This design comes from an exercise in tuning for small area and a short achievable clock period on the open sky130 flow, not from production work.
Function was checked by simulation only, so behaviour that the tests miss may differ from the original.
The series may have gaps, and a smaller design here may also do less where the tests do not look.
No activity file was given, so power comes from the tool's default toggle rates.

run_1/layer_met2.png
Scale bar: 200 µm.
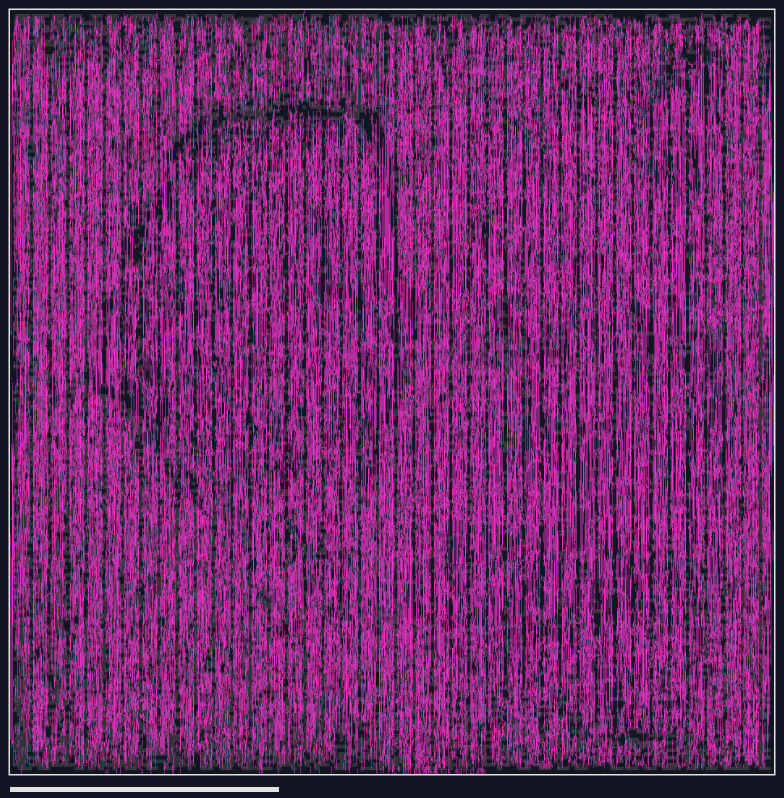
run_1/congestion.png
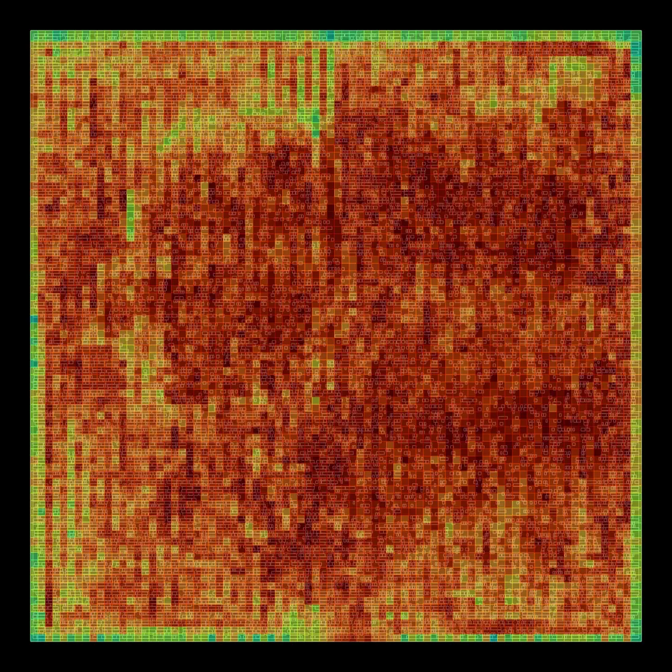
run_1/flops_by_reg.png
Scale bar: 200 µm. Other sequential cells in the stronger gray, the rest of the logic in the fainter gray.
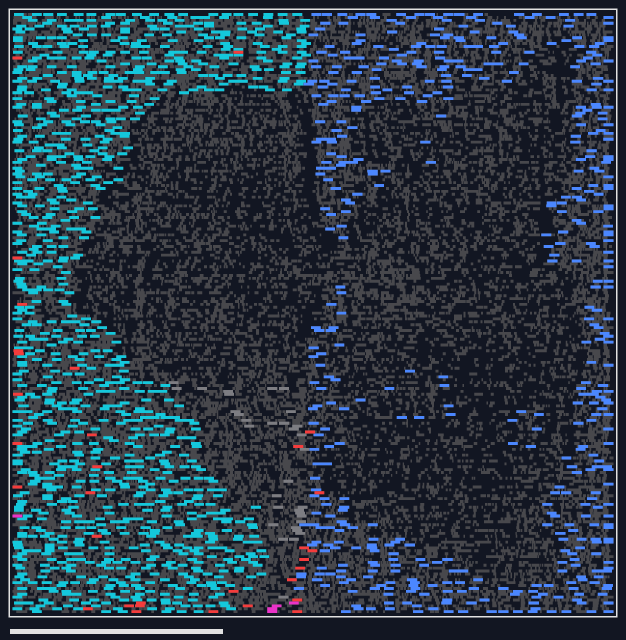
run_1/cell_density.png
Scale bar: 200 µm. The die is cut into 28 by 28 equal tiles; white is low, dark blue is high, 0 to 100% covered.
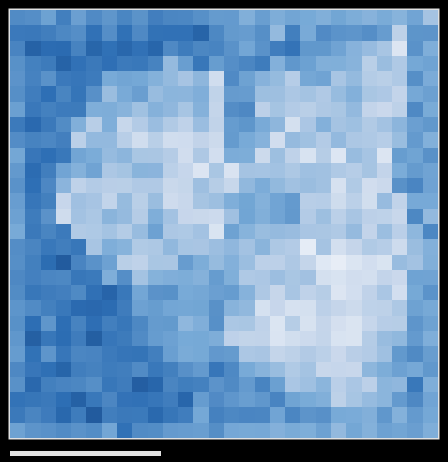
File: design/flow/config.mk
export PLATFORM = sky130hd
export DESIGN_NAME = scpu_core
export DESIGN_NICKNAME = scpu_core
export VERILOG_FILES = /design/flow/design.v
export SDC_FILE = /design/flow/constraint.sdc
export NUM_CORES = 4
export LEC_CHECK = 0
export CAP_MARGIN = 20
export CORE_MARGIN = 2
export CORE_UTILIZATION = 40
export PLACE_DENSITY = 0.6
export SETUP_SLACK_MARGIN = 0.5
export SLEW_MARGIN = 20
File: design/flow/constraint.sdc
create_clock -name core_clock -period 11.0 [get_ports {clk}]
set_input_delay 2.2000 -clock core_clock [delete_from_list [all_inputs] [get_ports {clk}]]
set_output_delay 2.2000 -clock core_clock [all_outputs]
set_load 0.01 [all_outputs]
File: design/flow/design.v
`timescale 1ns / 1ps
module ctrl(
    input [6:0] Op,   
    input [6:0] Funct7,   
    input [2:0] Funct3,     
    output RegWrite,  
    output MemWrite,  
    output [2:0]EXTOp,     
    output [3:0]ALUOp,     
    output [2:0]NPC,     
    output ALUSrc_A,    
    output ALUSrc_B,    
    output [2:0]DMType,  
    output [1:0]WDSel     
    );
    wire i_nop = ~Op[6]&~Op[5]&~Op[4]&~Op[3]&~Op[2]&~Op[1]&~Op[0];  
    wire itype_r = ~Op[6]&Op[5]&Op[4]&~Op[3]&~Op[2]&Op[1]&Op[0];  
    wire i_add = itype_r&~Funct7[6]&~Funct7[5]&~Funct7[4]&~Funct7[3]&~Funct7[2]&~Funct7[1]&~Funct7[0]&~Funct3[2]&~Funct3[1]&~Funct3[0];  
    wire i_sub = itype_r&~Funct7[6]&Funct7[5]&~Funct7[4]&~Funct7[3]&~Funct7[2]&~Funct7[1]&~Funct7[0]&~Funct3[2]&~Funct3[1]&~Funct3[0];  
    wire i_sll = itype_r&~Funct7[6]&~Funct7[5]&~Funct7[4]&~Funct7[3]&~Funct7[2]&~Funct7[1]&~Funct7[0]&~Funct3[2]& ~Funct3[1]& Funct3[0];  
    wire i_slt = itype_r&~Funct7[6]&~Funct7[5]&~Funct7[4]&~Funct7[3]&~Funct7[2]&~Funct7[1]&~Funct7[0]&~Funct3[2]& Funct3[1]& ~Funct3[0];  
    wire i_sltu = itype_r&~Funct7[6]&~Funct7[5]&~Funct7[4]&~Funct7[3]&~Funct7[2]&~Funct7[1]&~Funct7[0]&~Funct3[2]& Funct3[1]& Funct3[0];  
    wire i_xor = itype_r&~Funct7[6]&~Funct7[5]&~Funct7[4]&~Funct7[3]&~Funct7[2]&~Funct7[1]&~Funct7[0]&Funct3[2]& ~Funct3[1]& ~Funct3[0];  
    wire i_srl = itype_r& ~Funct7[6]&~Funct7[5]&~Funct7[4]&~Funct7[3]&~Funct7[2]&~Funct7[1]&~Funct7[0]&Funct3[2]& ~Funct3[1]& Funct3[0];  
    wire i_sra = itype_r& ~Funct7[6]&Funct7[5]&~Funct7[4]&~Funct7[3]&~Funct7[2]&~Funct7[1]&~Funct7[0]&Funct3[2]& ~Funct3[1]& Funct3[0];  
    wire i_or = itype_r&~Funct7[6]&~Funct7[5]&~Funct7[4]&~Funct7[3]&~Funct7[2]&~Funct7[1]&~Funct7[0]&Funct3[2]& Funct3[1]& ~Funct3[0];  
    wire i_and = itype_r&~Funct7[6]&~Funct7[5]&~Funct7[4]&~Funct7[3]&~Funct7[2]&~Funct7[1]&~Funct7[0]&Funct3[2]& Funct3[1]& Funct3[0];  
    wire itype_load  = ~Op[6]&~Op[5]&~Op[4]&~Op[3]&~Op[2]&Op[1]&Op[0];  
    wire i_lb = itype_load&~Funct3[2]& ~Funct3[1]& ~Funct3[0];  
    wire i_lh = itype_load&~Funct3[2]& ~Funct3[1]& Funct3[0];   
    wire i_lw = itype_load&~Funct3[2]& Funct3[1]& ~Funct3[0];   
    wire i_ld = itype_load&~Funct3[2]& Funct3[1]& Funct3[0];   
    wire i_lbu = itype_load&Funct3[2]& ~Funct3[1]& ~Funct3[0];  
    wire i_lhu = itype_load&Funct3[2]& ~Funct3[1]& Funct3[0];  
    wire i_lwu = itype_load&Funct3[2]& Funct3[1]& ~Funct3[0];   
    wire itype_imm  = ~Op[6]&~Op[5]&Op[4]&~Op[3]&~Op[2]&Op[1]&Op[0];  
    wire i_addi  =  itype_imm& ~Funct3[2]& ~Funct3[1]& ~Funct3[0];  
    wire i_slli  =  itype_imm&~Funct7[6]&~Funct7[5]&~Funct7[4]&~Funct7[3]&~Funct7[2]&~Funct7[1]&~Funct7[0]& ~Funct3[2]& ~Funct3[1]& Funct3[0];  
    wire i_slti  =  itype_imm& ~Funct3[2]& Funct3[1]& ~Funct3[0];  
    wire i_sltiu  =  itype_imm& ~Funct3[2]& Funct3[1]& Funct3[0];  
    wire i_xori  =  itype_imm& Funct3[2]& ~Funct3[1]& ~Funct3[0];  
    wire i_srli  =  itype_imm&~Funct7[6]&~Funct7[5]&~Funct7[4]&~Funct7[3]&~Funct7[2]&~Funct7[1]&~Funct7[0]& Funct3[2]& ~Funct3[1]& Funct3[0];  
    wire i_srai  =  itype_imm&~Funct7[6]&Funct7[5]&~Funct7[4]&~Funct7[3]&~Funct7[2]&~Funct7[1]&~Funct7[0]& Funct3[2]& ~Funct3[1]& Funct3[0];  
    wire i_ori  =  itype_imm& Funct3[2]& Funct3[1]& ~Funct3[0];  
    wire i_andi  =  itype_imm& Funct3[2]& Funct3[1]& Funct3[0];  
    wire itype_s = ~Op[6]&Op[5]&~Op[4]&~Op[3]&~Op[2]&Op[1]&Op[0]; 
    wire i_sb = itype_s& ~Funct3[2]& ~Funct3[1]& ~Funct3[0];  
    wire i_sh = itype_s& ~Funct3[2]& ~Funct3[1]&  Funct3[0];  
    wire i_sw = itype_s& ~Funct3[2]&  Funct3[1]& ~Funct3[0];  
    wire itype_sb = Op[6]&Op[5]&~Op[4]&~Op[3]&~Op[2]&Op[1]&Op[0]; 
    wire i_beq = itype_sb&~Funct3[2]&~Funct3[1]&~Funct3[0];  
    wire i_bne = itype_sb&~Funct3[2]&~Funct3[1]& Funct3[0];  
    wire i_blt = itype_sb& Funct3[2]&~Funct3[1]&~Funct3[0];  
    wire i_bge = itype_sb& Funct3[2]&~Funct3[1]& Funct3[0];  
    wire i_bltu = itype_sb& Funct3[2]& Funct3[1]& ~Funct3[0];  
    wire i_bgeu = itype_sb& Funct3[2]& Funct3[1]& Funct3[0];  
    wire itype_sb_sign = i_beq | i_bne | i_blt | i_bge;
    wire itype_sb_unsign = i_bltu | i_bgeu;
    wire i_jal = Op[6]&Op[5]&~Op[4]&Op[3]&Op[2]&Op[1]&Op[0]; 
    wire i_jalr = Op[6]&Op[5]&~Op[4]&~Op[3]&Op[2]&Op[1]&Op[0]; 
    wire i_lui = ~Op[6]&Op[5]&Op[4]&~Op[3]&Op[2]&Op[1]&Op[0]; 
    wire i_auipc = ~Op[6]&~Op[5]&Op[4]&~Op[3]&~Op[2]&~Op[1]&~Op[0]; 
    assign RegWrite = itype_r | itype_load | itype_imm | i_jal | i_jalr | i_lui | i_auipc; 
    assign MemWrite = itype_s;     
    assign ALUSrc_A = ~i_auipc;
    assign ALUSrc_B = itype_imm | itype_s | itype_load | i_lui | i_auipc | i_jalr;
    assign WDSel[0] = itype_load | itype_r | itype_imm | i_lui | i_auipc;   
    assign WDSel[1] = itype_load | i_jal | i_jalr;
    assign ALUOp[0] = itype_load | itype_s | i_add | i_addi | i_jal | i_jalr | i_sll | i_slli | i_srl | i_srli | i_or | i_ori | i_lui | i_slt | i_slti | i_sltu | i_sltiu;
    assign ALUOp[1] = itype_sb_sign | i_sub | i_sll | i_slli | i_sra | i_srai | i_or | i_ori | i_auipc | i_slt | i_slti;
    assign ALUOp[2] = i_xor | i_xori | i_srl | i_srli | i_sra | i_srai | i_or | i_ori | itype_sb_unsign | i_sltu | i_sltiu;
    assign ALUOp[3] = i_and | i_andi | i_lui | i_auipc | i_slt | i_sltu | i_slti | i_sltiu | itype_sb_unsign;
    assign EXTOp[0] = i_sltiu | itype_sb | i_lui | i_auipc;
    assign EXTOp[1] = itype_s | itype_sb; 
    assign EXTOp[2] = i_jal | | i_lui | i_auipc;
    assign DMType[2] = i_lbu;
    assign DMType[1] = i_lb | i_sb | i_lhu;
    assign DMType[0] = i_lh | i_sh | i_lb | i_sb;
    assign NPC[0] = i_jal | i_bge | i_bgeu | i_bne;
    assign NPC[1] = i_jalr | i_bge | i_bgeu | i_beq;
    assign NPC[2] = i_blt | i_bltu | i_bne | i_beq;
endmodule
`timescale 1ns / 1ps
module RF(
    input Clk_CPU,
    input rstn,
    input RFWr,
    input [5:0] A1,A2,
    input [4:0] A3,
    input [31:0] WD,
    output reg[31:0] RD1,
    output reg[31:0] RD2
        );
    reg [1023:0] rf_flat;
    integer i;
    always@(*)begin
        RD1 = (A1!=0)?rf_flat[32*A1[4:0] +: 32]:0;
        RD2 = (A2!=0)?rf_flat[32*A2[4:0] +: 32]:0;
    end
    always@(posedge Clk_CPU or negedge rstn) begin
        if(!rstn) begin
            for(i=0;i<32;i=i+1)
                rf_flat[32*i +: 32] <= i;  
            end
        else
            for(i=0;i<32;i=i+1)
                if(RFWr && A3 == i)
                    rf_flat[32*i +: 32] <= WD;
     end     
endmodule
`timescale 1ns / 1ps
module alu(
    input signed [31:0] A,
    input signed [31:0] B,
    input [3:0] ALUOp,
    output reg signed  [31:0] C,
    output reg [7:0] Zero,
    output reg [7:0] isLess
    );
    always@(*)begin
        case(ALUOp)
            4'b0000: C = A+B;
            4'b0001: C = A+B;
            4'b0010: C = A-B;
            4'b0011: C = A<<B;
            4'b0100: C = A^B;
            4'b0101: C = A>>B;
            4'b0110: C = A>>>B;
            4'b0111: C = A|B;
            4'b1000: C = A&B;
            4'b1001: C = B<<12;
            4'b1010: C = B<<12 + A;
            4'b1011: C = (A<B)?{{31{1'B0}},1'b1}:32'b0;
            4'b1100 : C = $unsigned(A)<$unsigned(B);
            4'b1101: C = ($unsigned(A)<$unsigned(B))?{{31{1'B0}},1'b1}:32'b0;
            default: C = A+B;
   endcase
           Zero = (C==0)?1:0;
           isLess = (C<0)?1:0;
   end
endmodule
`timescale 1ns / 1ps
module EXT(
    input [31:0] instr,
    input [2:0]	 EXTOp,
    output reg [31:0] immout
    );
    always@(*) begin
        case(EXTOp)
            3'b000:  immout = {{20{instr[31]}},instr[31:20]};
            3'b001: immout = {{20{1'b0}},instr[31:20]};
            3'b010:  immout = {{20{instr[31]}},instr[31:25],instr[11:7]};
            3'b011: immout = {{21{instr[31]}},instr[7],instr[30:25],instr[11:8]};
            3'b100: immout = {{13{instr[31]}},instr[19:12],instr[20],instr[30:21]};
            3'b101:  immout = {{12{1'b0}},instr[31:12]}; 
            default: immout = 32'b0;
        endcase
    end
endmodule
`timescale 1ns / 1ps
module dm(
    input Clk_CPU,
    input rstn,
    input DMWr,
    input [5:0] addr,
    input [31:0] din,
    input [2:0] DMType,
    output reg [31:0] dout
    );
    reg [511:0] dmem_flat;
    integer i;
    wire [6:0] a0 = {1'b0, addr};
    wire [6:0] a1 = a0 + 7'd1;
    wire [6:0] a2 = a0 + 7'd2;
    wire [6:0] a3 = a0 + 7'd3;
    wire [7:0] b0 = dmem_flat[8*a0[5:0] +: 8];
    wire [7:0] b1 = a1[6] ? 8'h00 : dmem_flat[8*a1[5:0] +: 8];
    wire [7:0] b2 = a2[6] ? 8'h00 : dmem_flat[8*a2[5:0] +: 8];
    wire [7:0] b3 = a3[6] ? 8'h00 : dmem_flat[8*a3[5:0] +: 8];
    always@(posedge Clk_CPU or negedge rstn) begin
    if(!rstn) begin
        for(i=0;i<64;i=i+1)
            dmem_flat[8*i +: 8] <= i;
        end
    else if(DMWr == 1) begin
        for(i=0;i<64;i=i+1) begin
            if(a0 == i && DMType <= 3'b100)
                dmem_flat[8*i +: 8] <= din[7:0];
            if(a1 == i && (DMType == 3'b001 || DMType == 3'b010 || DMType == 3'b000))
                dmem_flat[8*i +: 8] <= din[15:8];
            if(a2 == i && DMType == 3'b000)
                dmem_flat[8*i +: 8] <= din[23:16];
            if(a3 == i && DMType == 3'b000)
                dmem_flat[8*i +: 8] <= din[31:24];
        end
        end
    end
    always@(*) begin
        case(DMType)
        3'b011:dout = {{24{b0[7]}}, b0};
        3'b100:dout = {{24{1'b0}}, b0};
        3'b001:dout = {{16{b1[7]}}, b1, b0};
        3'b010:dout = {{16{1'b0}}, b1, b0}; 
        3'b000:dout = {b3, b2, b1, b0};
        default:dout = {b3, b2, b1, b0};
        endcase
    end
endmodule
`timescale 1ns / 1ps
module scpu_core(
    input clk,
    input rstn,
    output [31:0] pc,
    input [31:0] instr,
    output reg rf_we,
    output reg [4:0] rf_waddr,
    output reg [31:0] rf_wdata
    );
    reg [31:0] rom_addr;
    reg [31:0] next_rom_addr;
    always@(posedge clk or negedge rstn) begin
        if(!rstn) rom_addr <= 32'b0;
        else rom_addr <= next_rom_addr;
    end
    assign pc = rom_addr;
    wire[6:0] Op = instr[6:0];   
    wire[6:0] Funct7 = instr[31:25];  
    wire[2:0] Funct3 = instr[14:12];  
    wire[4:0] rs1 = instr[19:15];   
    wire[4:0] rs2 = instr[24:20];   
    wire[4:0] rd = instr[11:7];   
    wire RegWrite, MemWrite, ALUSrc_A, ALUSrc_B;
    wire [2:0] EXTOp, NPC, DMType;
    wire [3:0] ALUOp;
    wire [1:0] WDSel;
    ctrl U_CTRL(
        .Op(Op),
        .Funct7(Funct7),
        .Funct3(Funct3),
        .RegWrite(RegWrite),
        .MemWrite(MemWrite),
        .EXTOp(EXTOp),
        .ALUOp(ALUOp),
        .NPC(NPC),
        .ALUSrc_A(ALUSrc_A),
        .ALUSrc_B(ALUSrc_B),
        .DMType(DMType),
        .WDSel(WDSel)
    );
    wire [31:0] RD1, RD2, immout, dout;
    wire signed [31:0] alu_C, pcplus1_C, pcaddimm_C;
    wire [7:0] alu_Zero, alu_isLess;
    reg [31:0] WBSrc;
    always@(*)begin
        case(WDSel)
        2'b01: WBSrc = alu_C;
        2'b10    : WBSrc = pcplus1_C;
        2'b11   : WBSrc = dout;
        default   : WBSrc = 32'b0;
        endcase
    end
    RF U_RF(
        .Clk_CPU(clk),
        .rstn(rstn),
        .RFWr(RegWrite),
        .A1({1'b0, rs1}),
        .A2({1'b0, rs2}),
        .A3(rd),
        .WD(WBSrc),
        .RD1(RD1),
        .RD2(RD2)
    );
    EXT U_EXT(
        .instr(instr),
        .EXTOp(EXTOp),
        .immout(immout)
    );
    wire [31:0] alu_A;
    wire [31:0] alu_B;
    assign alu_A = ALUSrc_A?RD1:rom_addr;
    assign alu_B = ALUSrc_B?immout:RD2;
    alu U_alu_arithmetic(
        .A(alu_A),
        .B(alu_B),
        .ALUOp(ALUOp),
        .C(alu_C),
        .Zero(alu_Zero),
        .isLess(alu_isLess)
    );
    wire [7:0] unused_z1, unused_l1, unused_z2, unused_l2;
    alu U_PCPLUS1 (
        .A(rom_addr),
        .B({{31{1'b0}}, 1'b1}),
        .ALUOp(4'b0001),
        .C(pcplus1_C),
        .Zero(unused_z1),
        .isLess(unused_l1)
    );
    alu U_PCADDIMM (
        .A(rom_addr),
        .B(immout),
        .ALUOp(4'b0001),
        .C(pcaddimm_C),
        .Zero(unused_z2),
        .isLess(unused_l2)
    );
    always@(*)begin
        case(NPC)
        3'b000: next_rom_addr = pcplus1_C;
        3'b001   : next_rom_addr = pcaddimm_C;
        3'b010  : next_rom_addr = alu_C;
        3'b011   : begin
                        if(alu_isLess == 0)
                            next_rom_addr = pcaddimm_C;
                        else
                            next_rom_addr = pcplus1_C;
                    end
        3'b100   : begin
                        if(alu_isLess == 1)
                            next_rom_addr = pcaddimm_C;
                        else
                            next_rom_addr = pcplus1_C;
                    end
        3'b101   : begin
                        if(alu_Zero == 0)
                            next_rom_addr = pcaddimm_C;
                        else
                            next_rom_addr = pcplus1_C;
                    end
        3'b110   : begin
                        if(alu_Zero == 1)
                            next_rom_addr = pcaddimm_C;
                        else
                            next_rom_addr = pcplus1_C;
                    end
        default    : next_rom_addr = pcplus1_C;
        endcase
    end
    dm U_DM(
        .Clk_CPU(clk),
        .rstn(rstn),
        .DMWr(MemWrite),
        .addr(alu_C[5:0]),
        .din(RD2),
        .DMType(DMType),
        .dout(dout)
        );
    always@(posedge clk or negedge rstn) begin
        if(!rstn) begin
            rf_we <= 1'b0;
            rf_waddr <= 5'b0;
            rf_wdata <= 32'b0;
        end
        else begin
            rf_we <= RegWrite;
            rf_waddr <= rd;
            rf_wdata <= WBSrc;
        end
    end
endmodule
File: design/flow/run.sh
#!/bin/bash
# synth_recipe.tcl (not shown) runs the flow's synth.tcl, then flattens the netlist and writes it again
# the make line also repeats each setting of config.mk as NAME=value (left out here)
make -C /OpenROAD-flow-scripts/flow DESIGN_CONFIG=/design/flow/config.mk WORK_HOME=/design/flow/orfs CLKGATE_MAP_FILE= SYNTH_SCRIPT=/design/flow/synth_recipe.tcl finish
==> impl_metrics.yaml, run 1 <==
power:
  power_w: 0.0254
  switching_share_pct: 43.8
  power_frac_seq_pct: 26.3
  peakVddDrop_mv: 0.171
  intPower_w: 0.0143
  p_leak_nw: 69.9
  pg_comb_w: 0.0119
  pwr-share-clk_pct: 26.7
  power_clock_w: 0.00679
  p_switching_w: 0.0111
  power_leader: "combinational cells"
  p_per_area_nw_per_um2: 156
  combPwrFrac_pct: 47.0
routing:
  vias_per_cell: 6.87
  drc: 0
  wl_per_cell_um: 42.2
  drtPass1Iterations: 9
  drt-initial-drc-count: 21700
  drt.antenna.violating_nets: 0
final_layout:
  area_growth_pct: 27.5
  layout_commonest_cell: "buf_4"
  drive_above_1_share_pct: 30.4
  fillCellCount: 30200
  final_cells: 20800
  fin_nets: 16600
  multi_input_area_um2: 81700
  layout_common_cells: "2498 x buf_4, 2140 x nand2_1, 1334 x dfrtp_1"
  final_area_um2: 163000
clocking:
  cts_buffers: 192
  cts_hold_buf: 0
  cts_resized: 95
  insertion_delay_ps: 990
  htree_levels: 4
  path_clk_slew_ps: 60
  cts_tree: "yes"
  root_buffer: "clkbuf_16"
  clockBufferDepth: 4
  postCtsSetupBuffers: 21
  cts.sinks: 1606
floorplan:
  boundaryPins: 104
  die_h_um: 569
  rows: 207
  dieWidth_um: 569
  dieArea_um2: 323000
setup_path:
  critical_path.slowest_cell: "nand4_1"
  worstReg2RegStart: "U_RF.rf_flat[970]"
  cpPeakStageDelay_ps: 790
  crit_arrival_ps: 11700
  critPathLaunchType: "primary input"
  r2r_setup_slack_ps: 1490
  worstSetupEndpointType: "flip-flop"
  required_ps: 11900
  path_buf_inv: 22
  cp_common_cell: "buf_4"
  crit_fanout: 46
  cpLargestDelayFamily: "buffers and inverters"
  ff2ff_path_depth: 39
  worstReg2RegEnd: "U_RF.rf_flat[628]"
  worst-setup-path-type: "in2reg"
global_route:
  grt_pass1_wl_um: 1170000
  grt_max_degree: 170
  grt_overflow: 0
  grt_pass1_vias: 134000
  antenna_found_initial: 86
synth:
  synth-xor-area-share_pct: 0.697
  synth_mux_area_share_pct: 22.8
  synth_top_family_by_area: "multiplexers"
  yosysTopAreaCell: "dfrtp_1"
  synth_cell_types: 124
  avgSynthCellArea_um2: 8.67
  synthArstFlopShare_pct: 100
  synth_top_area_share_pct: 26.2
  synthAdderAreaFrac_pct: 1.37
  synth_cells: 14700
  synth_nets: 14900
  synthSimpleGateAreaFrac_pct: 16.0
  synth-main-ff-cell: "dfrtp_1"
  synth_common_cells: "2146 x nand2_1, 1338 x nor2_1, 1334 x dfrtp_1, 1191 x mux2i_1, 1134 x a21oi_1"
  yosys-top-cells-area: "dfrtp_1 26%, mux2i_1 9.3%, mux4_2 7.9%"
  synth-compound-area-share_pct: 21.6
  yosysSeqAreaShare_pct: 31.8
  synth-seq-cells: 1606
  yosysWarnings: 5
  synth.cell_area_um2: 128000
  synth-edff-count: 0
  synth_most_common_cell: "nand2_1"
place:
  gp_congestion: 1.18
  port_buffers: 103
  preCtsSetupSlack_ps: -2030
  place_inst: 20400
  placed_cell_area_um2: 154000
  hpwl_um: 660000
sta:
  finalHoldViolations: 0
  holdWs_ps: 477
  clock_skew_ps: 89.7
  tightest_slew_ps: 1370
  finalSetupTns_ps: 0
  setup_viol: 0
  fmax_mhz: 92.6
  rsz0062_at_grt: "no"
  min_period_over_period_pct: 98.2
  slew_violations: 0
  period_needed_ps: 10800
  timing.slew.headroom_pct: 8.20
  setup_ws_ps: 200
min_path:
  min_to: "U_RF.rf_flat[130]"
  worstHoldStart: "U_RF.rf_flat[130]"
  min_path_cells: 2
  hp-class: "reg2reg"
run_status:
  outcome: "finished clean"
run:
  max-cap-violations: 0
About layer_met2.png:
wire length on this layer = 362 mm
share of all routed wire = 41%
via count: 143k
M2 GR Usage: 76.0%
Routed WL: 878000 µm

About congestion.png:
grt peak-use layer: met2
GRT Util Overall: 52.7%
met3 Use GR: 14.2%
met1 usage: 62.2%

About flops_by_reg.png:
red -> `rf_wdata`  # sequential cells 32
cyan -> `U_RF.rf_flat`  # sequential cells 1024
blue -> `U_DM.dmem_flat`  # sequential cells 512
magenta -> `rf_waddr`  # sequential cells 5, where bottom center
fraction of area in registers: 24.9%
final core occ: 51.2%
sequential cell power: 0.00666 W
Register Area: 40500 µm²

About cell_density.png:
densest ninth of the die = lower left
emptiest ninth of the die = middle right
fullest tile = 83%
tiles over 75% full = 3.8%
core area: 318000 µm²
Starting Density: 40.2%

## run 1: state kept, by name, summed over array words and instances (netlist names)
signal / cells
rf_we: 1
U_DM.dmem_flat: 512
U_RF.rf_flat: 1024
rf_wdata: 32
rom_addr: 32
rf_waddr: 5
## run 1: how the worst max path moves through the flow
stage,startpoint,slack (ps),to,cells past startpoint
after floorplan,instr[15],-650,U_RF.rf_flat[187],52
after global placement,instr[6],-2180,U_RF.rf_flat[276],38
after detailed placement,instr[0],-2030,U_RF.rf_flat[116],35
after CTS,instr[1],500,U_RF.rf_flat[948],41
after global routing,instr[24],510,U_RF.rf_flat[788],40
final,instr[24],200,U_RF.rf_flat[628],40
## run 1: metal layers
layer / wire length (µm) / up-vias / track usage, %
met5: 231 / - / 0
met4: 109000 / 36 / 52.4
met3: 95300 / 3541 / 14.2
met2: 362000 / 10800 / 76.0
met1: 311000 / 70600 / 62.2
li1: - / 58000 / -
## run 1: area by class of cell
cell class,count,share of cell area (%)
diodes,41,0.0631
multi-input cells,11500,50.2
clock buffers,289,3.50
repair buffers,3018,17.2
inverters,162,0.389
flip-flops and latches,1606,24.9
clock inverters,61,0.501
well taps,4180,3.22
run_1/clk_routes.png
Scale bar: 200 µm.
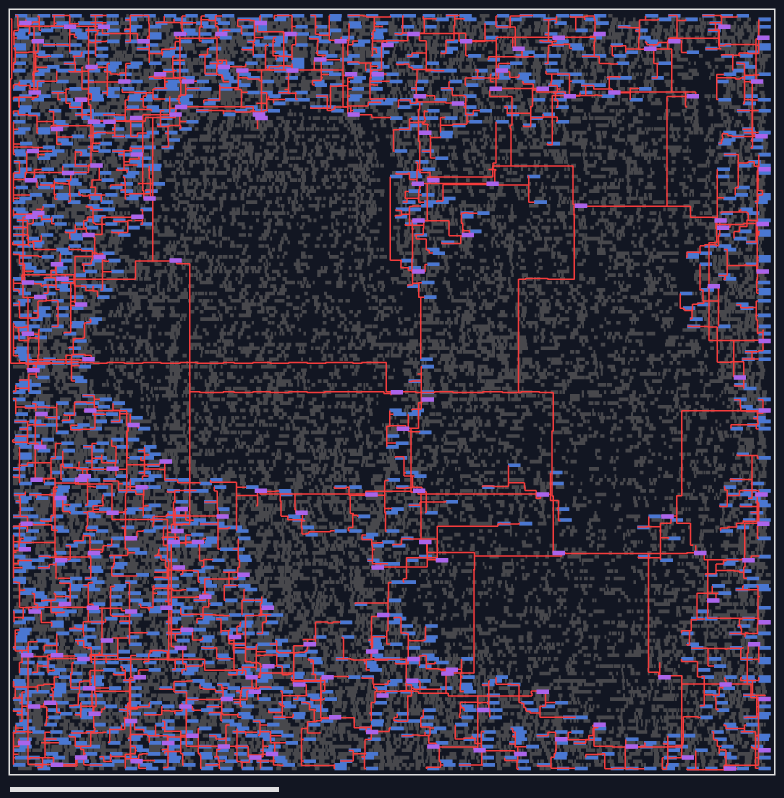

==> run 2: a larger rewrite; changed files in full <==
==> design/flow/design.v <==
`timescale 1ns / 1ps
module rf_read_port(
    input  [4:0]     rs,
    input  [1023:32] rf_flat,
    input  [31:1]    rf_v,
    input            byp,
    input  [31:0]    wdata,
    output [31:0]    rd
    );
    wire [31:0] dec = 32'd1 << rs;
    wire [31:1] sel = dec[31:1] & rf_v;
    wire nv = ~(|sel);
    reg [31:0] m;
    integer i;
    always @(*) begin
        m = {27'd0, {5{nv}} & rs};
        for (i = 1; i < 32; i = i + 1)
            m = m | ({32{sel[i]}} & rf_flat[32*i +: 32]);
    end
    assign rd = byp ? wdata : m;
endmodule
`timescale 1ns / 1ps
module add32nc(
    input  [31:0] a,
    input  [31:0] b,
    output [31:0] s
    );
    assign s = a + b;
endmodule
module add8cs(
    input  [7:0] a,
    input  [7:0] b,
    output [7:0] s0,
    output       c0,
    output [7:0] s1,
    output       c1
    );
    assign {c0, s0} = {1'b0, a} + {1'b0, b};
    assign {c1, s1} = {1'b0, a} + {1'b0, b} + 9'd1;
endmodule
module compare(
    input  [31:0] a,
    input  [31:0] b,
    output        ltu,
    output        lts,       
    output        ltsub      
    );
    wire lt_lo = a[30:0] < b[30:0];
    assign ltu   = (a[31] ^ b[31]) ? b[31] : lt_lo;
    assign lts   = (a[31] ^ b[31]) ? a[31] : lt_lo;
    assign ltsub = a[31] ^ b[31] ^ lt_lo;
endmodule
module shifter(
    input  [31:0] val,
    input  [4:0]  amt,
    input         big,
    input         fill,
    output [31:0] res
    );
    wire signed [32:0] sh_ext = {fill, val};
    wire signed [32:0] sh_rx = sh_ext >>> amt;
    assign res = big ? {32{fill}} : sh_rx[31:0];
endmodule
`timescale 1ns / 1ps
module dm_access(
    input  [511:0] dm_flat,
    input  [63:0]  dm_v,
    input  [5:0]   a,         
    input  [5:0]   b,
    input          we,        
    input  [1:0]   wsize,     
    input  [31:0]  wdata,
    output [31:0]  banks,
    output [3:0]   bvalid,
    output [1:0]   ma_lo,     
    output reg [63:0] bwe,    
    output [31:0]  wbank      
    );
    wire [2:0] lo = {1'b0, a[1:0]} + {1'b0, b[1:0]};
    wire c2 = lo[2];
    assign ma_lo = lo[1:0];
    wire [3:0] ah = a[5:2], bh = b[5:2];
    reg [15:0] rdec;
    reg [3:0] k;
    reg ok;
    integer q, n;
    always @(*) begin
        for (q = 0; q < 16; q = q + 1) begin
            k = q;
            ok = ((k[0] ^ ah[0] ^ bh[0]) == c2);
            for (n = 1; n < 4; n = n + 1)
                ok = ok & ((k[n] ^ ah[n] ^ bh[n]) == ((ah[n-1] == bh[n-1]) ? ah[n-1] : ~k[n-1]));
            rdec[q] = ok;
        end
    end
    wire [15:0] rdec1 = {rdec[14:0], 1'b0};
    wire [15:0] sel [0:3];
    assign sel[0] = (lo[1:0] > 2'd0) ? rdec1 : rdec;
    assign sel[1] = (lo[1:0] > 2'd1) ? rdec1 : rdec;
    assign sel[2] = (lo[1:0] > 2'd2) ? rdec1 : rdec;
    assign sel[3] = rdec;
    reg [31:0] bd;
    reg [3:0] bv;
    integer j, r;
    always @(*) begin
        bd = 32'd0; bv = 4'd0;
        for (j = 0; j < 4; j = j + 1)
            for (r = 0; r < 16; r = r + 1) begin
                bd[8*j +: 8] = bd[8*j +: 8] | ({8{sel[j][r] & dm_v[4*r+j]}} & dm_flat[8*(4*r+j) +: 8]);
                bv[j] = bv[j] | (sel[j][r] & dm_v[4*r+j]);
            end
    end
    assign banks = bd;
    assign bvalid = bv;
    wire [3:0] lane_en = (wsize == 2'd0) ? 4'b0001 : (wsize == 2'd1) ? 4'b0011 : 4'b1111;
    wire [3:0] bank_en = (lo[1:0] == 2'd0) ? lane_en :
                         (lo[1:0] == 2'd1) ? {lane_en[2:0], lane_en[3]} :
                         (lo[1:0] == 2'd2) ? {lane_en[1:0], lane_en[3:2]} :
                                             {lane_en[0],   lane_en[3:1]};
    assign wbank = (lo[1:0] == 2'd0) ? wdata :
                   (lo[1:0] == 2'd1) ? {wdata[23:0], wdata[31:24]} :
                   (lo[1:0] == 2'd2) ? {wdata[15:0], wdata[31:16]} :
                                       {wdata[7:0],  wdata[31:8]};
    always @(*) begin
        for (j = 0; j < 4; j = j + 1)
            for (r = 0; r < 16; r = r + 1)
                bwe[4*r+j] = we & bank_en[j] & sel[j][r];
    end
endmodule
`timescale 1ns / 1ps
module scpu_core(
    input clk,
    input rstn,
    output [31:0] pc,
    input [31:0] instr,
    output rf_we,
    output [4:0] rf_waddr,
    output [31:0] rf_wdata
    );
    integer i;
    function [31:0] rev32(input [31:0] x);
        integer k;
        for (k = 0; k < 32; k = k + 1) rev32[k] = x[31-k];
    endfunction
    reg [1023:32] rf_flat;         
    reg [31:1]    rf_v;
    reg [511:0]   dm_flat;         
    reg [63:0]    dm_v;
    reg [31:0] s0_q;               
    reg [31:8] s1_q;               
    reg [3:0]  c0_q;               
    reg [3:1]  c1_q;               
    reg        sub_q;              
    reg [3:0]  bv_q;               
    reg [31:0] res_q;              
    reg        sum_q, rev_q, jalr_q;
    reg [31:0] pc1_q, tgt_q;       
    reg        redir_q;            
    reg [5:0]  ma_q;               
    reg [4:0]  rd_q;
    reg we_q, ld_q;
    reg ldb_q, ldh_q, ldsx_q;
    wire [6:0] op  = instr[6:0];
    wire [2:0] f3  = instr[14:12];
    wire [6:0] f7  = instr[31:25];
    wire [4:0] rs1 = instr[19:15];
    wire [4:0] rs2 = instr[24:20];
    wire is_r    = (op == 7'b0110011);
    wire is_i    = (op == 7'b0010011);
    wire is_ld   = (op == 7'b0000011);
    wire is_st   = (op == 7'b0100011);
    wire is_br   = (op == 7'b1100011);
    wire is_jal  = (op == 7'b1101111);
    wire is_jalr = (op == 7'b1100111);
    wire is_lui  = (op == 7'b0110111);
    wire is_x10  = (op == 7'b0010000);    
    wire f7z = (f7 == 7'b0000000);
    wire f7s = (f7 == 7'b0100000);
    wire reg_write = is_r | is_i | is_ld | is_jal | is_jalr | is_lui | is_x10;
    wire alu_ri  = is_r | is_i;
    wire ri_std  = (is_r & f7z) | is_i;
    wire fn_sub  = is_r & f7s & (f3 == 3'd0);
    wire fn_sll  = alu_ri & f7z & (f3 == 3'd1);
    wire fn_slt  = ri_std & (f3 == 3'd2);
    wire fn_sltu = ri_std & (f3 == 3'd3);
    wire fn_xor  = ri_std & (f3 == 3'd4);
    wire fn_srl  = alu_ri & f7z & (f3 == 3'd5);
    wire fn_sra  = alu_ri & f7s & (f3 == 3'd5);
    wire fn_or   = ri_std & (f3 == 3'd6);
    wire fn_and  = ri_std & (f3 == 3'd7);
    wire fn_shl  = fn_sll | is_x10;
    wire fn_shift = fn_shl | fn_srl | fn_sra;
    wire fn_sum  = alu_ri & ~(fn_slt | fn_sltu | fn_xor | fn_or | fn_and | fn_shift);
    wire sub     = fn_sub | fn_slt | fn_sltu | is_br;
    wire byp1 = rf_we & (rf_waddr == rs1) & (rs1 != 5'd0);
    wire byp2 = rf_we & (rf_waddr == rs2) & (rs2 != 5'd0);
    wire [31:0] r1, r2;
    rf_read_port u_rp1(.rs(rs1), .rf_flat(rf_flat), .rf_v(rf_v), .byp(byp1), .wdata(rf_wdata), .rd(r1));
    rf_read_port u_rp2(.rs(rs2), .rf_flat(rf_flat), .rf_v(rf_v), .byp(byp2), .wdata(rf_wdata), .rd(r2));
    wire [31:0] imm_i  = {{20{instr[31]}}, instr[31:20]};
    wire [31:0] imm_iu = {20'b0, instr[31:20]};
    wire [31:0] imm_b  = {{21{instr[31]}}, instr[7], instr[30:25], instr[11:8]};
    wire [31:0] imm_j  = {{13{instr[31]}}, instr[19:12], instr[20], instr[30:21]};
    wire [31:0] opb = (is_r | is_br) ? r2 : ((is_i & (f3 == 3'd3)) ? imm_iu : imm_i);
    wire [31:0] ax = r1 ^ {32{sub}};
    wire [31:0] bs0, bs1;
    wire [3:0]  bc0, bc1;
    genvar gk;
    generate
        for (gk = 0; gk < 4; gk = gk + 1) begin : g_blk
            add8cs u_blk(.a(ax[8*gk +: 8]), .b(opb[8*gk +: 8]),
                         .s0(bs0[8*gk +: 8]), .c0(bc0[gk]), .s1(bs1[8*gk +: 8]), .c1(bc1[gk]));
        end
    endgenerate
    wire ltu, lts, ltsub;
    compare u_cmp(.a(r1), .b(opb), .ltu(ltu), .lts(lts), .ltsub(ltsub));
    wire [31:0] pc12 = pc + 32'd12;
    wire [31:0] sh_val = is_x10 ? rev32({12'd0, instr[31:12]}) :
                         fn_sll ? rev32(r1) : r1;
    wire [31:0] sh_b   = is_x10 ? pc12 : opb;
    wire [31:0] sh_res;
    shifter u_sh(.val(sh_val), .amt(sh_b[4:0]), .big(|sh_b[31:5]),
                 .fill(fn_sra & r1[31]), .res(sh_res));
    wire [31:0] pc1 = pc + 32'd1;
    wire [31:0] res =
        ({32{fn_slt}}  & {31'd0, lts}) |
        ({32{fn_sltu}} & {31'd0, ltu}) |
        ({32{fn_xor}}  & (r1 ^ opb)) |
        ({32{fn_or}}   & (r1 | opb)) |
        ({32{fn_and}}  & (r1 & opb)) |
        ({32{fn_shift}} & sh_res) |
        ({32{is_jal | is_jalr}} & pc1) |
        ({32{is_lui}}  & {instr[31:12], 12'd0});
    wire [31:0] pcimm;
    add32nc u_pcimm(.a(pc), .b(is_jal ? imm_j : imm_b), .s(pcimm));
    wire eq = (r1 == r2);
    wire lt = ltsub;                                  
    reg taken;
    always @(*) begin
        case (f3)
        3'd0: taken = eq;
        3'd1: taken = ~eq;
        3'd4: taken = lt;
        3'd5: taken = ~lt;
        3'd7: taken = 1'b1;
        default: taken = 1'b0;
        endcase
    end
    wire redir = is_jal | (is_br & taken);            
    wire [5:0] moff = is_st ? {instr[30:25], instr[11:7]} : instr[25:20];
    wire [1:0] ma_lo;
    wire [5:0] ma = r1[5:0] + moff;                
    wire [31:0] mbanks, wbank;
    wire [3:0] mbv;
    wire [63:0] bwe;
    dm_access u_dm(.dm_flat(dm_flat), .dm_v(dm_v), .a(r1[5:0]), .b(moff), .ma_lo(ma_lo), .we(is_st),
                   .wsize((f3 == 3'd0) ? 2'd0 : (f3 == 3'd1) ? 2'd1 : 2'd2),
                   .wdata(r2), .banks(mbanks), .bvalid(mbv), .bwe(bwe), .wbank(wbank));
    always @(posedge clk) begin
        for (i = 0; i < 64; i = i + 1)
            if (bwe[i]) dm_flat[8*i +: 8] <= wbank[8*(i%4) +: 8];
    end
    always @(posedge clk or negedge rstn) begin
        if (!rstn) dm_v <= 64'd0;
        else dm_v <= dm_v | bwe;
    end
    always @(posedge clk or negedge rstn) begin
        if (!rstn) begin
            pc1_q <= 32'd0;
            we_q <= 1'b0; ld_q <= 1'b0; redir_q <= 1'b0; jalr_q <= 1'b0;
        end else begin
            pc1_q <= pc1;
            we_q <= reg_write; ld_q <= is_ld; redir_q <= redir; jalr_q <= is_jalr;
        end
    end
    always @(posedge clk) begin
        res_q <= res;
        s0_q <= is_ld ? mbanks : bs0;
        s1_q <= bs1[31:8];
        c0_q <= bc0;
        c1_q <= bc1[3:1];
        sub_q <= sub;
        bv_q <= mbv;
        sum_q <= fn_sum;
        rev_q <= fn_shl;
        tgt_q <= pcimm;
        ma_q <= ma;
        rd_q <= instr[11:7];
        ldb_q <= (f3 == 3'd0) | (f3 == 3'd4);
        ldh_q <= (f3 == 3'd1) | (f3 == 3'd5);
        ldsx_q <= ~f3[2];
    end
    assign rf_we    = we_q;
    assign rf_waddr = rd_q;
    wire k1 = c0_q[0];
    wire k2 = k1 ? c1_q[1] : c0_q[1];
    wire k3 = k2 ? c1_q[2] : c0_q[2];
    wire [31:0] t = {k3 ? s1_q[31:24] : s0_q[31:24],
                     k2 ? s1_q[23:16] : s0_q[23:16],
                     k1 ? s1_q[15:8]  : s0_q[15:8],
                     s0_q[7:0]};
    wire [31:0] sum = t ^ {32{sub_q}};
    assign pc = jalr_q ? sum : redir_q ? tgt_q : pc1_q;
    reg [31:0] banks;
    reg [4:0] brow;
    integer j;
    always @(*) begin
        for (j = 0; j < 4; j = j + 1) begin
            brow = {1'b0, ma_q[5:2]} + ((ma_q[1:0] > j) ? 5'd1 : 5'd0);
            banks[8*j +: 8] = bv_q[j] ? s0_q[8*j +: 8] :
                              brow[4] ? 8'd0 : {2'd0, brow[3:0], j[1:0]};
        end
    end
    wire [31:0] mword = (ma_q[1:0] == 2'd0) ? banks :
                        (ma_q[1:0] == 2'd1) ? {banks[7:0],  banks[31:8]} :
                        (ma_q[1:0] == 2'd2) ? {banks[15:0], banks[31:16]} :
                                              {banks[23:0], banks[31:24]};
    wire [31:0] ldata;
    assign ldata[7:0]   = mword[7:0];
    assign ldata[15:8]  = ldb_q ? {8{ldsx_q & mword[7]}} : mword[15:8];
    assign ldata[31:16] = ldb_q ? {16{ldsx_q & mword[7]}} :
                          ldh_q ? {16{ldsx_q & mword[15]}} : mword[31:16];
    assign rf_wdata = ld_q  ? ldata :
                      sum_q ? sum :
                      rev_q ? rev32(res_q) : res_q;
    reg [31:1] rf_wsel;
    always @(*) begin
        for (i = 1; i < 32; i = i + 1)
            rf_wsel[i] = rf_we & (rf_waddr == i);
    end
    always @(posedge clk) begin
        for (i = 1; i < 32; i = i + 1)
            if (rf_wsel[i]) rf_flat[32*i +: 32] <= rf_wdata;
    end
    always @(posedge clk or negedge rstn) begin
        if (!rstn) rf_v <= 31'd0;
        else rf_v <= rf_v | rf_wsel;
    end
endmodule
==> design/flow/config.mk <==
export PLATFORM = sky130hd
export DESIGN_NAME = scpu_core
export DESIGN_NICKNAME = scpu_core
export VERILOG_FILES = /design/flow/design.v
export SDC_FILE = /design/flow/constraint.sdc
export NUM_CORES = 4
export LEC_CHECK = 0
export CAP_MARGIN = 20
export CORE_MARGIN = 2
export CORE_UTILIZATION = 45
export CTS_CLUSTER_DIAMETER = 80
export CTS_CLUSTER_SIZE = 25
export PLACE_DENSITY = 0.6
export SETUP_SLACK_MARGIN = 5
export SLEW_MARGIN = 20
export SYNTH_HIERARCHICAL = 1
export TNS_END_PERCENT = 0
run_2/clk_routes.png
Scale bar: 100 µm.
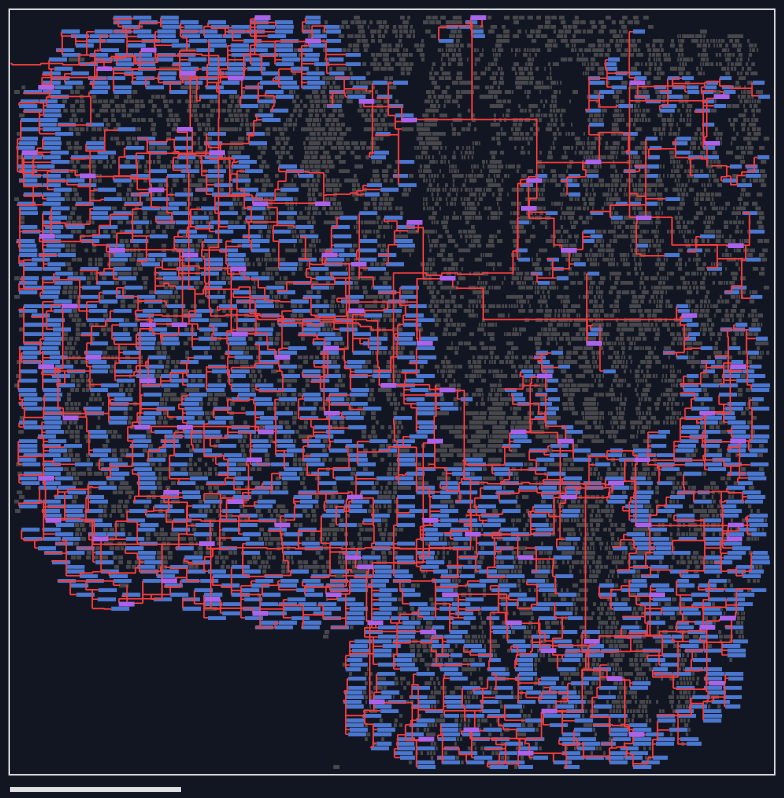
blue -> flip-flops  # count 1781
purple -> clock drivers  # count 103
red -> clock wires  # length 20.1 mm
routed clock nets = 104
flops lie = all over the die

run_2/layer_met2.png
Scale bar: 100 µm.
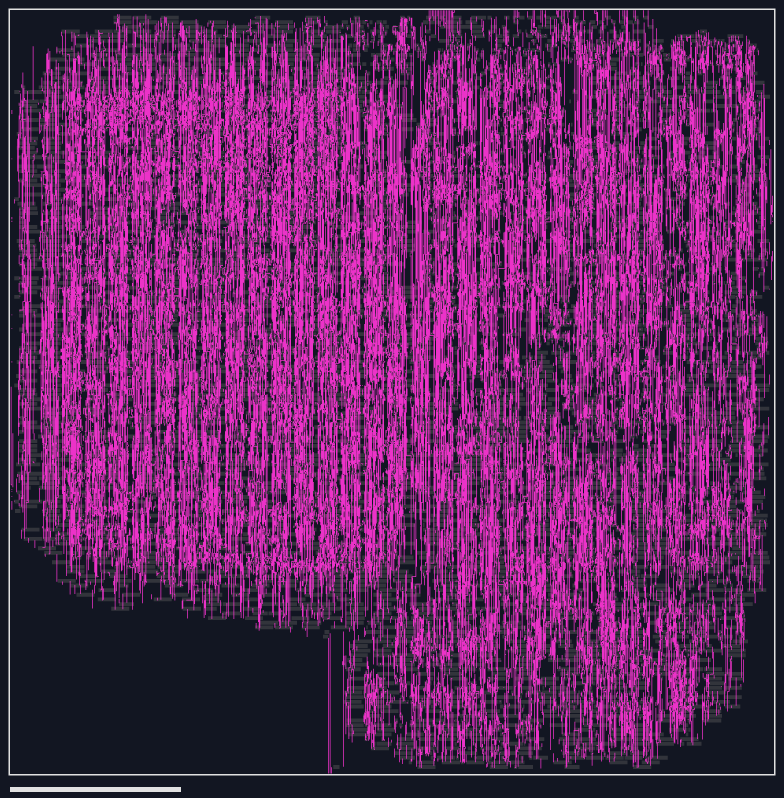
longest straight run = 132 µm
main direction = vertical
share of all routed wire = 41%
nets with wire on the layer = 6425
wire length on this layer = 172 mm
M2 GR Usage: 58.2%
via count: 74.6k
Routed WL: 418000 µm

run_2/flops_by_reg.png
Scale bar: 100 µm. Other sequential cells in the stronger gray, the rest of the logic in the fainter gray.
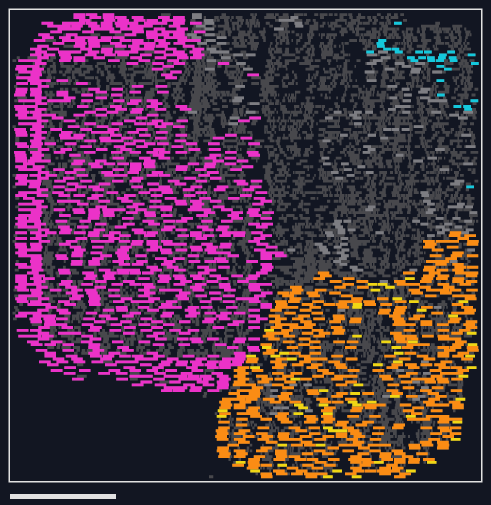
orange -> `dm_flat`  # sequential cells 512
magenta -> `rf_flat`  # sequential cells 992
yellow -> `dm_v`  # sequential cells 64
cyan -> `tgt_q`  # sequential cells 32, where upper right
sequential cell power: 0.00780 W
fraction of area in registers: 50.4%

==> run 2 against run 1 <==
Against the previous run:
- power is 38% lower
- sequential cell count up 175
- fmax grew 62%
- setup slack improved by 4100 ps
- sequential power increased by 17%
- register-to-register slack gained 3100 ps
- combinational power is 72% lower
- largest cell class is now flip-flops and latches
- first-iteration DRC count down 35%
- global-route usage is 12 points lower
- sequential share of layout area grew 25 points
- critical endpoint is now res_q[28]
- clock skew shrank 26 ps
- utilization up 1.1 points
- still clean on timing, DRC and antenna
==> impl_metrics.yaml, run 2 <==
final_layout:
  fin_nets: 7532
  final_util_pct: 52.4
  drive_above_1_share_pct: 20.5
  final_cells: 10100
  layout_commonest_cell: "edfxtp_1"
  largest_reg_flops: 992
  top_regs: "rf_flat (992), dm_flat (512), dm_v (64)"
  final_area_um2: 102000
  area_growth_pct: 15.8
  layout_common_cells: "1504 x edfxtp_1, 424 x buf_4, 403 x a22oi_1"
  fillCellCount: 16500
  regMostFlops: "rf_flat"
sta:
  holdWs_ps: 466
  timing.slew.headroom_pct: 16.4
  clock_skew_ps: 63.4
  setup_ws_ps: 4330
  finalHoldViolations: 0
  tightest_slew_ps: 1250
  setup_viol: 0
  fmax_mhz: 150
  rsz0062_at_grt: "yes"
  period_needed_ps: 6670
  min_period_over_period_pct: 60.6
  finalSetupTns_ps: 0
  slew_violations: 0
clocking:
  cts_resized: 577
  postCtsSetupBuffers: 232
  cts.sinks: 1781
  clockBufferDepth: 3
  path_clk_slew_ps: 90
  cts_buffers: 103
  root_buffer: "clkbuf_16"
  htree_levels: 3
  cts_tree: "yes"
  insertion_delay_ps: 870
  cts_hold_buf: 0
routing:
  drt-initial-drc-count: 14000
  vias_per_cell: 7.42
  drc: 0
  drt.antenna.violating_nets: 0
  drtPass1Iterations: 14
  wl_per_cell_um: 41.6
setup_path:
  critical_path.slowest_cell: "a222oi_1"
  cp_common_cell: "buf_4"
  cpLargestDelayFamily: "compound AO/OA/AOI/OAI gates"
  critPathLaunchType: "primary input"
  required_ps: 11680
  crit_arrival_ps: 7350
  worstSetupEndpointType: "flip-flop"
  worst-setup-path-type: "in2reg"
  worstReg2RegStart: "ma_q[1]"
  path_cells: "buf_4 > and2_4 > and3_4 > buf_4 > buf_4 > a221oi_1 > nand4_1 > o32a_4 > buf_4 > nor2_1 > nand4_1 > o21ai_1 > nand3_1 > a221oi_2 > nand4_1 > buf_6 > or2_4 > o21ai_2 > nand2_2 > a222oi_1 > o2111ai_1"
  path_buf_inv: 5
  cpPeakStageDelay_ps: 580
  crit_fanout: 11
  startpoint: "instr[20]"
floorplan:
  start_util_pct: 45.2
  dieWidth_um: 446
  dieArea_um2: 199000
  boundaryPins: 104
  rows: 162
  die_h_um: 446
  fp.coreArea_um2: 195000
place:
  place_inst: 9553
  hpwl_um: 259000
  preCtsSetupSlack_ps: 1350
  placed_cell_area_um2: 93200
  port_buffers: 103
  gp_congestion: 1.02
global_route:
  grt_util_all_layers_pct: 40.7
  grt_overflow: 0
  antenna_found_initial: 35
  grt_max_degree: 80
  grt_pass1_wl_um: 562000
  grt_pass1_vias: 68700
run_status:
  outcome: "finished clean"
run:
  max-cap-violations: 0
power:
  peakVddDrop_mv: 0.163
  p_leak_nw: 35.8
  power_w: 0.0157
  p_per_area_nw_per_um2: 154
synth:
  yosysWarnings: 9
  synth_cells: 7085
  synth_nets: 7307
  avgSynthCellArea_um2: 12.4
  synth.cell_area_um2: 88100
min_path:
  hp-class: "reg2reg"
  worstHoldStart: "dm_v[48]"
run 2: routing by layer:
metal  track usage, %  up-vias  part of all wire, %
li1                 -    28900                    -
met1             50.0    36700                   35
met2             58.2     6820                   41
met3             15.6     2097                   14
met4             30.1       32                  9.6
met5            0.586        -                0.066
run 2: cell type report:
type	count	area (µm²)	share of cell area, %
timing repair inverter	2	12.5	0.0123
clock inverter	64	836	0.820
tap	2624	3280	3.22
antenna	30	75.1	0.0736
clock buffer	127	2760	2.71
multi-input combinational	4604	36800	36.1
sequential	1781	51400	50.4
timing repair buffer	633	6110	5.99
inverter	185	709	0.696
run 2: final timing paths:
check | to | slack (ps) | depth (start not counted)
worst min-delay path | dm_v[48] | 470 | 1
max in group asynchronous | redir_q | 8370 | 2
worst min register to register | dm_v[48] | 470 | 1
worst max register to register | res_q[0] | 4640 | 30
worst max-delay path | res_q[28] | 4330 | 21
min in group asynchronous | dm_v[52] | 1330 | 1
run 2: where the power goes:
part	total, W	internal [W]	switching, W	leakage (nW)
Clock	0.00456	0.00197	0.00259	1.74
Sequential	0.00780	0.00755	0.000245	17.1
Combinational	0.00333	0.00116	0.00217	16.9
==> run 3: changes to the inputs <==
--- a/design/flow/config.mk
+++ b/design/flow/config.mk
@@ -8,8 +8,8 @@
 export CAP_MARGIN = 20
 export CORE_MARGIN = 2
-export CORE_UTILIZATION = 45
+export CORE_UTILIZATION = 40
 export CTS_CLUSTER_DIAMETER = 80
 export CTS_CLUSTER_SIZE = 25
-export PLACE_DENSITY = 0.6
+export PLACE_DENSITY = 0.55
 export SETUP_SLACK_MARGIN = 5
 export SLEW_MARGIN = 20
run_3/cell_density.png
Scale bar: 100 µm. The die is cut into 24 by 24 equal tiles; white is low, dark blue is high, 0 to 100% covered.
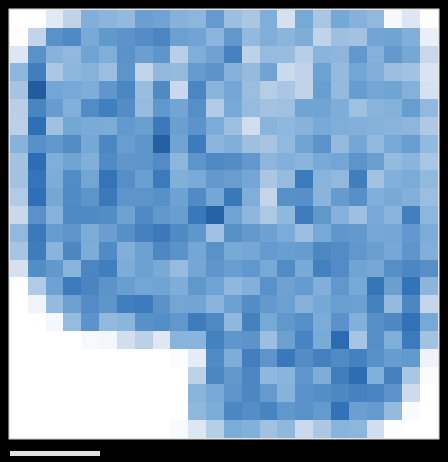
emptiest ninth of the die = lower left
nearly empty tiles = 12%
mean over tiles = 45%

run_3/clk_routes.png
Scale bar: 100 µm.
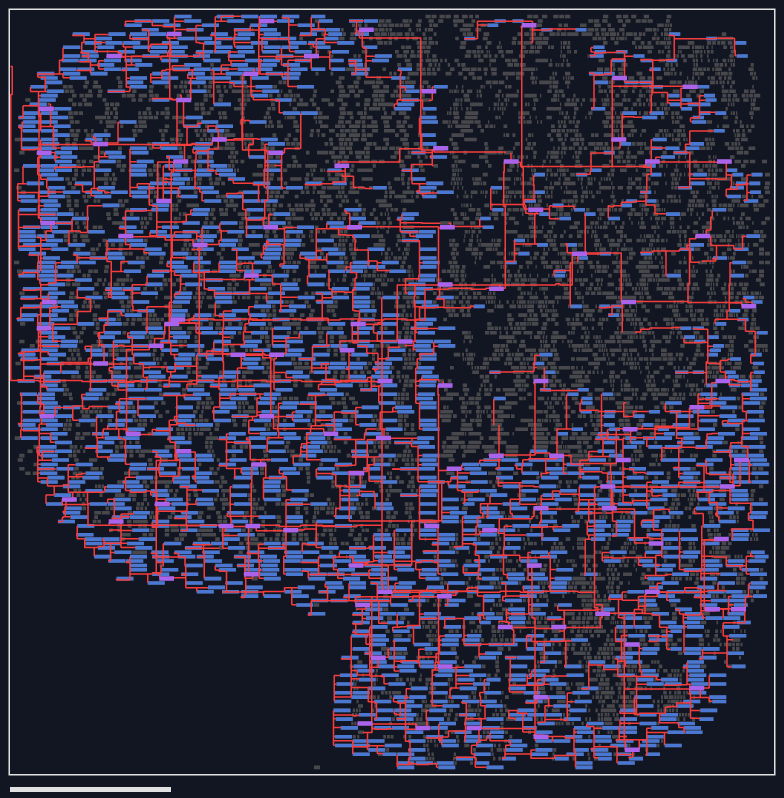
blue -> flip-flops  # count 1781
purple -> clock drivers  # count 105
red -> clock wires  # length 21.0 mm
flops lie = all over the die
P_clk: 0.00466 W
Clock Skews: 50.4 ps

run_3/layer_met2.png
Scale bar: 100 µm.
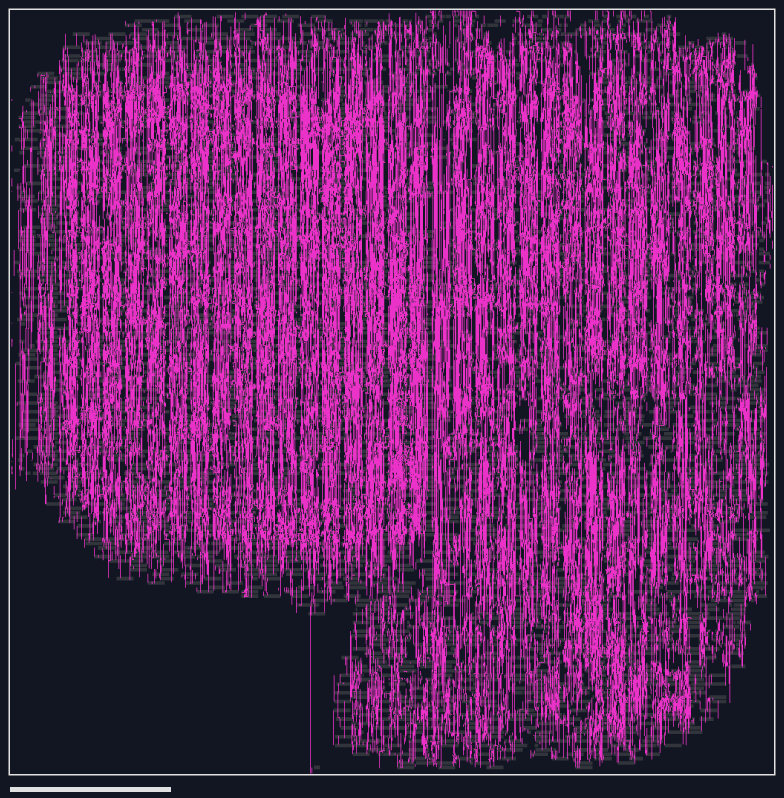
longest straight run = 156 µm
main direction = vertical
nets with wire on the layer = 6574
share of all routed wire = 42%
wire length on this layer = 184 mm

==> run 3 against run 2 <==
Against the previous run:
- largest power group unchanged
- clock skew decreased by 13 ps
- non-clock buffer count increased by 68
- via count fell by 0.82%
- wire length rose by 3.4%
- still clean on timing, DRC and antenna
- hold slack gained 1.5 ps
- synthesized cell count stayed put
- largest cell class unchanged
==> impl_metrics.yaml, run 3 <==
final_layout:
  top_regs: "rf_flat (992), dm_flat (512), dm_v (64)"
  nonClockBufferCount: 701
  largest_class: "flip-flops and latches"
  final_util_pct: 47.1
  clkbuf_count: 133
  fin_nets: 7598
  multi_input_comb_cells: 4601
  layout_common_cells: "1504 x edfxtp_1, 461 x buf_4, 402 x a22oi_1"
  seq-cell-share_pct: 49.7
  final_area_um2: 103000
  seq_area_um2: 51400
  drive_above_1_share_pct: 21.8
  fillCellCount: 19400
  largest_reg_flops: 992
  clockNetworkAreaShare_pct: 3.56
  antennaDiodeCount: 23
  buffer_area_share_pct: 6.64
  layout_commonest_cell: "edfxtp_1"
  multi_input_area_um2: 37000
  final_cells: 10400
  multi_input_area_share_pct: 35.8
  area_growth_pct: 17.3
  n_all_inverters: 186
  regMostFlops: "rf_flat"
  design.seq.count: 1781
power:
  power_w: 0.0158
  peakVddDrop_mv: 0.135
  intPower_w: 0.0108
  switching_share_pct: 31.8
  p_leak_nw: 36.2
  p_per_area_nw_per_um2: 153
  p_switching_w: 0.00503
  power_frac_seq_pct: 49.4
  combPwrFrac_pct: 21.1
  pwr-share-clk_pct: 29.5
run_status:
  outcome: "finished clean"
routing:
  wl_per_cell_um: 41.8
  route.top_layer_used: "met5"
  drc: 0
  wl_um: 432000
  drtPass1Iterations: 8
  wl_met2_um: 184000
  vias_per_cell: 7.14
  drt.antenna.violating_nets: 0
  route.met3.wl_um: 56400
  vias: 73900
  wirelength_met1_um: 155000
  drt-initial-drc-count: 13300
setup_path:
  worstSetupEndpointType: "flip-flop"
  cpPeakStageDelay_ps: 450
  worst-setup-path-type: "in2reg"
  critPathLaunchType: "primary input"
  required_ps: 11720
  crit_arrival_ps: 7460
  crit_fanout: 11
  cpLargestDelayFamily: "compound AO/OA/AOI/OAI gates"
  path_cells: "buf_6 > and2_4 > and3_4 > buf_6 > buf_12 > a22o_1 > a221oi_4 > nand4_1 > o32a_1 > nor3_4 > nand4_1 > o21ai_1 > nand3_1 > a221oi_2 > nand4_1 > buf_4 > nor3_2 > buf_4 > buf_6 > a21oi_4 > a222oi_1 > o211ai_1 > a21o_1"
  r2r_setup_slack_ps: 4650
  path_buf_inv: 6
  critical_path.slowest_cell: "o32a_1"
place:
  preCtsSetupSlack_ps: 1370
  gp_congestion: 0.976
  hpwl_um: 273000
  port_buffers: 103
  placed_cell_area_um2: 93800
  place_inst: 9826
clocking:
  htree_levels: 3
  cts_buffers: 105
  path_clk_slew_ps: 90
  root_buffer: "clkbuf_16"
  cts_hold_buf: 0
  clockBufferDepth: 3
  cts.sinks: 1781
  insertion_delay_ps: 840
  cts_tree: "yes"
synth:
  synth.cell_area_um2: 88100
  synth_nets: 7307
  yosysWarnings: 9
  avgSynthCellArea_um2: 12.4
  synth_cells: 7085
sta:
  tightest_slew_ps: 1220
  finalHoldViolations: 0
  setup_viol: 0
  min_period_over_period_pct: 61.2
  timing.slew.headroom_pct: 18.0
  period_needed_ps: 6730
  setup_ws_ps: 4270
  fmax_mhz: 148
  finalSetupTns_ps: 0
  holdWs_ps: 468
  rsz0062_at_grt: "yes"
  slew_violations: 0
run:
  max-cap-violations: 0
floorplan:
  fp.coreArea_um2: 219000
  boundaryPins: 104
  dieArea_um2: 224000
  start_util_pct: 40.2
  taps: 2871
  dieWidth_um: 473
  rows: 172
  die_h_um: 473
global_route:
  grt_busiest_layer: "met2"
  grt_overflow: 0
  grtUsageMet2_pct: 55.5
  grt_pass1_wl_um: 580000
  grt_util_all_layers_pct: 37.4
  grt_pass1_vias: 68900
  grt_use_met3_pct: 11.6
  grt_max_degree: 65
  antenna_found_initial: 26
  use_met1_pct: 46.8
min_path:
  hp-class: "reg2reg"
[run 3: changes by cell type in the layout (fill, tap and decap cells not counted), sizes merged, moves of 3 or more]
cell	change
and3	-3
buf	+76
bufbuf	-8
clkbuf	+6
clkdlybuf4s50	+6
clkinv	-8
clkinvlp	+3
diode	-7
dlygate4sd2	-6
[run 3: final timing paths]
kind	depth (start not counted)	endpoint	from
hold / removal	1	dm_v[48]	dm_v[48]
setup reg to reg	20	res_q[26]	sub_q
max in group asynchronous	3	redir_q	rstn
min in group asynchronous	1	dm_v[20]	rstn
setup / recovery	23	res_q[26]	instr[20]
hold reg to reg	1	dm_v[48]	dm_v[48]
[run 3: power by group through the flow]
stage	clock (W)	sequential (W)	combinational [W]
2_1_floorplan	0	0.00778	0.00186
3_5_place_dp	0	0.00794	0.00300
4_1_cts	0.00467	0.00779	0.00324
3_3_place_gp	0	0.00794	0.00298
6_report	0.00466	0.00780	0.00334
5_1_grt	0.00490	0.00781	0.00350
[run 3: what timing repair did]
action,in CTS,in global routing
setup endpoints to repair,1251,1217
buffers inserted,254,38
gates resized for setup,526,97
pin swaps,144,63
cloned,20,2
==> run 4: changes to the inputs <==
--- a/design/flow/config.mk
+++ b/design/flow/config.mk
@@ -8,8 +8,8 @@
 export CAP_MARGIN = 20
 export CORE_MARGIN = 2
-export CORE_UTILIZATION = 40
+export CORE_UTILIZATION = 50
 export CTS_CLUSTER_DIAMETER = 80
 export CTS_CLUSTER_SIZE = 25
-export PLACE_DENSITY = 0.55
+export PLACE_DENSITY = 0.65
 export SETUP_SLACK_MARGIN = 5
 export SLEW_MARGIN = 20
==> run 4 against run 3 <==
Against the previous run:
- still clean on timing, DRC and antenna
- utilization up 12 points
- wire length down 1.9%
- die area down 20%
- sequential power about the same
- sequential cell count unchanged
- global-route usage up 8.3 points
- largest cell class unchanged
- largest power group unchanged
- highest routed layer unchanged
==> impl_metrics.yaml, run 4 <==
sta:
  clock_skew_ps: 82.5
  period_needed_ps: 6730
  finalHoldViolations: 0
  finalSetupTns_ps: 0
  setup_viol: 0
  slew_violations: 0
  timing.slew.headroom_pct: 12.5
  rsz0062_at_grt: "yes"
  holdWs_ps: 467
  min_period_over_period_pct: 61.2
  setup_ws_ps: 4270
  tightest_slew_ps: 1310
clocking:
  cts_tree: "yes"
  cts_buffers: 101
  cts_hold_buf: 0
  path_clk_slew_ps: 100
  cts.sinks: 1781
  root_buffer: "clkbuf_16"
  clockBufferDepth: 3
  insertion_delay_ps: 870
synth:
  yosysWarnings: 9
  synth.cell_area_um2: 88100
  synth_cells: 7085
  synth_nets: 7307
  avgSynthCellArea_um2: 12.4
final_layout:
  largest_reg_flops: 992
  fin_nets: 7628
  layout_common_cells: "1504 x edfxtp_1, 448 x buf_4, 406 x a22oi_1"
  layout_commonest_cell: "edfxtp_1"
  area_growth_pct: 17.6
  final_area_um2: 104000
  drive_above_1_share_pct: 22.2
  regMostFlops: "rf_flat"
  top_regs: "rf_flat (992), dm_flat (512), dm_v (64)"
  final_cells: 9874
setup_path:
  critical_path.slowest_cell: "o32a_2"
  startpoint: "instr[16]"
  cp-endpoint: "res_q[9]"
  cpLargestDelayFamily: "compound AO/OA/AOI/OAI gates"
  path_buf_inv: 3
  worst-setup-path-type: "in2reg"
  cp.depth: 17
  ff2ff_path_depth: 32
  crit_arrival_ps: 7380
  crit_fanout: 13
  r2r_setup_slack_ps: 4740
  required_ps: 11650
  worstReg2RegStart: "ma_q[1]"
  worstSetupEndpointType: "flip-flop"
  critPathLaunchType: "primary input"
  worstReg2RegEnd: "res_q[0]"
power:
  intPower_w: 0.0107
  switching_share_pct: 31.8
  p_per_area_nw_per_um2: 152
  combPwrFrac_pct: 21.4
  p_leak_nw: 36.7
  power_frac_seq_pct: 49.6
  peakVddDrop_mv: 0.165
  pwr-share-clk_pct: 29.0
  power_clock_w: 0.00456
  p_switching_w: 0.00500
  power_w: 0.0157
place:
  placed_cell_area_um2: 92800
  gp_congestion: 1.01
  hpwl_um: 248000
  preCtsSetupSlack_ps: 1370
  place_inst: 9265
  port_buffers: 103
global_route:
  grt_pass1_wl_um: 568000
  grt_max_degree: 65
  grt_overflow: 0
  grt_pass1_vias: 69600
  antenna_found_initial: 38
run:
  max-cap-violations: 0
floorplan:
  dieWidth_um: 424
  boundaryPins: 104
  dieArea_um2: 180000
  start_util_pct: 50.2
  die_h_um: 424
  rows: 154
  fp.coreArea_um2: 176000
routing:
  wl_per_cell_um: 43.0
  drc: 0
  drt-initial-drc-count: 16400
  drtPass1Iterations: 14
  vias: 77300
min_path:
  hp-class: "reg2reg"
run_status:
  outcome: "finished clean"
## run 4: how the worst min path moves through the flow
stage	start	to	slack, ps	cells past startpoint
6_report	dm_v[48]	dm_v[48]	470	1
4_1_cts	dm_v[48]	dm_v[48]	470	1
5_1_grt	dm_v[5]	dm_v[5]	480	1
2_1_floorplan	dm_v[18]	dm_v[18]	430	1
3_3_place_gp	dm_v[48]	dm_v[48]	450	1
3_5_place_dp	dm_v[18]	dm_v[18]	440	1
## run 4: area by class of cell
cell class	instances	area, µm²
multi-input cells	4619	37400
inverters	185	716
flip-flops and latches	1781	51400
repair buffers	716	7450
fillers	13900	72000
clock buffers	128	2700
clock inverters	58	905
repair inverters	2	12.5
well taps	2340	2930
diodes	45	113
## run 4: what timing repair did
action,in CTS,in global routing
pin swaps,140,102
buffers inserted,256,65
setup endpoints to repair,1251,690
gates resized for setup,610,152
cloned,50,7
## run 4: routing by layer
metal / wire length, µm / up-vias / part of all wire, % / track usage (%)
met3: 71200 / 2588 / 17 / 21.9
met5: 1060 / - / 0.25 / 4.41
met2: 169000 / 8133 / 40 / 63.0
li1: - / 29100 / - / -
met1: 139000 / 37400 / 33 / 54.3
met4: 43900 / 45 / 10 / 35.2
run_4/layer_met2.png
Scale bar: 100 µm.
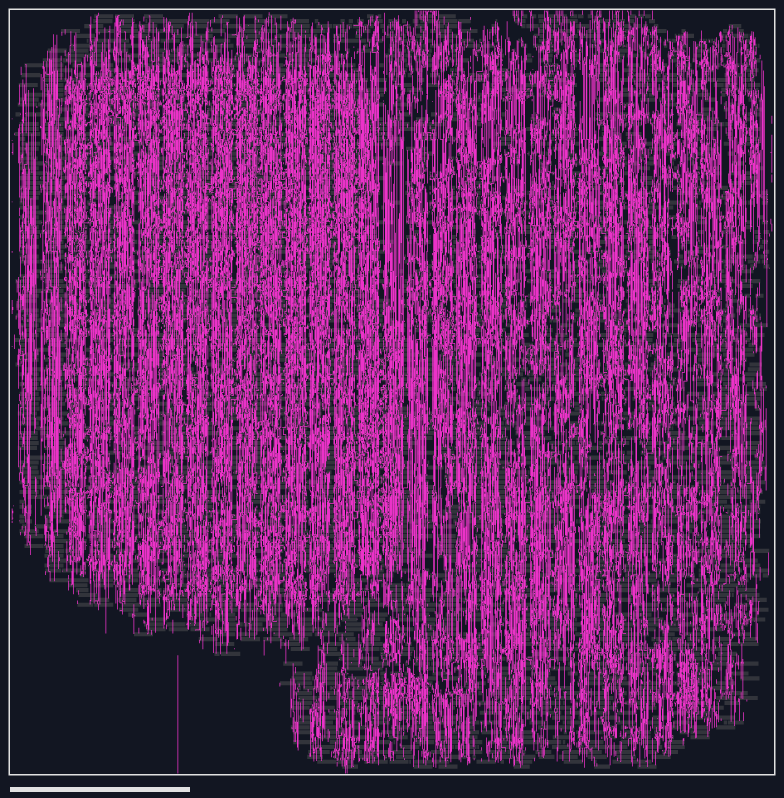
nets with wire on the layer = 6618
longest straight run = 200 µm
main direction = vertical
Routed WL: 424000 µm
M2 GR Usage: 63.0%

run_4/congestion.png
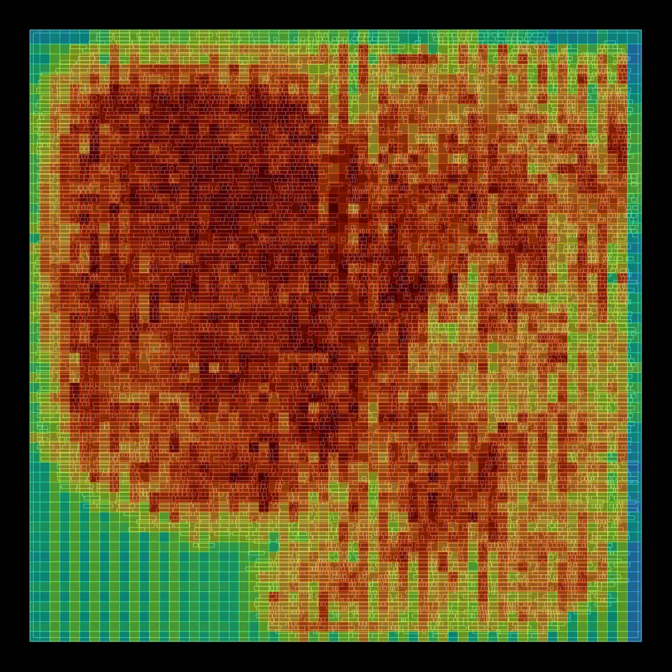
GRT Util Overall: 45.7%
met3 Use GR: 21.9%
final core occ: 59.0%
met1 usage: 54.3%

run_4/clk_routes.png
Scale bar: 100 µm.
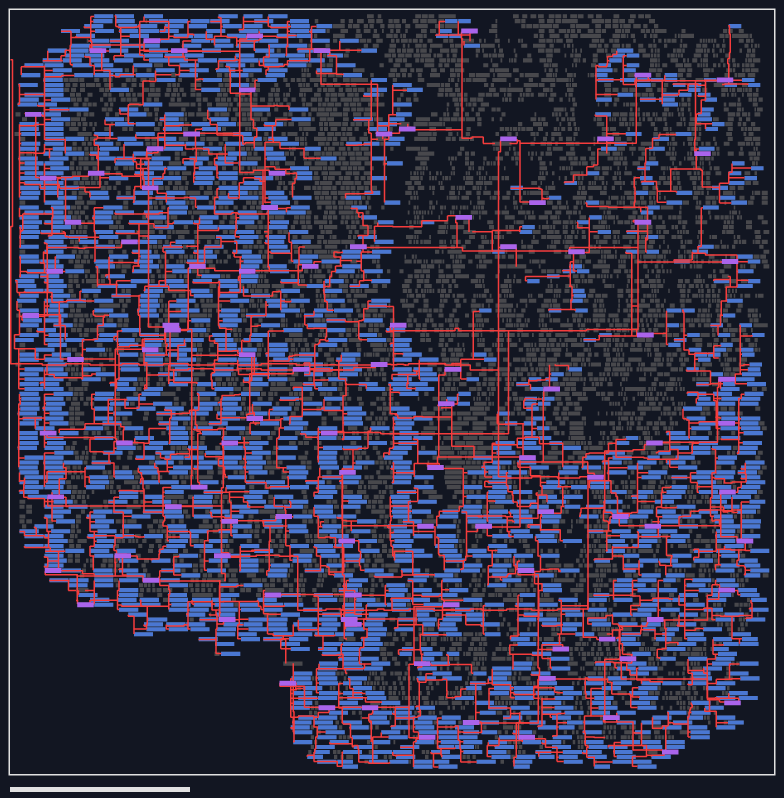
red -> clock wires  # length 19300 µm
blue -> flip-flops  # count 1781
purple -> clock drivers  # count 101
flops lie = all over the die
routed clock nets = 102

==> what the ideal ports hide <==
The results above use ideal ports. As a check the final layouts listed here were re-extracted and re-timed, cells and wires unchanged.
Step 1: set_driving_cell puts a clkbuf_16 on clk and a buf_2 on each other input, an assumption about the parent block.
Step 2, shift: input delay + t, output delay - t, t = (earliest + latest rising clock arrival at the registers) / 2. This alone moves slack from input paths to output paths.
a / b / c = ideal / step 1 / step 2; a / b = the first two.
run | t, ns | setup WS [ns] | worst setup path at the end | latest minus earliest clock arrival (ns) | worst register clock-pin slew, ns
run 1 | 1.063 | 0.200 / 0.263 / -0.800 | input to register | 0.090 / 0.090 | 0.07 / 0.07
run 2 | 0.946 | 4.332 / 4.376 / 3.430 | input to register | 0.064 / 0.064 | 0.11 / 0.11
run 3 | 0.896 | 4.266 / 4.172 / 3.276 | input to register | 0.075 / 0.074 | 0.11 / 0.11
run 4 | 0.909 | 4.271 / 4.312 / 3.402 | input to register | 0.082 / 0.083 | 0.11 / 0.11
Met with ideal ports but missed after step 2: setup timing in run 1. The setup slack of run 1, which loses most, moves by +0.063 ns with the drivers and by -1.000 ns with both steps.
